Context: an optimization exercise on an open-source flow, tuned for small area. The choices shown serve that exercise and are no tape-out recipe. Function was checked by simulation only, so behaviour that the tests miss may differ from the original. Not every run is shown, and edits may drop behaviour that the tests do not exercise. Power is estimated from default activity; no workload was simulated.

==> design/flow/design.v <==
module alu(input [31:0] aluIn1, input [31:0] aluIn2, input [1:0] aluOp,
 input overflow_q, input carry_q, input neg_q, input zero_q, input Npflag_q,
 output reg overflow, output reg carry, output reg neg, output reg zero, output reg Npflag, output reg [31:0] aluOut);
 reg [32:0] temp;
 reg [31:0] overflow_check;
	always@(aluIn1 or aluIn2 or aluOp or overflow_q or carry_q or neg_q or zero_q or Npflag_q)
	begin
		overflow = overflow_q;
		carry = carry_q;
		neg = neg_q;
		zero = zero_q;
		Npflag = Npflag_q;
		temp = 33'd0;
		overflow_check = 32'd0;
		aluOut = 32'd0;
		case(aluOp)
			2'b00: begin
			       aluOut = aluIn1 + aluIn2;
			       temp = aluIn1 + aluIn2;
			       if((aluIn1[31]==aluIn2[31]) && (aluIn1[31]!=aluOut[31]))  overflow = 1'b1;
			       else                                                      overflow = 1'b0;
			       if(temp[32] == 1) carry = 1'b1;
			       else              carry = 1'b0;
			       if(aluOut[31] == 1)    neg = 1'b1;
			       else              neg = 1'b0;
			       if(aluOut == 0)   zero = 1'b1;
			       else              zero = 1'b0;
			       end	
			2'b11: begin
			       aluOut = aluIn2 - aluIn1;
			       overflow_check = ~(aluIn1) + 1;
			       if(aluIn1 < aluIn2) carry = 1'b1; 
			       else                carry = 1'b0;
			       if((aluIn1[31]==overflow_check[31]) && (aluIn1[31]!=aluOut[31]))  overflow = 1'b1;
			       else                                                      overflow = 1'b0;
			       if(aluIn1 == 32'b1000_0000_0000_0000_0000_0000_0000_0000 && aluIn2 == 32'd0) overflow = 1'b1;
			       if(aluOut[31] == 1)    neg = 1'b1;
			       else              neg = 1'b0;
			       if(aluOut == 0)   zero = 1'b1;
			       else              zero = 1'b0;
			       Npflag = carry;
			       end
			2'b10: begin
			       aluOut = aluIn1 >> aluIn2;
			       if(aluIn2 >= 32)  carry = aluIn1[31];
			       else if(aluIn2 == 0) carry = 1'b0;
			       else              carry = aluIn1[aluIn2[4:0]-5'd1];
			       if(aluOut[31] == 1)    neg = 1'b1;
			       else              neg = 1'b0;
			       if(aluOut == 0)   zero = 1'b1;
			       else              zero = 1'b0;
			       overflow = 1'b0;
			       end
			2'b01: begin
			       aluOut = aluIn1 ^ aluIn2;
			       end  
		endcase
	end
endmodule
module alu_unit(input clk, input [31:0] aluIn1, input [31:0] aluIn2, input [1:0] aluOp,
 output reg overflow, output reg carry, output reg neg, output reg zero, output reg Npflag,
 output reg [31:0] aluOut);
	wire overflow_d, carry_d, neg_d, zero_d, Npflag_d;
	wire [31:0] aluOut_d;
	alu alu_i(aluIn1, aluIn2, aluOp, overflow, carry, neg, zero, Npflag,
		overflow_d, carry_d, neg_d, zero_d, Npflag_d, aluOut_d);
	always @(posedge clk) begin
		overflow <= overflow_d;
		carry <= carry_d;
		neg <= neg_d;
		zero <= zero_d;
		Npflag <= Npflag_d;
		aluOut <= aluOut_d;
	end
endmodule
==> design/flow/run.sh <==
#!/bin/bash
# synth_recipe.tcl (not shown) runs the flow's synth.tcl, then flattens the netlist and writes it again
# the make line also repeats each setting of config.mk as NAME=value (left out here)
make -C /OpenROAD-flow-scripts/flow DESIGN_CONFIG=/design/flow/config.mk WORK_HOME=/design/flow/orfs CLKGATE_MAP_FILE= SYNTH_SCRIPT=/design/flow/synth_recipe.tcl finish
==> design/flow/config.mk <==
export PLATFORM = sky130hd
export DESIGN_NAME = alu_unit
export DESIGN_NICKNAME = alu_unit
export VERILOG_FILES = /design/flow/design.v
export SDC_FILE = /design/flow/constraint.sdc
export NUM_CORES = 4
export LEC_CHECK = 0
export CAP_MARGIN = 20
export CORE_MARGIN = 2
export CORE_UTILIZATION = 40
export SLEW_MARGIN = 20
==> design/flow/constraint.sdc <==
create_clock -name core_clock -period 10.0 [get_ports {clk}]
set_input_delay 2.0000 -clock core_clock [delete_from_list [all_inputs] [get_ports {clk}]]
set_output_delay 2.0000 -clock core_clock [all_outputs]
set_load 0.01 [all_outputs]
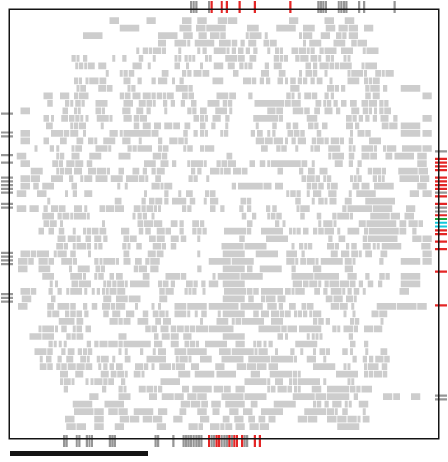
*Pin placement, run 1*
Scale bar: 50 microns. Pins as bars across the die edge, other pins in grey.
legend:
  red:
    port: `aluOut`
    pins: 32
    direction: output
    edge: 17 east, 9 south, 6 north
  green:
    port: `Npflag`
    pins: 1
    direction: output
    edge: east
  cyan:
    port: `aluOp`
    pins: 2
    direction: input
    edge: east
I/O Buffers: 103
Die X-Extent: 154.8 microns
die height: 154.8 microns

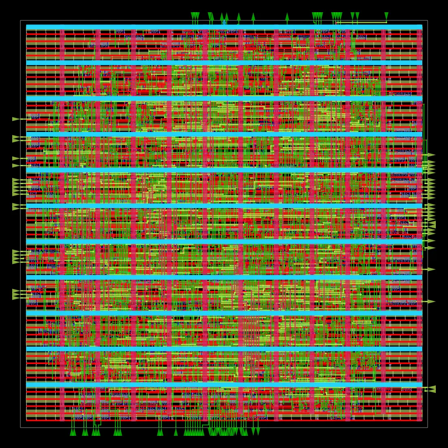
*Top view of the die, run 1*
Die ar.: 0.02397 sq mm
top-level port count: 104

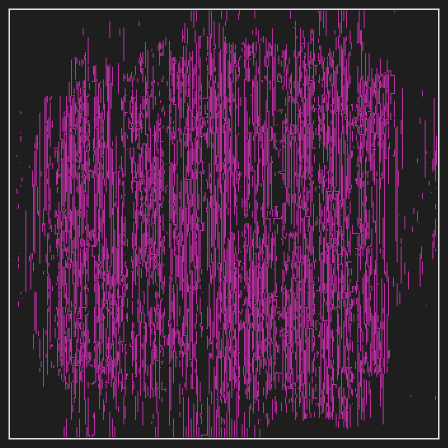
*Signal wires on met2, run 1*
main direction: vertical
wire length on this layer: 19,000 microns
nets with wire on the layer: 1,180
longest straight run: 58.8 microns
M2 GR Usage: 55.04%
WL final: 43,350 microns
Vias: 10,950

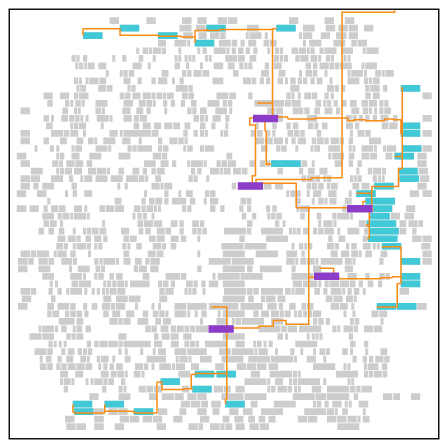
*Clock network drawn from the DEF, run 1*
legend:
  orange:
    item: clock wires
    length: 748 microns
  cyan:
    item: flip-flops
    count: 37
  purple:
    item: clock drivers
    count: 5
flops lie: widely spread
power in the clock group: 0.218 mW
clock share of power: 20.0%

==> flow_metrics.py, run 1 <==
metrics = {
    "cts": {
        "cts_resized": 0,
        "cts_tree": "yes",
        "clkTransAtPathRegs_ps": 70,
        "htreeDepth": 2,
        "clk_path_buf_depth": 2,
        "cts_root_buf": "clkbuf_16",
        "cts_setup_buffers": 0,
        "cts_buffers": 5,
        "cts_num_sinks": 37,
        "cts_hold_buffers": 0,
    },
    "grt": {
        "antenna_found_initial": 0,
        "grt_pass1_vias": 9941,
        "grt_max_degree": 57,
        "gr-total-overflow": 0,
        "grt_pass1_wl_microns": 64170,
        "grt.total_usage_pct": 35.44,
    },
    "drt": {
        "vias_per_cell": 6.998,
        "drc": 0,
        "detail_route.wl_per_cell_microns": 27.70,
        "dr.pass1.iters": 6,
        "drt_iter0_markers": 1571,
        "postRouteAntennaNets": 0,
    },
    "placement": {
        "dpl.hpwl_microns": 34010,
        "gp_congestion": 1.019,
        "postPlaceCellArea_sq_mm": 0.01025,
    },
    "timing": {
        "max_slew_margin_pct": 30.46,
        "tightest_slew_ps": 1043,
        "setup_viol": 0,
        "setup_tns_ps": 0,
        "period_needed_ps": 6299,
        "max_freq_mhz": 158.7,
        "slew_violations": 0,
        "rsz0062_at_grt": "false",
        "post-route-period-util_pct": 62.99,
        "finalHoldViolCount": 0,
        "hold_slack_ps": 2345,
    },
    "critical_path": {
        "crit_type": "input port to flop",
        "crit_slowest_cell": "clkdlybuf4s50_1",
        "path_cells": "clkdlybuf4s50_1, ha_1, and2b_1, o311ai_1, a21oi_1, nand4_1, a311o_1, o211ai_1, a31oi_1, o21bai_1, a211oi_1, a21oi_1",
        "arrival_ps": 6320,
        "cpMostUsedCell": "a21oi_1",
        "crit_path_end_kind": "flop",
        "startpoint": "aluIn2[2]",
        "critPathRequiredTime_ps": 10020,
        "start_kind": "input port",
        "slowest_delay_ps": 870,
        "crit_fanout": 17,
    },
    "yosys": {
        "synthesis.nets": 1363,
        "synth_area_leaders": "mux4_2 (11%), ha_1 (8.9%), dfxtp_1 (7.0%)",
        "synth_edf_count": 5,
        "syn_area_sq_mm": 0.009099,
        "yosysSeqAreaShare_pct": 8.691,
        "synth_top_area_share_pct": 11.14,
        "yosys_warnings": 2,
        "synth_flop_cell": "dfxtp_1",
        "async_flop_share_pct": 0,
        "ys_types": 95,
        "avgSynthCellArea_sq_um": 7.403,
        "synth_largest_area_cell": "mux4_2",
        "syn-instance-count": 1229,
        "ys_ff_latch": 37,
    },
    "layout": {
        "area_delta_synth_final_pct": 14.85,
        "post-route-cell-area_sq_mm": 0.01045,
        "layout_common_cells": "a21oi_1 (109), nand2_1 (99), clkdlybuf4s50_1 (99), nor2_1 (93), inv_1 (66)",
        "final_common_cell": "a21oi_1",
        "drive_gt1_share_pct": 9.233,
        "nets": 1411,
        "fin_util_pct": 46.44,
    },
    "power": {
        "seqPwrFrac_pct": 16.6,
        "p_per_area_mw_per_mm2": 103.9,
        "irDropWorstVdd_v": 0.00005695,
        "p_sw_mw": 0.5021,
        "swShare_pct": 46.25,
        "p_int_mw": 0.5835,
        "p_comb_share_pct": 63.4,
        "power_mw": 1.086,
        "leakagePower_nw": 3.882,
    },
    "run": {
        "max_cap_viol_count": 0,
    },
    "status": {
        "run_status": "complete, no violations",
    },
    "floorplanning": {
        "initial_core_util_pct": 40.43,
        "core-area_sq_mm": 0.02250,
        "rows": 55,
    },
    "min_path": {
        "hold_start": "aluOp[1]",
        "min_path_type": "input port to flop",
    },
}
## run 1: area by class of cell
type,instances,area (sq um)
sequential,37,790.8
clock buffer,5,125.1
timing repair buffer,123,1161
inverter,75,281.5
fill,2302,12050
antenna,2,5.005
multi-input combinational,1035,7661
tap,285,356.6
clock inverter,3,68.82
## run 1: power groups by stage
stage          sequential (mW)  clock [mW]  combinational, mW
2_1_floorplan            0.196           0              0.407
3_3_place_gp             0.183           0              0.667
3_5_place_dp             0.184           0              0.663
4_1_cts                  0.180       0.222              0.665
5_1_grt                  0.182       0.226              0.726
6_report                 0.180       0.218              0.688
## run 1: critical path: cells and delay by family
family | cells | cell delay (ps)
compound gates | 8 | 2100
fa+ha+maj | 1 | 850
simple gates | 2 | 480
buf+inv | 1 | 870
## run 1: final timing paths
kind | end | slack, ps | cells past startpoint
setup / recovery | carry | 3700 | 12
hold / removal | aluOut[18] | 2350 | 3
## run 1: through the flow
| stage | std cells | setup slack (ps) |
|---|---|---|
| after floorplan | 1229 | 4721 |
| after global placement | 1555 | 3436 |
| after detailed placement | 1555 | 3443 |
| after CTS | 1563 | 3771 |
| after global routing | 1563 | 3445 |
| final | 1565 | 3701 |
## run 1: cell families after synthesis
kind of cell / share of synthesized area (%)
and+or+nand+nor: 24.63
AOI/OAI and AO/OA: 31.56
buffers and inverters: 7.109
xor gates and xnor gates: 2.792
DFF: 8.691
adders and majority gates: 9.378
muxes: 15.84
## run 1: sequential cells by signal, summed over array words and instances (netlist names)
register / flops
aluOut: 32
neg: 1
Npflag: 1
carry: 1
zero: 1
overflow: 1
## run 1: synthesized netlist by cell type (all sizes together) (5+ instances only)
cell type  instances
ha                65
o2111ai            8
nor3              47
a221o              7
o21bai             7
nand2            101
nor4              40
mux2               6
o221ai            10
or3               12
and2              11
a211oi            19
nor4b              5
and3               8
edfxtp             5
o22ai             10
nand3             44
o21ai             65
o21a              14
inv               71
a221oi             7
a2111oi            9
nand4             20
buf               31
mux4              45
nand2b            15
or2                9
xnor2             28
o31ai             12
nand3b             7
a31oi             21
nor2              93
o31a               8
clkbuf            51
o211ai            22
a21boi             5
mux2i             36
a311oi             5
a21o              14
dfxtp             32
a21oi            113
nor2b             19
o2bb2ai            7
## run 1: metal layers
layer | vias to the layer above | global-route usage [%] | part of all wire (%) | wire (microns)
met1 | 5225 | 47.78 | 40 | 17430
met2 | 751 | 55.04 | 44 | 19020
met3 | 139 | 6.220 | 11 | 4578
met5 | - | 0 | 0 | 0
li1 | 4837 | - | - | -
met4 | 0 | 16.84 | 5.3 | 2314
--- run 2 (changed files replaced; the others as in run 1) ---
removed: design/flow/run.sh
==> design/flow/design.v <==
module alu(input [31:0] aluIn1, input [31:0] aluIn2, input [1:0] aluOp,
 input overflow_q, input carry_q, input neg_q, input zero_q, input Npflag_q,
 output overflow, output carry, output neg, output zero, output Npflag, output [31:0] aluOut);
	wire [31:0] A = aluIn1;
	wire [31:0] B = aluIn2;
	wire sub = aluOp[1] & aluOp[0];
	wire shf = aluOp[1] & ~aluOp[0];
	wire xr  = ~aluOp[1] & aluOp[0];
	wire ar  = ~(aluOp[1] ^ aluOp[0]);
	wire [31:0] q = A ^ B;
	wire [31:0] p = q ^ {32{sub}};
	wire [31:0] a = A & {32{ar}};
	localparam K1 = 10, K2 = 21;
	wire [32:0] c;
	wire [K2-K1:0] g;
	assign c[0] = 1'b0;
	assign g[0] = 1'b0;
	genvar i;
	generate for (i = 0; i < 32; i = i + 1) begin : rc
		if (i != K2 - 1)
			assign c[i+1] = p[i] ? c[i] : a[i];
		if (i >= K1 && i < K2)
			assign g[i-K1+1] = p[i] ? g[i-K1] : a[i];
	end endgenerate
	assign c[K2] = (&p[K2-1:K1]) ? c[K1] : g[K2-K1];
	wire [31:0] r = q ^ c[31:0];
	wire [32:0] v0 = {A, 1'b0};
	wire [3:0] s0 = {B[1] & B[0], B[1] & ~B[0], ~B[1] & B[0], ~B[1] & ~B[0]};
	wire [3:0] s1 = {B[3] & B[2], B[3] & ~B[2], ~B[3] & B[2], ~B[3] & ~B[2]};
	wire [32:0] v2 = ({33{s0[0]}} & v0) | ({33{s0[1]}} & {1'b0, v0[32:1]})
	               | ({33{s0[2]}} & {2'b0, v0[32:2]}) | ({33{s0[3]}} & {3'b0, v0[32:3]});
	wire [32:0] v4 = ({33{s1[0]}} & v2) | ({33{s1[1]}} & {4'b0, v2[32:4]})
	               | ({33{s1[2]}} & {8'b0, v2[32:8]}) | ({33{s1[3]}} & {12'b0, v2[32:12]});
	wire big = |B[31:5];
	wire en_lo = shf & ~big & ~B[4];
	wire en_hi = shf & ~big & B[4];
	wire [32:0] sh = ({33{en_lo}} & v4) | ({33{en_hi}} & {16'b0, v4[32:16]});
	wire shc = big ? A[31] : (B[4] ? v4[16] : v4[0]);
	assign aluOut = sh[32:1] | (r & {32{~shf}});
	wire o31 = aluOut[31];
	wire zlow = ~|aluOut[30:0];
	wire z = zlow & ~o31;
	wire alz = ~|A[30:0];
	wire ltu = ~c[32] & ~z;
	wire ov_add = ~q[31] & (A[31] ^ o31);
	wire ov_sub = alz & (A[31] ? (~o31 | zlow) : o31);
	assign neg = xr ? neg_q : o31;
	assign zero = xr ? zero_q : z;
	assign carry = aluOp == 2'b00 ? c[32] : aluOp == 2'b11 ? ltu : aluOp == 2'b10 ? shc : carry_q;
	assign overflow = aluOp == 2'b00 ? ov_add : aluOp == 2'b11 ? ov_sub : aluOp == 2'b10 ? 1'b0 : overflow_q;
	assign Npflag = sub ? ltu : Npflag_q;
endmodule
module alu_unit(input clk, input [31:0] aluIn1, input [31:0] aluIn2, input [1:0] aluOp,
 output reg overflow, output reg carry, output reg neg, output reg zero, output reg Npflag,
 output reg [31:0] aluOut);
	wire overflow_d, carry_d, neg_d, zero_d, Npflag_d;
	wire [31:0] aluOut_d;
	alu alu_i(aluIn1, aluIn2, aluOp, overflow, carry, neg, zero, Npflag,
		overflow_d, carry_d, neg_d, zero_d, Npflag_d, aluOut_d);
	always @(posedge clk) begin
		overflow <= overflow_d;
		carry <= carry_d;
		neg <= neg_d;
		zero <= zero_d;
		Npflag <= Npflag_d;
		aluOut <= aluOut_d;
	end
endmodule
==> design/flow/flow/run.sh <==
#!/bin/bash
# Layout flow: ORFS with the standard flow's synthesis except for an area-only ABC
# mapping script, and the ports buffered with the smallest buffer.
set -euo pipefail
W=$PWD
export MY_ABC_SCRIPT=$W/flow/abc_min.script
make -C "$FLOW_HOME" DESIGN_CONFIG="$FLOW_CONFIG" WORK_HOME="$W/orfs" CLKGATE_MAP_FILE= ADDER_MAP_FILE= \
  SYNTH_SCRIPT="$W/flow/synth_min.tcl" \
  "BUFFER_PORTS_ARGS=-buffer_cell sky130_fd_sc_hd__buf_1" \
  finish > "$W/make.log" 2>&1
R=$W/orfs/results/$FLOW_PLATFORM/alu_unit/base
: # left out here: write the final layout as DEF
==> design/flow/flow/abc_min.script <==
strash
&get -n
&st
&dch
&nf -C 32 -F 20 -A 20 -R 1000 -p
&put
topo
==> design/flow/flow/synth_min.tcl <==
# The standard flow's synthesis (synth_recipe.tcl) with one change: ABC maps with the
# script named by MY_ABC_SCRIPT instead of ORFS's abc_area/abc_speed script.
set fh [open $::env(SCRIPTS_DIR)/synth.tcl r]
set body [read $fh]
close $fh
set from {log_cmd abc {*}$abc_args}
set to "log_cmd abc {*}\[lreplace \$abc_args 1 1 $::env(MY_ABC_SCRIPT)\]"
set mod [string map [list $from $to] $body]
if { $mod eq $body } { error "synth.tcl: abc call not found" }
file mkdir $::env(RESULTS_DIR)
set fo [open $::env(RESULTS_DIR)/synth_min_body.tcl w]
puts $fo $mod
close $fo
proc synth {args} { yosys synth -nofsm -noshare {*}$args }
source $::env(RESULTS_DIR)/synth_min_body.tcl
# left out here: clear keep_hierarchy, flatten, clean up, hide names made inside functions, write 1_2_yosys.v
==> design/flow/standard.sh <==
#!/bin/bash
# synth_recipe.tcl (not shown) runs the flow's synth.tcl, then flattens the netlist and writes it again
# the make line also repeats each setting of config.mk as NAME=value (left out here)
make -C /OpenROAD-flow-scripts/flow DESIGN_CONFIG=/design/flow/config.mk WORK_HOME=/design/flow/orfs CLKGATE_MAP_FILE= SYNTH_SCRIPT=/design/flow/synth_recipe.tcl "${@:-finish}"
==> design/flow/config.mk <==
export PLATFORM = sky130hd
export DESIGN_NAME = alu_unit
export DESIGN_NICKNAME = alu_unit
export VERILOG_FILES = /design/flow/design.v
export SDC_FILE = /design/flow/constraint.sdc
export NUM_CORES = 4
export LEC_CHECK = 0
export CAP_MARGIN = 20
export CORE_MARGIN = 2
export CORE_UTILIZATION = 55
export CTS_BUF_LIST = sky130_fd_sc_hd__clkbuf_2 sky130_fd_sc_hd__clkbuf_4 sky130_fd_sc_hd__clkbuf_8
export PLACE_DENSITY = 0.65
export SLEW_MARGIN = 20
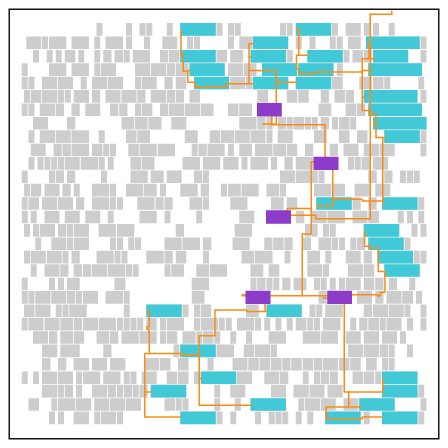
*Clock network drawn from the DEF, run 2*
legend:
  purple:
    item: clock drivers
    count: 5
  cyan:
    item: flip-flops
    count: 37
  orange:
    item: clock wires
    length: 478 microns
routed clock nets: 6
clock share of power: 16.8%
power in the clock group: 0.103 mW

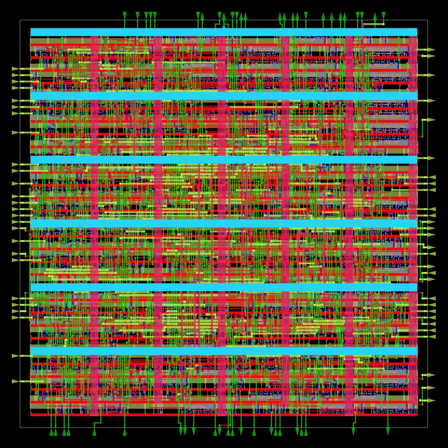
*Top view of the die, run 2*
Post-Route Utilization: 66.46%
post-route cell area: 0.004466 sq mm
Die ar.: 0.007552 sq mm

==> flow_metrics.py, run 2 <==
metrics = {
    "timing": {
        "tightest_slew_ps": 805.0,
        "setup_viol": 0,
        "setup_slack_ps": 893.9,
        "setup_tns_ps": 0,
        "period_needed_ps": 9106,
        "post-route-period-util_pct": 91.06,
        "max_freq_mhz": 109.8,
        "finalHoldViolCount": 0,
        "rsz0062_at_grt": "false",
        "slew_violations": 0,
        "max_slew_margin_pct": 46.28,
    },
    "cts": {
        "cts_tree": "yes",
        "clk_path_buf_depth": 2,
        "cts_setup_buffers": 0,
        "clkTransAtPathRegs_ps": 80,
        "htreeDepth": 2,
        "cts_num_sinks": 37,
        "cts_root_buf": "clkbuf_8",
        "cts_resized": 0,
        "cts_hold_buffers": 0,
        "cts_buffers": 5,
    },
    "drt": {
        "drt_iter0_markers": 866,
        "postRouteAntennaNets": 0,
        "dr.pass1.iters": 11,
        "drc": 0,
        "vias_per_cell": 6.793,
        "detail_route.wl_per_cell_microns": 19.01,
    },
    "layout": {
        "final_common_cell": "nand2_1",
        "nets": 690,
        "largest_reg_flops": 32,
        "layout_common_cells": "nand2_1 (107), buf_1 (103), xnor2_1 (60), a222oi_1 (52)",
        "nFillCells": 631,
        "diodes": 0,
        "top_register": "aluOut",
        "area_delta_synth_final_pct": 18.14,
        "drive_gt1_share_pct": 4.327,
    },
    "power": {
        "p_sw_mw": 0.2650,
        "p_per_area_mw_per_mm2": 137.9,
        "p_comb_share_pct": 51.5,
        "swShare_pct": 43.06,
        "leakagePower_nw": 1.514,
        "irDropWorstVdd_v": 0.00005404,
        "p_int_mw": 0.3505,
        "seqPwrFrac_pct": 31.7,
    },
    "critical_path": {
        "crit_path_end_kind": "flop",
        "critPathTopFamily": "compound AO/OA/AOI/OAI gates",
        "critPathRequiredTime_ps": 10040,
        "crit_slowest_cell": "nand2_2",
        "crit_type": "input port to flop",
        "slowest_delay_ps": 460,
        "start_kind": "input port",
        "cpMostUsedCell": "o21ai_0",
        "arrival_ps": 9150,
        "crit_buf_inv": 1,
        "crit_fanout": 22,
    },
    "yosys": {
        "syn_area_sq_mm": 0.003780,
        "ys_ff_latch": 37,
        "synthAdderAreaFrac_pct": 0,
        "syn-instance-count": 500,
        "synth_top_family_by_area": "compound AO/OA/AOI/OAI gates",
        "async_flop_share_pct": 0,
        "synth-simple-area-share_pct": 22.24,
        "yosysSeqAreaShare_pct": 20.92,
        "synth_edf_count": 5,
        "synth_top_area_share_pct": 16.95,
        "synth.area.mux_share_pct": 1.092,
        "synth_xor_area_share_pct": 21.55,
        "yosys_warnings": 1,
        "synth_flop_cell": "dfxtp_1",
        "synthesis.nets": 567,
        "ys_types": 37,
        "synth_compound_area_share_pct": 33.40,
        "yosys.cell_count.top_type": "nand2_1",
        "synth_area_leaders": "dfxtp_1 (17%), xnor2_1 (14%), a222oi_1 (14%)",
        "avgSynthCellArea_sq_um": 7.560,
        "synth_largest_area_cell": "dfxtp_1",
        "yosys-top-cells-count": "nand2_1 (108), xnor2_1 (60), a222oi_1 (52), a21oi_1 (33), xor2_1 (33)",
    },
    "floorplanning": {
        "initial_core_util_pct": 56.26,
        "die_w_microns": 86.90,
        "chipHeight_microns": 86.90,
        "io_pins": 104,
        "core-area_sq_mm": 0.006719,
        "rows": 30,
    },
    "grt": {
        "gr-total-overflow": 0,
        "grt_pass1_wl_microns": 21180,
        "grt_pass1_vias": 4190,
        "grt.total_usage_pct": 35.17,
        "grt_max_degree": 36,
        "antenna_found_initial": 0,
    },
    "placement": {
        "gp_congestion": 0.9596,
        "dp_slack_ps": 844.6,
        "io_buffer_count": 103,
        "dpl.hpwl_microns": 10160,
    },
    "run": {
        "max_cap_viol_count": 0,
    },
    "min_path": {
        "min_path_type": "input port to flop",
    },
    "status": {
        "run_status": "complete, no violations",
    },
}
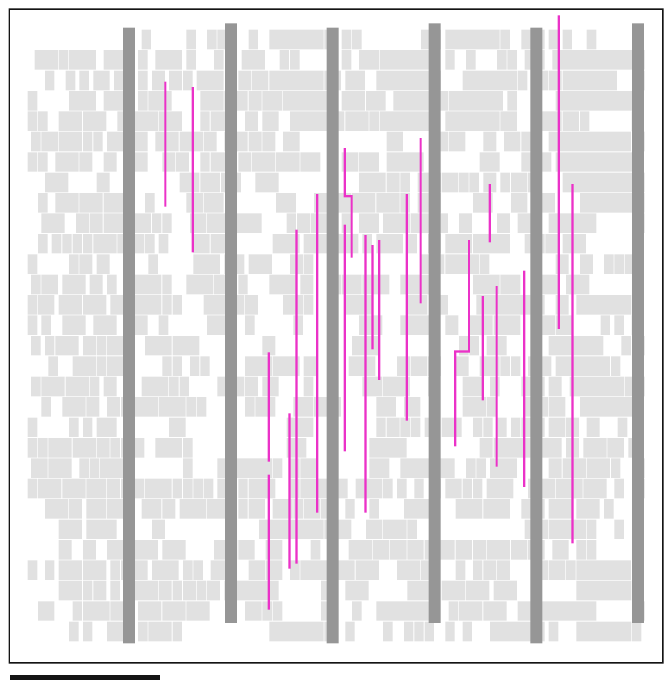
*Signal wires on met4, run 2*
Scale bar: 20 microns. Supply wires on this layer in grey. Cells faint in the background.
main direction: vertical
nets with wire on the layer: 20
longest straight run: 47.6 microns
share of all routed wire: 4.0%
wire length on this layer: 534 microns
WL final: 13,390 microns
Vias: 4,782

## run 2: through the flow
stage | hold slack, ps | util, % | power [mW] | instances | instance area, sq um
global placement | 2386 | 65.18 | 0.5017 | 696 | 4379
CTS | 2171 | 66.46 | 0.6094 | 704 | 4466
global route | 2209 | 66.46 | 0.6521 | 704 | 4466
detailed placement | 2385 | 65.18 | 0.5076 | 696 | 4379
finish | 2177 | 66.46 | 0.6156 | 704 | 4466
floorplan | 2164 | - | 0.4022 | 500 | 3780
## run 2: layout make-up
cell class	count	area [sq um]	share of cell area (%)
Sequential cell	37	790.8	17.71
Inverter	8	30.03	0.6725
Tap cell	80	100.1	2.242
Clock buffer	5	68.82	1.541
Multi-Input combinational cell	455	2974	66.60
Timing Repair Buffer	116	484.2	10.84
Clock inverter	3	17.52	0.3923
## run 2: worst paths after layout
path,endpoint,cells past startpoint,slack [ps],from
worst min-delay path,neg,2,2180,aluOp[0]
worst max-delay path,carry,32,890,aluOp[0]
## run 2: kinds of logic (layout without fill, tap and decap cells)
kind of cell / count (synthesis) / count (layout)
XOR/XNOR: 93 / 93
flip-flops: 37 / 37
buffers and inverters: 8 / 132
multiplexers: 4 / 4
AND/OR/NAND/NOR: 186 / 186
AO/OA/AOI/OAI: 172 / 172
## run 2: power groups by stage
stage               Sequential (mW)  Clock, mW  Combinational (mW)
global placement              0.198          0               0.304
finish                        0.195      0.103               0.317
floorplan                     0.218          0               0.184
CTS                           0.195      0.104               0.310
detailed placement            0.199          0               0.309
global route                  0.198      0.109               0.345
## run 2: metal layers
metal / share of wire (%) / up-vias / track usage (%)
li1: - / 2223 / -
met1: 40 / 2178 / 46.44
met2: 46 / 336 / 56.42
met3: 9.9 / 45 / 5.877
met4: 4.0 / 0 / 15.06
met5: 0 / - / 0
==> run 3: changes to the inputs <==
--- a/design/flow/design.v
+++ b/design/flow/design.v
@@ -9,20 +9,12 @@
 	wire ar  = ~(aluOp[1] ^ aluOp[0]);
 	wire [31:0] q = A ^ B;
 	wire [31:0] p = q ^ {32{sub}};
-	wire [31:0] a = A & {32{ar}};
-	localparam K1 = 10, K2 = 21;
 	wire [32:0] c;
-	wire [K2-K1:0] g;
 	assign c[0] = 1'b0;
-	assign g[0] = 1'b0;
 	genvar i;
 	generate for (i = 0; i < 32; i = i + 1) begin : rc
-		if (i != K2 - 1)
-			assign c[i+1] = p[i] ? c[i] : a[i];
-		if (i >= K1 && i < K2)
-			assign g[i-K1+1] = p[i] ? g[i-K1] : a[i];
+		assign c[i+1] = (ar & A[i] & ~p[i]) | (p[i] & c[i]);
 	end endgenerate
-	assign c[K2] = (&p[K2-1:K1]) ? c[K1] : g[K2-K1];
 	wire [31:0] r = q ^ c[31:0];
 	wire [32:0] v0 = {A, 1'b0};
 	wire [3:0] s0 = {B[1] & B[0], B[1] & ~B[0], ~B[1] & B[0], ~B[1] & ~B[0]};
--- a/design/flow/config.mk
+++ b/design/flow/config.mk
@@ -8,6 +8,8 @@
 export CAP_MARGIN = 20
 export CORE_MARGIN = 2
 export CORE_UTILIZATION = 55
-export CTS_BUF_LIST = sky130_fd_sc_hd__clkbuf_2 sky130_fd_sc_hd__clkbuf_4 sky130_fd_sc_hd__clkbuf_8
+export CTS_BUF_LIST = sky130_fd_sc_hd__clkbuf_4
+export CTS_CLUSTER_DIAMETER = 100
+export CTS_CLUSTER_SIZE = 20
 export PLACE_DENSITY = 0.65
 export SLEW_MARGIN = 20
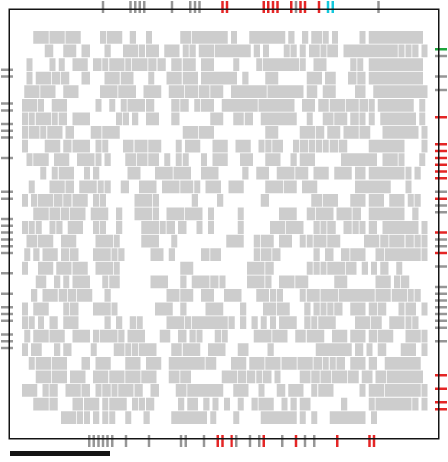
*Pin placement, run 3*
Scale bar: 20 microns. Pins as bars across the die edge, other pins in grey.
legend:
  red:
    port: `aluOut`
    pins: 32
    direction: output
    edge: 14 east, 10 north, 8 south
  cyan:
    port: `aluOp`
    pins: 2
    direction: input
    edge: north
  green:
    port: `Npflag`
    pins: 1
    direction: output
    edge: east
die height: 85.73 microns
Die X-Extent: 85.73 microns

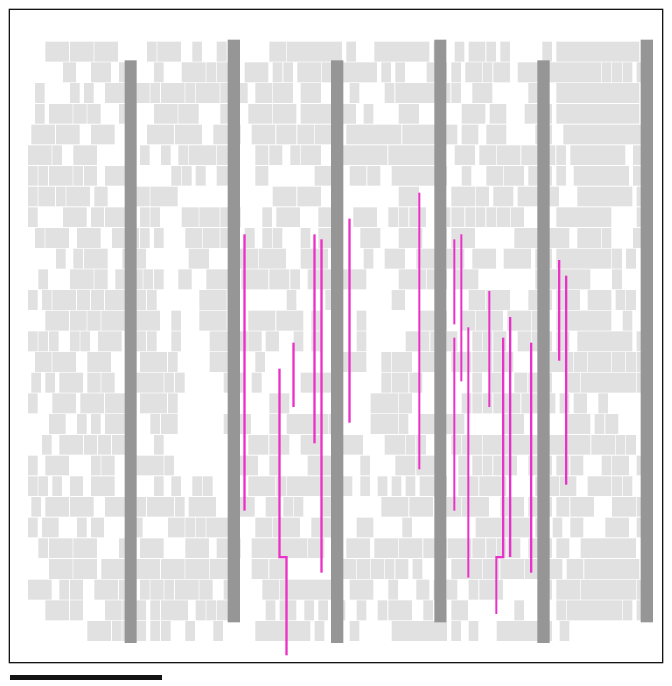
*Signal wires on met4, run 3*
Scale bar: 20 microns. Supply wires on this layer in grey. Cells faint in the background.
wire length on this layer: 454 microns
share of all routed wire: 3.6%
nets with wire on the layer: 17
longest straight run: 43.5 microns
main direction: vertical
Vias: 4,648
WL final: 12,790 microns

==> flow_metrics.py, run 3 <==
metrics = {
    "status": {
        "run_status": "complete, no violations",
    },
    "layout": {
        "final_cells": 690,
        "nFillCells": 620,
        "top_register": "aluOut",
        "final_common_cell": "nand2_1",
        "layout_common_cells": "nand2_1 (115), buf_1 (103), xnor2_1 (63), a222oi_1 (51), dfxtp_1 (32)",
        "diodes": 0,
        "nets": 679,
        "area_delta_synth_final_pct": 17.92,
        "largest_reg_flops": 32,
        "drive_gt1_share_pct": 4.405,
        "fin_util_pct": 67.45,
    },
    "cts": {
        "clk_path_buf_depth": 2,
        "cts_num_sinks": 37,
        "cts_hold_buffers": 0,
        "clkTransAtPathRegs_ps": 110,
        "htreeDepth": 2,
        "cts_buffers": 5,
        "cts_root_buf": "clkbuf_4",
        "cts_setup_buffers": 0,
        "cts_tree": "yes",
    },
    "critical_path": {
        "cpMostUsedCell": "a21oi_1",
        "crit_type": "input port to flop",
        "crit_slowest_cell": "a21oi_1",
        "start_kind": "input port",
        "slowest_delay_ps": 270,
        "crit_fanout": 15,
        "arrival_ps": 9340,
        "critPathRequiredTime_ps": 10110,
        "crit_path_end_kind": "flop",
    },
    "floorplanning": {
        "io_pins": 104,
        "initial_core_util_pct": 57.20,
        "die-area_sq_mm": 0.007349,
        "core-area_sq_mm": 0.006422,
        "rows": 29,
    },
    "grt": {
        "grt_pass1_vias": 4116,
        "grt_max_degree": 36,
        "gr-total-overflow": 0,
        "antenna_found_initial": 0,
        "grt.total_usage_pct": 34.12,
        "grt_pass1_wl_microns": 20220,
    },
    "yosys": {
        "yosys-top-cells-count": "nand2_1 (116), xnor2_1 (63), a222oi_1 (51), dfxtp_1 (32), xor2_1 (30)",
        "ys_ff_latch": 37,
        "yosysSeqAreaShare_pct": 21.53,
        "synth_flop_cell": "dfxtp_1",
        "avgSynthCellArea_sq_um": 7.528,
        "async_flop_share_pct": 0,
        "synth_top_area_share_pct": 17.44,
        "yosys_warnings": 1,
        "syn_area_sq_mm": 0.003674,
        "yosys.cell_count.top_type": "nand2_1",
        "synth_largest_area_cell": "dfxtp_1",
        "synth_edf_count": 5,
        "synthesis.nets": 555,
        "ys_types": 36,
        "synth_area_leaders": "dfxtp_1 (17%), xnor2_1 (15%), a222oi_1 (14%)",
        "syn-instance-count": 488,
    },
    "drt": {
        "dr.pass1.iters": 26,
        "drc": 0,
        "drt_iter0_markers": 812,
        "detail_route.wl_per_cell_microns": 18.54,
        "vias_per_cell": 6.736,
        "postRouteAntennaNets": 0,
    },
    "power": {
        "p_per_area_mw_per_mm2": 129.9,
        "irDropWorstVdd_v": 0.00005227,
        "leakagePower_nw": 1.488,
        "power_mw": 0.5627,
    },
    "min_path": {
        "holdPathEnd": "zero",
        "hold_start": "aluOp[0]",
        "min_path_type": "input port to flop",
        "hold_depth": 2,
    },
    "timing": {
        "setup_viol": 0,
        "setup_tns_ps": 0,
        "tightest_slew_ps": 981.7,
        "slew_violations": 0,
        "setup_slack_ps": 768.0,
        "period_needed_ps": 9232,
        "max_slew_margin_pct": 34.31,
        "finalHoldViolCount": 0,
        "max_freq_mhz": 108.3,
        "post-route-period-util_pct": 92.32,
        "rsz0062_at_grt": "false",
    },
    "placement": {
        "dp.cells": 682,
        "gp_congestion": 0.9830,
        "dp_slack_ps": -411.2,
        "dpl.hpwl_microns": 9689,
        "io_buffer_count": 103,
    },
    "run": {
        "max_cap_viol_count": 0,
    },
}
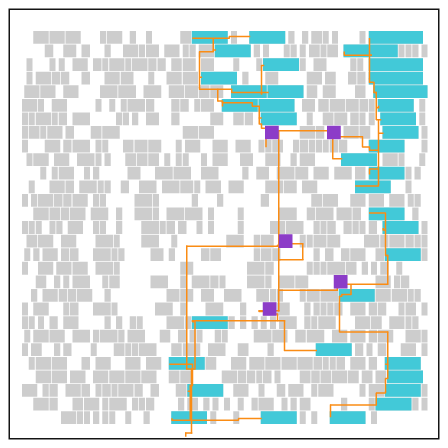
*Clock network drawn from the DEF, run 3*
legend:
  purple:
    item: clock drivers
    count: 5
  cyan:
    item: flip-flops
    count: 37
  orange:
    item: clock wires
    length: 431 microns
routed clock nets: 6
clock share of power: 14.0%
power in the clock group: 0.0789 mW

-- run 3: cell types whose count changed after synthesis, sizes merged, moves of 4 or more --
cell | previous run | this run
o22ai | 17 | 11
a21boi | 5 | 9
nand2 | 108 | 116
nand3 | 13 | 21
nor2 | 16 | 22
a21o | 9 | 1
a21oi | 33 | 25
clkinv | 8 | 1
-- run 3: final cells by class --
cell class | instances | area (sq um) | share of cell area (%)
Tap cell | 77 | 96.34 | 2.224
Timing Repair Buffer | 117 | 491.7 | 11.35
Inverter | 1 | 3.754 | 0.08666
Clock inverter | 3 | 17.52 | 0.4044
Clock buffer | 5 | 37.54 | 0.8666
Sequential cell | 37 | 790.8 | 18.26
Multi-Input combinational cell | 450 | 2894 | 66.81
-- run 3: cells by family after synthesis --
group,after synthesis,synth area share [%]
simple gates,201,24.35
buf+inv,1,0.1021
compound gates,156,31.85
flops,37,21.53
xor+xnor,93,22.17
-- run 3: power breakdown --
group          internal, mW  switching [mW]  leakage [nW]
combinational         0.106           0.186          1.13
sequential            0.184         0.00768         0.321
clock                0.0266          0.0522        0.0326
total                 0.317           0.246          1.49
-- run 3: what timing repair did --
action	CTS	global route
hold endpoints to repair	0	0
resized for setup	2	8
setup endpoints to repair	1	5
-- run 3: metrics by stage --
| step | area [sq um] | hold slack (ps) |
|---|---|---|
| after floorplan | 3676 | 2154 |
| after global placement | 4274 | 2387 |
| after detailed placement | 4274 | 2384 |
| after CTS | 4329 | 2063 |
| after global routing | 4332 | 2090 |
| final | 4332 | 2058 |
-- run 3: worst max-delay path by stage --
stage | to | from | cells past startpoint | slack, ps
2_1_floorplan | carry | aluOp[0] | 41 | 240
5_1_grt | carry | aluIn1[1] | 41 | 30
4_1_cts | carry | aluOp[0] | 43 | 90
3_3_place_gp | carry | aluOp[0] | 43 | 4
3_5_place_dp | carry | aluOp[0] | 43 | -410
6_report | carry | aluOp[0] | 43 | 770
-- run 3: critical path: cells and delay by family --
family	cells	cell delay, ps
xor gates and xnor gates	1	150
buffers and inverters	2	360
AOI/OAI and AO/OA	30	5440
and+or+nand+nor	10	1380
-- run 3: per-layer routing --
layer | part of all wire, % | vias to the layer above | track usage, %
li1 | - | 2179 | -
met1 | 41 | 2111 | 45.01
met2 | 46 | 320 | 55.26
met3 | 10 | 38 | 5.871
met4 | 3.5 | 0 | 14.00
met5 | 0 | - | 0
==> run 4: changes to the inputs <==
==> design/flow/config.mk (replaced) <==
export PLATFORM = sky130hd
export DESIGN_NAME = alu_unit
export DESIGN_NICKNAME = alu_unit
export VERILOG_FILES = /design/flow/design.v
export SDC_FILE = /design/flow/constraint.sdc
export NUM_CORES = 4
export LEC_CHECK = 0
export CAP_MARGIN = 10
export CORE_MARGIN = 2
export CORE_UTILIZATION = 40
export CTS_BUF_LIST = sky130_fd_sc_hd__clkbuf_4
export CTS_CLUSTER_DIAMETER = 100
export CTS_CLUSTER_SIZE = 20
export PLACE_DENSITY = 0.6
export SLEW_MARGIN = 10
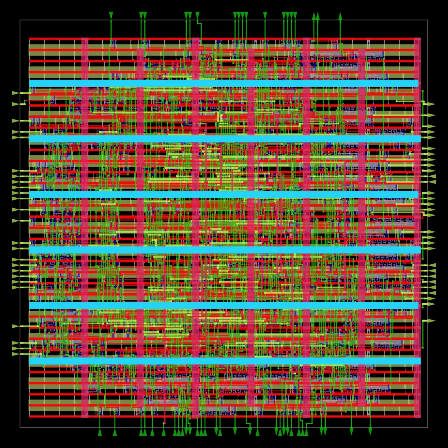
*Top view of the die, run 4*
Post-Route Utilization: 49.69%
Std-Cell Rows: 34
Post-Layout Cell Count: 721
post-route cell area: 0.004375 sq mm
die height: 99.83 microns

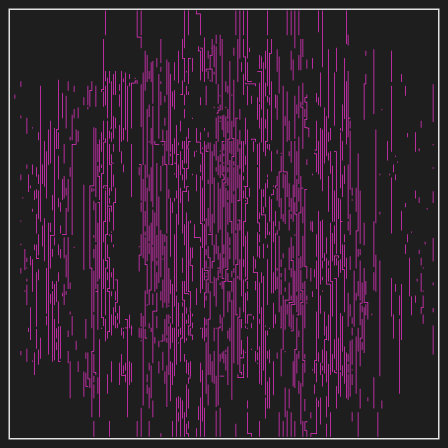
*Signal wires on met2, run 4*
longest straight run: 36.0 microns
nets with wire on the layer: 573
M2 GR Usage: 39.86%
WL final: 13,160 microns
Vias: 4,600

==> flow_metrics.py, run 4 <==
metrics = {
    "yosys": {
        "synthAdderAreaFrac_pct": 0,
        "async_flop_share_pct": 0,
        "synth_xor_area_share_pct": 22.17,
        "synth_top_family_by_area": "compound AO/OA/AOI/OAI gates",
        "yosys_warnings": 1,
        "synth_top_area_share_pct": 17.44,
        "synth_area_leaders": "dfxtp_1 (17%), xnor2_1 (15%), a222oi_1 (14%)",
        "synth.area.mux_share_pct": 0,
        "ys_types": 36,
        "avgSynthCellArea_sq_um": 7.528,
        "yosys.cell_count.top_type": "nand2_1",
        "synth-simple-area-share_pct": 24.35,
        "syn-instance-count": 488,
    },
    "layout": {
        "top_register": "aluOut",
        "diodes": 0,
        "area_delta_synth_final_pct": 19.11,
        "drive_gt1_share_pct": 4.731,
        "final_common_cell": "nand2_1",
        "layout_common_cells": "nand2_1 (115), buf_1 (103), xnor2_1 (63), a222oi_1 (51), dfxtp_1 (32)",
        "nets": 679,
    },
    "grt": {
        "grt_max_degree": 36,
        "grt.total_usage_pct": 25.71,
        "gr-total-overflow": 0,
    },
    "critical_path": {
        "crit_fanout": 6,
        "crit_slowest_cell": "o21ai_0",
        "critPathRequiredTime_ps": 10090,
        "crit_type": "input port to flop",
        "slowest_delay_ps": 260,
        "arrival_ps": 9090,
    },
    "cts": {
        "cts_root_buf": "clkbuf_4",
        "clk_path_buf_depth": 2,
        "cts_buffers": 5,
        "cts_hold_buffers": 0,
        "clkTransAtPathRegs_ps": 100,
        "cts_tree": "yes",
    },
    "power": {
        "leakagePower_nw": 1.492,
        "irDropWorstVdd_v": 0.00004074,
    },
    "placement": {
        "dpl.hpwl_microns": 10140,
        "io_buffer_count": 103,
        "gp_congestion": 0.9807,
    },
    "status": {
        "run_status": "complete, no violations",
    },
    "timing": {
        "rsz0062_at_grt": "false",
        "tightest_slew_ps": 1236,
        "max_slew_margin_pct": 17.26,
        "setup_viol": 0,
        "slew_violations": 0,
        "setup_tns_ps": 0,
        "period_needed_ps": 8993,
        "post-route-period-util_pct": 89.93,
        "finalHoldViolCount": 0,
    },
    "drt": {
        "drt_iter0_markers": 780,
        "dr.pass1.iters": 11,
        "drc": 0,
        "vias_per_cell": 6.380,
        "postRouteAntennaNets": 0,
    },
    "floorplanning": {
        "core-area_sq_mm": 0.008806,
        "initial_core_util_pct": 41.72,
        "die_w_microns": 99.83,
    },
    "min_path": {
        "hold_depth": 2,
        "min_path_type": "input port to flop",
        "hold_start": "aluOp[0]",
    },
}
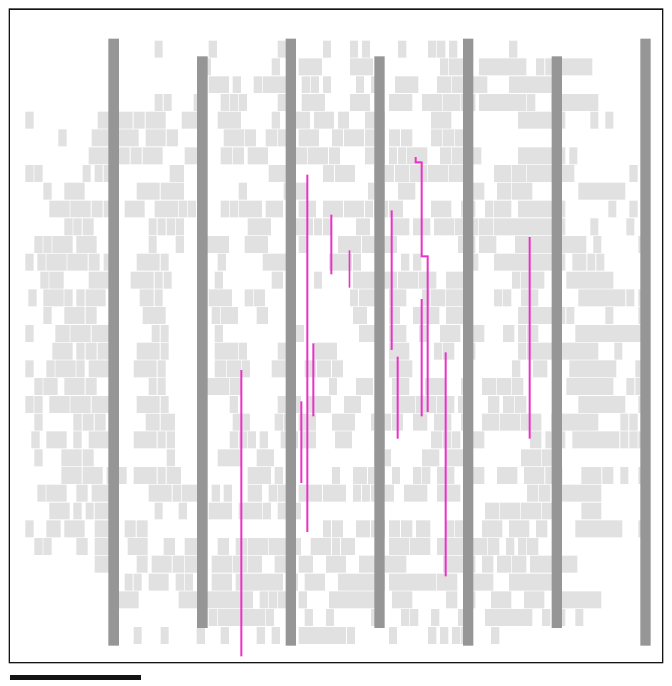
*Signal wires on met4, run 4*
Scale bar: 20 microns. Supply wires on this layer in grey. Cells faint in the background.
share of all routed wire: 2.2%
main direction: vertical
longest straight run: 54.4 microns
wire length on this layer: 292 microns
nets with wire on the layer: 12

run 4: cell counts after synthesis:
Identical to the previous run, type by type.
run 4: worst max path at each step:
stage,start,to,slack [ps],cells past startpoint
after floorplan,aluOp[0],carry,240,41
after global placement,aluOp[0],carry,30,42
after detailed placement,aluOp[0],carry,-290,42
after CTS,aluOp[0],carry,100,42
after global routing,aluOp[0],carry,10,42
final,aluOp[0],carry,1010,42
run 4: kinds of logic after synthesis:
logic type / after synthesis
AO/OA/AOI/OAI: 156
XOR/XNOR: 93
buffers and inverters: 1
flip-flops: 37
AND/OR/NAND/NOR: 201
run 4: routing by layer:
layer,part of all wire [%],track usage [%],vias up,routed length [microns]
li1,-,-,2175,-
met1,44,37.64,2120,5739
met2,45,39.86,279,5872
met3,9.5,2.646,26,1256
met4,2.2,7.798,0,291
met5,0,0,-,0
run 4: layout make-up:
class	count	area [sq um]
clock buffer	6	45.04
clock inverter	2	10.01
fill	915	4431
inverter	1	3.754
multi-input combinational	450	2899
sequential	37	790.8
tap	108	135.1
timing repair buffer	117	491.7
run 4: timing repair:
| action | in CTS | in global routing |
|---|---|---|
| resized for setup | 1 | 13 |
| buffers inserted | 0 | 0 |
| endpoints found under the setup margin | 1 | 6 |
| pin swaps | 0 | 1 |
run 4: per-stage QoR:
step / hold WS, ps / setup slack (ps) / cells / area (sq um)
2_1_floorplan: 2154 / 239.0 / 488 / 3676
3_3_place_gp: 2388 / 30.66 / 713 / 4313
3_5_place_dp: 2385 / -288.8 / 713 / 4313
4_1_cts: 2100 / 97.59 / 721 / 4368
5_1_grt: 2123 / 10.72 / 721 / 4375
6_report: 2102 / 1007 / 721 / 4375
run 4: worst max-delay path, delay by kind of cell:
| kind | cells | cell delay (ps) |
|---|---|---|
| buffers and inverters | 1 | 230 |
| xor gates and xnor gates | 1 | 140 |
| and+or+nand+nor | 9 | 1360 |
| AOI/OAI and AO/OA | 31 | 5360 |
run 4: power breakdown:
| part | leakage, nW | internal (mW) | total [mW] | switching [mW] |
|---|---|---|---|---|
| Sequential | 0.321 | 0.184 | 0.192 | 0.00746 |
| Clock | 0.0354 | 0.0295 | 0.0773 | 0.0478 |
| Combinational | 1.14 | 0.106 | 0.294 | 0.188 |
| Total | 1.49 | 0.320 | 0.563 | 0.243 |
==> run 5: changes to the inputs <==
==> design/flow/flow/run.sh (replaced) <==
#!/bin/bash
# Layout flow: ORFS with the standard flow's synthesis except for an area-only ABC
# mapping script, the ports buffered with the smallest buffer, and a clock
# tree built without dummy load cells.
set -euo pipefail
W=$PWD
export MY_ABC_SCRIPT=$W/flow/abc_min.script
make -C "$FLOW_HOME" DESIGN_CONFIG="$FLOW_CONFIG" WORK_HOME="$W/orfs" CLKGATE_MAP_FILE= ADDER_MAP_FILE= \
  SYNTH_SCRIPT="$W/flow/synth_min.tcl" \
  "BUFFER_PORTS_ARGS=-buffer_cell sky130_fd_sc_hd__buf_1" \
  "CTS_ARGS=-sink_clustering_enable -repair_clock_nets -buf_list sky130_fd_sc_hd__clkbuf_4 -dont_use_dummy_load" \
  finish > "$W/make.log" 2>&1
R=$W/orfs/results/$FLOW_PLATFORM/alu_unit/base
: # left out here: write the final layout as DEF
==> design/flow/config.mk (replaced) <==
export PLATFORM = sky130hd
export DESIGN_NAME = alu_unit
export DESIGN_NICKNAME = alu_unit
export VERILOG_FILES = /design/flow/design.v
export SDC_FILE = /design/flow/constraint.sdc
export NUM_CORES = 4
export LEC_CHECK = 0
export CAP_MARGIN = 20
export CORE_MARGIN = 2
export CORE_UTILIZATION = 40
export PLACE_DENSITY = 0.6
export SLEW_MARGIN = 20
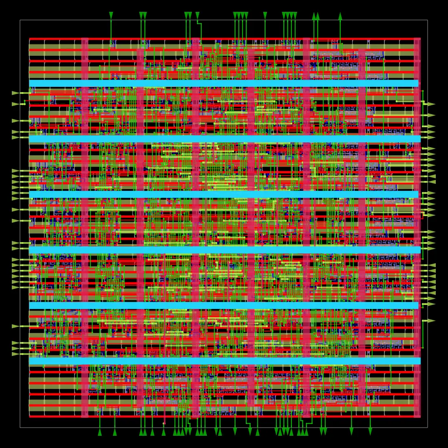
*Top view of the die, run 5*
Die ar.: 0.009966 sq mm
Post-Layout Cell Count: 718

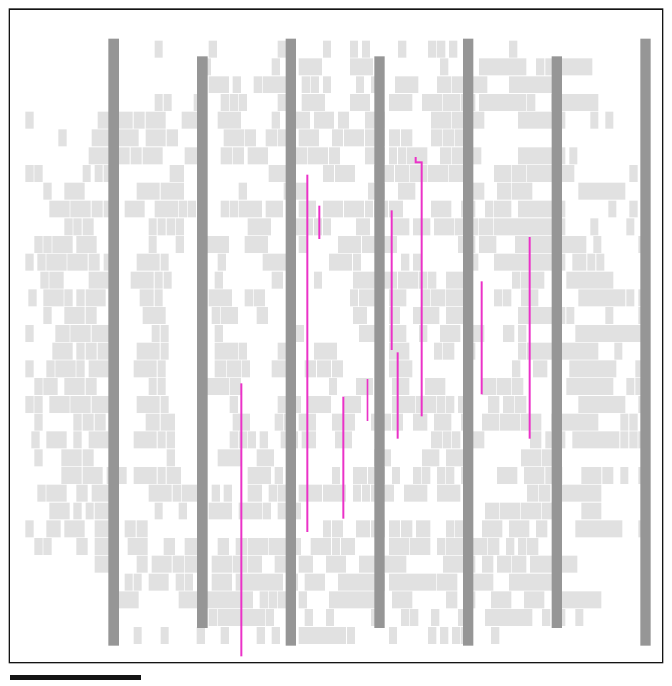
*Signal wires on met4, run 5*
Scale bar: 20 microns. Supply wires on this layer in grey. Cells faint in the background.
longest straight run: 54.4 microns
wire length on this layer: 247 microns
WL final: 13,260 microns
Vias: 4,558

==> flow_metrics.py, run 5 <==
metrics = {
    "drt": {
        "detail_route.wl_per_cell_microns": 18.47,
        "drt_iter0_markers": 716,
        "drc": 0,
        "postRouteAntennaNets": 0,
        "dr.pass1.iters": 12,
        "vias_per_cell": 6.348,
    },
    "critical_path": {
        "crit_fanout": 5,
        "start_kind": "input port",
        "slowest_delay_ps": 280,
        "critPathRequiredTime_ps": 10080,
        "crit_type": "input port to flop",
        "crit_buf_inv": 1,
        "critPathTopFamily": "compound AO/OA/AOI/OAI gates",
        "cpMostUsedCell": "a21oi_1",
        "arrival_ps": 9090,
        "crit_slowest_cell": "xor2_1",
        "crit_path_end_kind": "flop",
    },
    "yosys": {
        "syn-instance-count": 488,
        "avgSynthCellArea_sq_um": 7.528,
        "syn_area_sq_mm": 0.003674,
        "synth_flop_cell": "dfxtp_1",
        "ys_ff_latch": 37,
        "yosys_warnings": 1,
        "synth_edf_count": 5,
        "yosysSeqAreaShare_pct": 21.53,
        "yosys-top-cells-count": "nand2_1 (116), xnor2_1 (63), a222oi_1 (51), dfxtp_1 (32), xor2_1 (30)",
        "synthesis.nets": 555,
        "yosys.cell_count.top_type": "nand2_1",
        "synth_top_area_share_pct": 17.44,
        "ys_types": 36,
        "async_flop_share_pct": 0,
        "synth_largest_area_cell": "dfxtp_1",
        "synth_area_leaders": "dfxtp_1 (17%), xnor2_1 (15%), a222oi_1 (14%)",
    },
    "layout": {
        "diodes": 0,
        "drive_gt1_share_pct": 4.262,
        "final_common_cell": "nand2_1",
        "layout_common_cells": "nand2_1 (115), buf_1 (103), xnor2_1 (63), a222oi_1 (51), dfxtp_1 (32)",
        "fin_util_pct": 49.55,
        "nets": 679,
        "top_register": "aluOut",
        "largest_reg_flops": 32,
        "area_delta_synth_final_pct": 18.77,
    },
    "placement": {
        "dpl.hpwl_microns": 10140,
        "io_buffer_count": 103,
        "dp.cells": 713,
        "gp_congestion": 0.9807,
    },
    "grt": {
        "antenna_found_initial": 0,
        "gr-total-overflow": 0,
        "grt_max_degree": 36,
        "grt_pass1_vias": 3958,
        "grt.busiest_layer": "met2",
        "grtUsageMet2_pct": 40.18,
        "grt.total_usage_pct": 25.66,
        "met1_usage_pct": 37.47,
        "grt_pass1_wl_microns": 20760,
        "met3_usage_pct": 2.925,
    },
    "timing": {
        "rsz0062_at_grt": "false",
        "period_needed_ps": 9010,
        "max_freq_mhz": 111.0,
        "setup_viol": 0,
        "hold_slack_ps": 2105,
        "finalHoldViolCount": 0,
        "tightest_slew_ps": 1051,
        "post-route-period-util_pct": 90.10,
        "max_slew_margin_pct": 29.91,
        "slew_violations": 0,
    },
    "cts": {
        "cts_setup_buffers": 0,
        "cts_num_sinks": 37,
        "cts_tree": "yes",
        "cts_buffers": 5,
        "cts_root_buf": "clkbuf_4",
        "htreeDepth": 2,
        "clkTransAtPathRegs_ps": 100,
        "clk_path_buf_depth": 2,
    },
    "run": {
        "max_cap_viol_count": 0,
    },
    "power": {
        "irDropWorstVdd_v": 0.00004080,
        "leakagePower_nw": 1.484,
        "p_per_area_mw_per_mm2": 126.6,
    },
    "status": {
        "run_status": "complete, no violations",
    },
    "floorplanning": {
        "die_w_microns": 99.83,
        "rows": 34,
        "initial_core_util_pct": 41.72,
        "io_pins": 104,
        "core-area_sq_mm": 0.008806,
        "chipHeight_microns": 99.83,
    },
    "min_path": {
        "min_path_type": "input port to flop",
    },
}
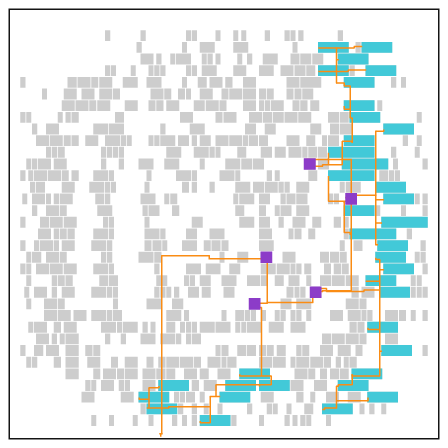
*Clock network drawn from the DEF, run 5*
legend:
  purple:
    item: clock drivers
    count: 5
  orange:
    item: clock wires
    length: 434 microns
  cyan:
    item: flip-flops
    count: 37
routed clock nets: 6
clock share of power: 12.0%
power in the clock group: 0.0663 mW

-- run 5: final timing paths --
path	startpoint	to	slack [ps]	depth (start not counted)
worst min-delay path	aluOp[0]	overflow	2100	2
worst max-delay path	aluIn2[1]	carry	990	41
-- run 5: kinds of logic after synthesis --
| group | after synthesis | synth area share (%) |
|---|---|---|
| AOI/OAI and AO/OA | 156 | 31.85 |
| DFF | 37 | 21.53 |
| and+or+nand+nor | 201 | 24.35 |
| buffers and inverters | 1 | 0.1021 |
| xor gates and xnor gates | 93 | 22.17 |
-- run 5: per-stage QoR --
step / instance area [sq um] / total power, mW / setup WS (ps) / setup TNS [ps]
floorplan: 3676 / 0.3781 / 239.0 / 0
finish: 4363 / 0.5524 / 989.7 / 0
global route: 4363 / 0.5913 / 59.18 / 0
detailed placement: 4313 / 0.4818 / -288.8 / -383.8
global placement: 4313 / 0.4790 / 30.66 / 0
CTS: 4350 / 0.5473 / 81.72 / 0
-- run 5: what timing repair did --
item | in CTS | in global routing
pin swaps | 0 | 1
gates resized for setup | 1 | 14
setup endpoints to repair | 1 | 6
hold buffers | 0 | 0
-- run 5: per-layer routing --
layer / up-vias / wire length [microns]
li1: 2172 / -
met1: 2124 / 5995
met2: 240 / 5946
met3: 22 / 1070
met4: 0 / 247
met5: - / 0
-- run 5: cell type report --
type,count,area [sq um]
inverter,1,3.754
fill,916,4443
timing repair buffer,117,491.7
multi-input combinational,450,2904
sequential,37,790.8
clock buffer,5,37.54
tap,108,135.1
-- run 5: report_power, final --
group,internal [mW],switching (mW)
Clock,0.0235,0.0428
Combinational,0.106,0.188
Sequential,0.184,0.00739
## Run 6: files that changed since run 5, shown whole
==> design/flow/design.v <==
module alu(input [31:0] aluIn1, input [31:0] aluIn2, input [1:0] aluOp,
 input overflow_q, input carry_q, input neg_q, input zero_q, input Npflag_q,
 output overflow, output carry, output neg, output zero, output Npflag, output [31:0] aluOut);
	wire [31:0] A = aluIn1;
	wire [31:0] B = aluIn2;
	wire sub = aluOp[1] & aluOp[0];
	wire shf = aluOp[1] & ~aluOp[0];
	wire xr  = ~aluOp[1] & aluOp[0];
	wire ar  = ~(aluOp[1] ^ aluOp[0]);
	wire [31:0] q = A ^ B;
	wire [31:0] p = q ^ {32{sub}};
	wire [32:0] c;
	assign c[0] = 1'b0;
	genvar i;
	generate for (i = 0; i < 32; i = i + 1) begin : rc
		assign c[i+1] = (ar & A[i] & ~p[i]) | (p[i] & c[i]);
	end endgenerate
	wire [31:0] r = q ^ c[31:0];
	wire [32:0] v0 = {A, 1'b0};
	wire big = |B[31:5];
	wire en = shf & ~big;
	wire sel0_0 = ~B[1] & ~B[2];
	wire sel0_1 = B[1] & ~B[2];
	wire sel0_2 = ~B[1] & B[2];
	wire sel0_3 = B[1] & B[2];
	wire [32:0] w1 = ({33{sel0_0}} & v0)
		| ({33{sel0_1}} & {2'b0, v0[32:2]})
		| ({33{sel0_2}} & {4'b0, v0[32:4]})
		| ({33{sel0_3}} & {6'b0, v0[32:6]});
	wire sel1_0 = ~B[0];
	wire sel1_1 = B[0];
	wire [32:0] w2 = ({33{sel1_0}} & w1)
		| ({33{sel1_1}} & {1'b0, w1[32:1]});
	wire sel2_0 = en & ~B[3] & ~B[4];
	wire sel2_1 = en & B[3] & ~B[4];
	wire sel2_2 = en & ~B[3] & B[4];
	wire sel2_3 = en & B[3] & B[4];
	wire [32:0] sh = ({33{sel2_0}} & w2)
		| ({33{sel2_1}} & {8'b0, w2[32:8]})
		| ({33{sel2_2}} & {16'b0, w2[32:16]})
		| ({33{sel2_3}} & {24'b0, w2[32:24]});
	wire shc = big ? A[31] : sh[0];
	assign aluOut = sh[32:1] | (r & {32{~shf}});
	wire o31 = aluOut[31];
	wire zlow = ~|aluOut[30:0];
	wire z = zlow & ~o31;
	wire alz = ~|A[30:0];
	wire ltu = ~c[32] & ~z;
	wire ov_add = ~q[31] & (A[31] ^ o31);
	wire ov_sub = alz & (A[31] ? (~o31 | zlow) : o31);
	assign neg = xr ? neg_q : o31;
	assign zero = xr ? zero_q : z;
	assign carry = aluOp == 2'b00 ? c[32] : aluOp == 2'b11 ? ltu : aluOp == 2'b10 ? shc : carry_q;
	assign overflow = aluOp == 2'b00 ? ov_add : aluOp == 2'b11 ? ov_sub : aluOp == 2'b10 ? 1'b0 : overflow_q;
	assign Npflag = sub ? ltu : Npflag_q;
endmodule
module alu_unit(input clk, input [31:0] aluIn1, input [31:0] aluIn2, input [1:0] aluOp,
 output reg overflow, output reg carry, output reg neg, output reg zero, output reg Npflag,
 output reg [31:0] aluOut);
	wire overflow_d, carry_d, neg_d, zero_d, Npflag_d;
	wire [31:0] aluOut_d;
	alu alu_i(aluIn1, aluIn2, aluOp, overflow, carry, neg, zero, Npflag,
		overflow_d, carry_d, neg_d, zero_d, Npflag_d, aluOut_d);
	always @(posedge clk) begin
		overflow <= overflow_d;
		carry <= carry_d;
		neg <= neg_d;
		zero <= zero_d;
		Npflag <= Npflag_d;
		aluOut <= aluOut_d;
	end
endmodule
==> design/flow/flow/run.sh <==
#!/bin/bash
# Layout flow: ORFS with the standard flow's synthesis except for an area-only ABC
# mapping script, the ports buffered with the smallest buffer, a clock tree
# built without dummy load cells, and the large buffers (buf_6 and up)
# added to the platform's don't-use list so that repair picks small ones.
set -euo pipefail
W=$PWD
export MY_ABC_SCRIPT=$W/flow/abc_min.script
P=sky130_fd_sc_hd__
DONT_USE="sky130_fd_sc_hd__probe_p_8 sky130_fd_sc_hd__probec_p_8 sky130_fd_sc_hd__lpflow_bleeder_1 sky130_fd_sc_hd__lpflow_clkbufkapwr_1 sky130_fd_sc_hd__lpflow_clkbufkapwr_16 sky130_fd_sc_hd__lpflow_clkbufkapwr_2 sky130_fd_sc_hd__lpflow_clkbufkapwr_4 sky130_fd_sc_hd__lpflow_clkbufkapwr_8 sky130_fd_sc_hd__lpflow_clkinvkapwr_1 sky130_fd_sc_hd__lpflow_clkinvkapwr_16 sky130_fd_sc_hd__lpflow_clkinvkapwr_2 sky130_fd_sc_hd__lpflow_clkinvkapwr_4 sky130_fd_sc_hd__lpflow_clkinvkapwr_8 sky130_fd_sc_hd__lpflow_decapkapwr_12 sky130_fd_sc_hd__lpflow_decapkapwr_3 sky130_fd_sc_hd__lpflow_decapkapwr_4 sky130_fd_sc_hd__lpflow_decapkapwr_6 sky130_fd_sc_hd__lpflow_decapkapwr_8 sky130_fd_sc_hd__lpflow_inputiso0n_1 sky130_fd_sc_hd__lpflow_inputiso0p_1 sky130_fd_sc_hd__lpflow_inputiso1n_1 sky130_fd_sc_hd__lpflow_inputiso1p_1 sky130_fd_sc_hd__lpflow_inputisolatch_1 sky130_fd_sc_hd__lpflow_isobufsrc_1 sky130_fd_sc_hd__lpflow_isobufsrc_16 sky130_fd_sc_hd__lpflow_isobufsrc_2 sky130_fd_sc_hd__lpflow_isobufsrc_4 sky130_fd_sc_hd__lpflow_isobufsrc_8 sky130_fd_sc_hd__lpflow_isobufsrckapwr_16 sky130_fd_sc_hd__lpflow_lsbuf_lh_hl_isowell_tap_1 sky130_fd_sc_hd__lpflow_lsbuf_lh_hl_isowell_tap_2 sky130_fd_sc_hd__lpflow_lsbuf_lh_hl_isowell_tap_4 sky130_fd_sc_hd__lpflow_lsbuf_lh_isowell_4 sky130_fd_sc_hd__lpflow_lsbuf_lh_isowell_tap_1 sky130_fd_sc_hd__lpflow_lsbuf_lh_isowell_tap_2 sky130_fd_sc_hd__lpflow_lsbuf_lh_isowell_tap_4"
DONT_USE="$DONT_USE ${P}buf_6 ${P}buf_8 ${P}buf_12 ${P}buf_16 ${P}bufbuf_8 ${P}bufbuf_16"
make -C "$FLOW_HOME" DESIGN_CONFIG="$FLOW_CONFIG" WORK_HOME="$W/orfs" CLKGATE_MAP_FILE= ADDER_MAP_FILE= \
  SYNTH_SCRIPT="$W/flow/synth_min.tcl" \
  "DONT_USE_CELLS=$DONT_USE" \
  "BUFFER_PORTS_ARGS=-buffer_cell ${P}buf_1" \
  "CTS_ARGS=-sink_clustering_enable -repair_clock_nets -buf_list ${P}clkbuf_4 -dont_use_dummy_load" \
  finish > "$W/make.log" 2>&1
R=$W/orfs/results/$FLOW_PLATFORM/alu_unit/base
: # left out here: write the final layout as DEF
==> design/flow/config.mk <==
export PLATFORM = sky130hd
export DESIGN_NAME = alu_unit
export DESIGN_NICKNAME = alu_unit
export VERILOG_FILES = /design/flow/design.v
export SDC_FILE = /design/flow/constraint.sdc
export NUM_CORES = 4
export LEC_CHECK = 0
export CAP_MARGIN = 20
export CORE_MARGIN = 2
export CORE_UTILIZATION = 40
export PLACE_DENSITY = 0.6
export SETUP_SLACK_MARGIN = -0.3
export SLEW_MARGIN = 20
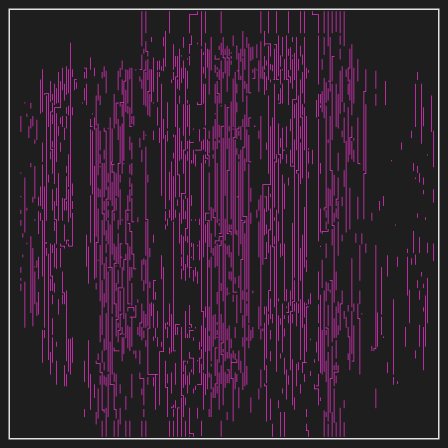
*Signal wires on met2, run 6*
nets with wire on the layer: 575
share of all routed wire: 45%
wire length on this layer: 5,920 microns
WL final: 13,300 microns
M2 GR Usage: 41.11%
Vias: 4,519

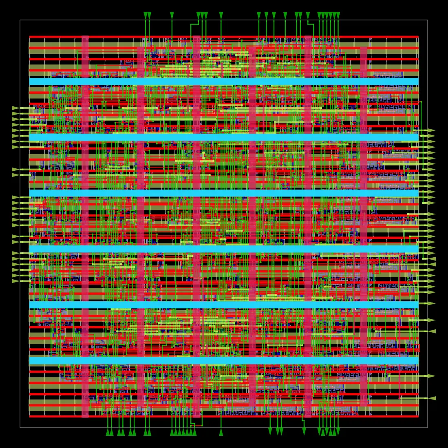
*Top view of the die, run 6*
die height: 99.31 microns
post-route cell area: 0.004278 sq mm

==> flow_metrics.py, run 6 <==
metrics = {
    "power": {
        "irDropWorstVdd_v": 0.00004594,
        "p_int_mw": 0.3098,
        "power_mw": 0.5436,
        "p_per_area_mw_per_mm2": 127.1,
        "p_sw_mw": 0.2338,
        "swShare_pct": 43.01,
        "clockPowerShare_pct": 12.1,
        "p_comb_share_pct": 52.5,
        "leakagePower_nw": 1.395,
        "seqPwrFrac_pct": 35.3,
    },
    "floorplanning": {
        "io_pins": 104,
        "rows": 34,
        "initial_core_util_pct": 41.46,
        "die-area_sq_mm": 0.009862,
        "core-area_sq_mm": 0.008763,
    },
    "grt": {
        "grt.total_usage_pct": 26.39,
        "gr-total-overflow": 0,
        "grt_max_degree": 61,
        "grt_pass1_wl_microns": 21050,
        "grt_pass1_vias": 3951,
        "antenna_found_initial": 0,
    },
    "cts": {
        "cts_buffers": 5,
        "clk_path_buf_depth": 2,
        "htreeDepth": 2,
        "cts_tree": "yes",
        "cts_hold_buffers": 0,
        "cts_setup_buffers": 0,
        "cts_root_buf": "clkbuf_4",
        "clkTransAtPathRegs_ps": 100,
        "cts_num_sinks": 37,
    },
    "timing": {
        "setup_viol": 0,
        "period_needed_ps": 9327,
        "setup_tns_ps": 0,
        "slew_violations": 0,
        "max_freq_mhz": 107.2,
        "max_slew_margin_pct": 35.27,
        "setup_slack_ps": 672.6,
        "finalHoldViolCount": 0,
        "post-route-period-util_pct": 93.27,
        "tightest_slew_ps": 971.0,
    },
    "critical_path": {
        "crit_fanout": 5,
        "critPathRequiredTime_ps": 10090,
        "start_kind": "input port",
        "cpMostUsedCell": "a21oi_1",
        "crit_slowest_cell": "a221o_1",
        "startpoint": "aluIn1[1]",
        "crit_type": "input port to flop",
        "slowest_delay_ps": 280,
        "crit_path_end_kind": "flop",
        "arrival_ps": 9420,
    },
    "layout": {
        "final_cells": 719,
        "multi_input_area_sq_mm": 0.002854,
        "drive_gt1_share_pct": 2.946,
        "largest_reg_flops": 32,
        "nFillCells": 956,
        "seqCellArea_sq_um": 790.8,
        "area_delta_synth_final_pct": 17.73,
        "nets": 680,
        "top_register": "aluOut",
        "fin_util_pct": 48.82,
        "diodes": 0,
        "final_common_cell": "buf_1",
        "layout_common_cells": "buf_1 (111), nand2_1 (73), xnor2_1 (57), a21oi_1 (43), nor2_1 (40)",
    },
    "drt": {
        "postRouteAntennaNets": 0,
        "detail_route.wl_per_cell_microns": 18.49,
        "dr.pass1.iters": 9,
        "drc": 0,
        "vias_per_cell": 6.285,
        "drt_iter0_markers": 670,
    },
    "yosys": {
        "async_flop_share_pct": 0,
        "synth_area_leaders": "dfxtp_1 (18%), xnor2_1 (14%), a222oi_1 (8.5%)",
        "yosysSeqAreaShare_pct": 21.76,
        "yosys_warnings": 1,
        "yosys.cell_count.top_type": "nand2_1",
        "synth_top_area_share_pct": 17.63,
        "synth_edf_count": 5,
        "yosys-top-cells-count": "nand2_1 (74), xnor2_1 (57), a21oi_1 (45), nor2_1 (41), o21ai_0 (36)",
        "ys_ff_latch": 37,
        "ys_types": 39,
        "synth_flop_cell": "dfxtp_1",
        "synth_largest_area_cell": "dfxtp_1",
        "synthesis.nets": 556,
        "syn-instance-count": 489,
        "syn_area_sq_mm": 0.003633,
        "avgSynthCellArea_sq_um": 7.430,
    },
    "min_path": {
        "min_path_type": "input port to flop",
        "hold_depth": 2,
        "hold_start": "aluOp[0]",
    },
    "placement": {
        "gp_congestion": 0.8918,
        "dp.cells": 714,
        "dpl.hpwl_microns": 10430,
        "dp_slack_ps": -126.7,
        "io_buffer_count": 103,
    },
    "status": {
        "run_status": "complete, no violations",
    },
    "run": {
        "max_cap_viol_count": 0,
    },
}
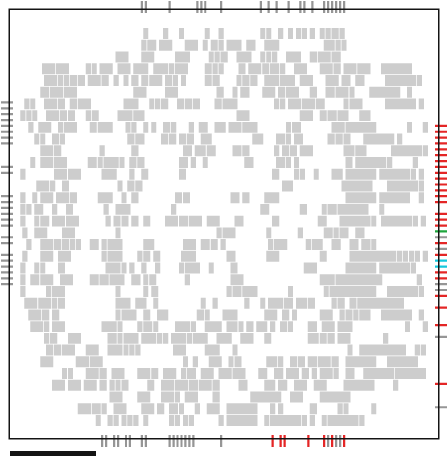
*Pin placement, run 6*
Scale bar: 20 microns. Pins as bars across the die edge, other pins in grey.
legend:
  red:
    port: `aluOut`
    pins: 32
    direction: output
    edge: 25 east, 7 south
  green:
    port: `Npflag`
    pins: 1
    direction: output
    edge: east
  cyan:
    port: `aluOp`
    pins: 2
    direction: input
    edge: east
all pins by edge: 34 east, 26 south, 24 west, 20 north
Die X-Extent: 99.31 microns

run 6: layout make-up:
cell class	instances	area share, %
Multi-Input combinational cell	449	66.72
Tap cell	108	3.159
Timing Repair Buffer	117	10.50
Inverter	3	0.2632
Sequential cell	37	18.48
Clock buffer	5	0.8775
run 6: worst paths after layout:
kind | endpoint | slack [ps]
max | carry | 670
min | overflow | 2090
run 6: per-stage QoR:
stage | hold slack (ps) | instance area (sq um)
final | 2089 | 4278
after global placement | 2386 | 4228
after global routing | 2122 | 4278
after detailed placement | 2384 | 4228
after CTS | 2081 | 4265
after floorplan | 2167 | 3633
run 6: critical path: cells and delay by family:
family	cells	cell delay, ps
XOR/XNOR	3	660
AO/OA/AOI/OAI	32	6050
buffers and inverters	1	210
AND/OR/NAND/NOR	4	510
run 6: kinds of logic (layout without fill, tap and decap cells):
| group | Yosys count | after routing | share of synthesized area, % |
|---|---|---|---|
| buffers and inverters | 3 | 125 | 0.3099 |
| multiplexers | 5 | 5 | 1.412 |
| AO/OA/AOI/OAI | 169 | 169 | 31.41 |
| AND/OR/NAND/NOR | 183 | 183 | 22.93 |
| XOR/XNOR | 92 | 92 | 22.18 |
| flip-flops | 37 | 37 | 21.76 |
run 6: repair_timing:
item,in CTS,in global routing
endpoints found under the hold margin,0,0
setup endpoints to repair,0,6
resized for setup,0,10
run 6: power by group through the flow:
stage / Combinational [mW] / Clock, mW / Sequential, mW
after floorplan: 0.156 / 0 / 0.215
after CTS: 0.280 / 0.0689 / 0.192
final: 0.286 / 0.0659 / 0.192
after detailed placement: 0.279 / 0 / 0.196
after global placement: 0.278 / 0 / 0.196
after global routing: 0.313 / 0.0724 / 0.195
run 6: metal layers:
metal | track usage, % | part of all wire [%] | wire, microns
met3 | 2.670 | 8.3 | 1108
met1 | 39.47 | 46 | 6110
met4 | 5.479 | 1.2 | 156
met2 | 41.11 | 45 | 5919
met5 | 0 | 0 | 0

==> gallery <==
Signal wires on met2.
image #1
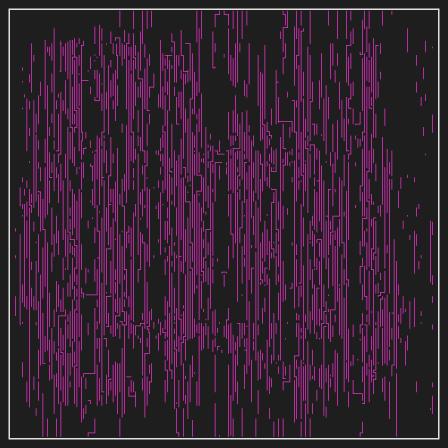
image #2
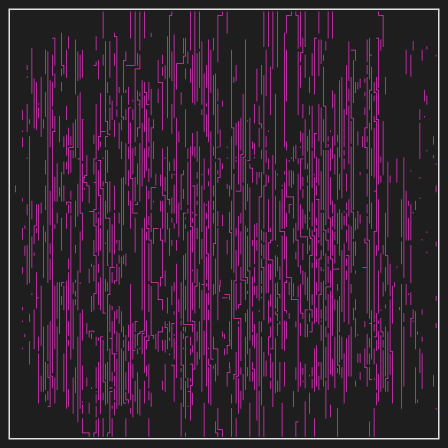
image #3
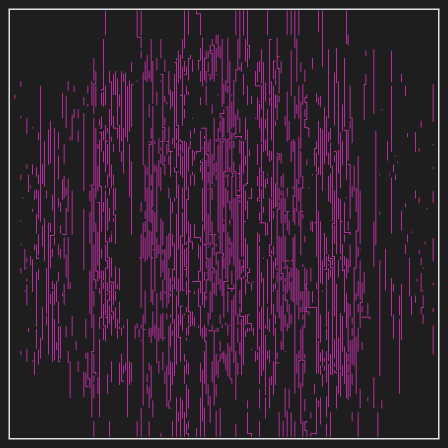
- image #3 = run 5
- image #2 = run 3
- image #1 = run 2

Key to image #2:
nets with wire on the layer: 573
longest straight run: 48.3 microns
main direction: vertical
wire length on this layer: 5,830 microns
share of all routed wire: 46%


==> gallery <==
Pin placement.
Scale bar: 20 microns. Pins as bars across the die edge, other pins in grey.
panel A
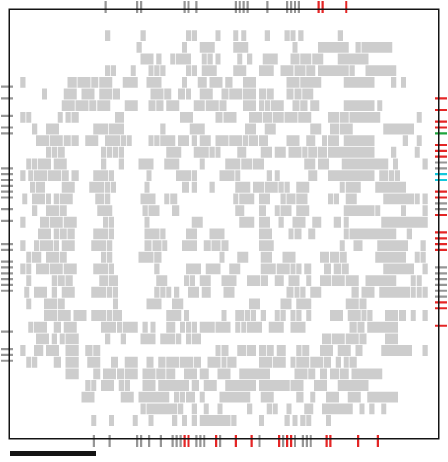
panel B
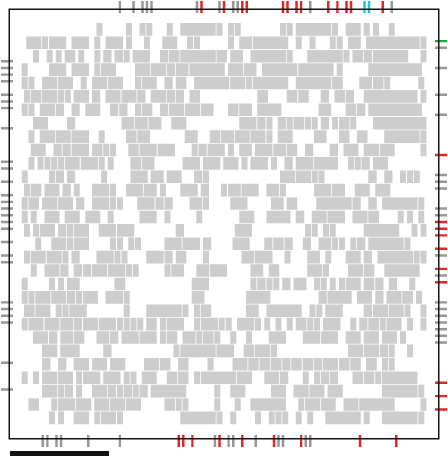
run 2: panel B
run 5: panel A
- largest die: panel A

[port drivers added, routing unchanged]
In the flow no input, the clock included, has a driving cell. The finished layouts below were timed again as built, in two steps.
Step 1: set_driving_cell puts a clkbuf_16 on clk and a buf_2 on each other input, an assumption about the parent block.
Step 2 times the ports against the registers' clock, not the clock port: input delays grow and output delays shrink by t, the midpoint of the rising clock arrivals with the driver on.
Slacks: no drivers / after step 1 / after step 2; pairs: no drivers / after step 1.
run	t (ns)	setup slack, ns	latest minus earliest clock arrival (ns)	worst slew at a driven data input, ns	cell pins on the clock port's net
run 1	0.347	3.701 / 3.724 / 3.378	0.015 / 0.015	0.04	1
run 2	0.321	0.894 / 0.902 / 0.581	0.008 / 0.008	0.04	1
run 3	0.370	0.768 / 0.775 / 0.405	0.008 / 0.008	0.04	1
run 4	0.365	1.007 / 1.008 / 0.643	0.011 / 0.010	0.03	1
run 5	0.354	0.990 / 0.996 / 0.642	0.015 / 0.014	0.03	1
run 6	0.347	0.673 / 0.673 / 0.327	0.015 / 0.015	0.03	1
After both steps every run listed still meets setup and hold. The setup slack of run 4, which loses most, moves by +0.001 ns with the drivers and by -0.364 ns with both steps.
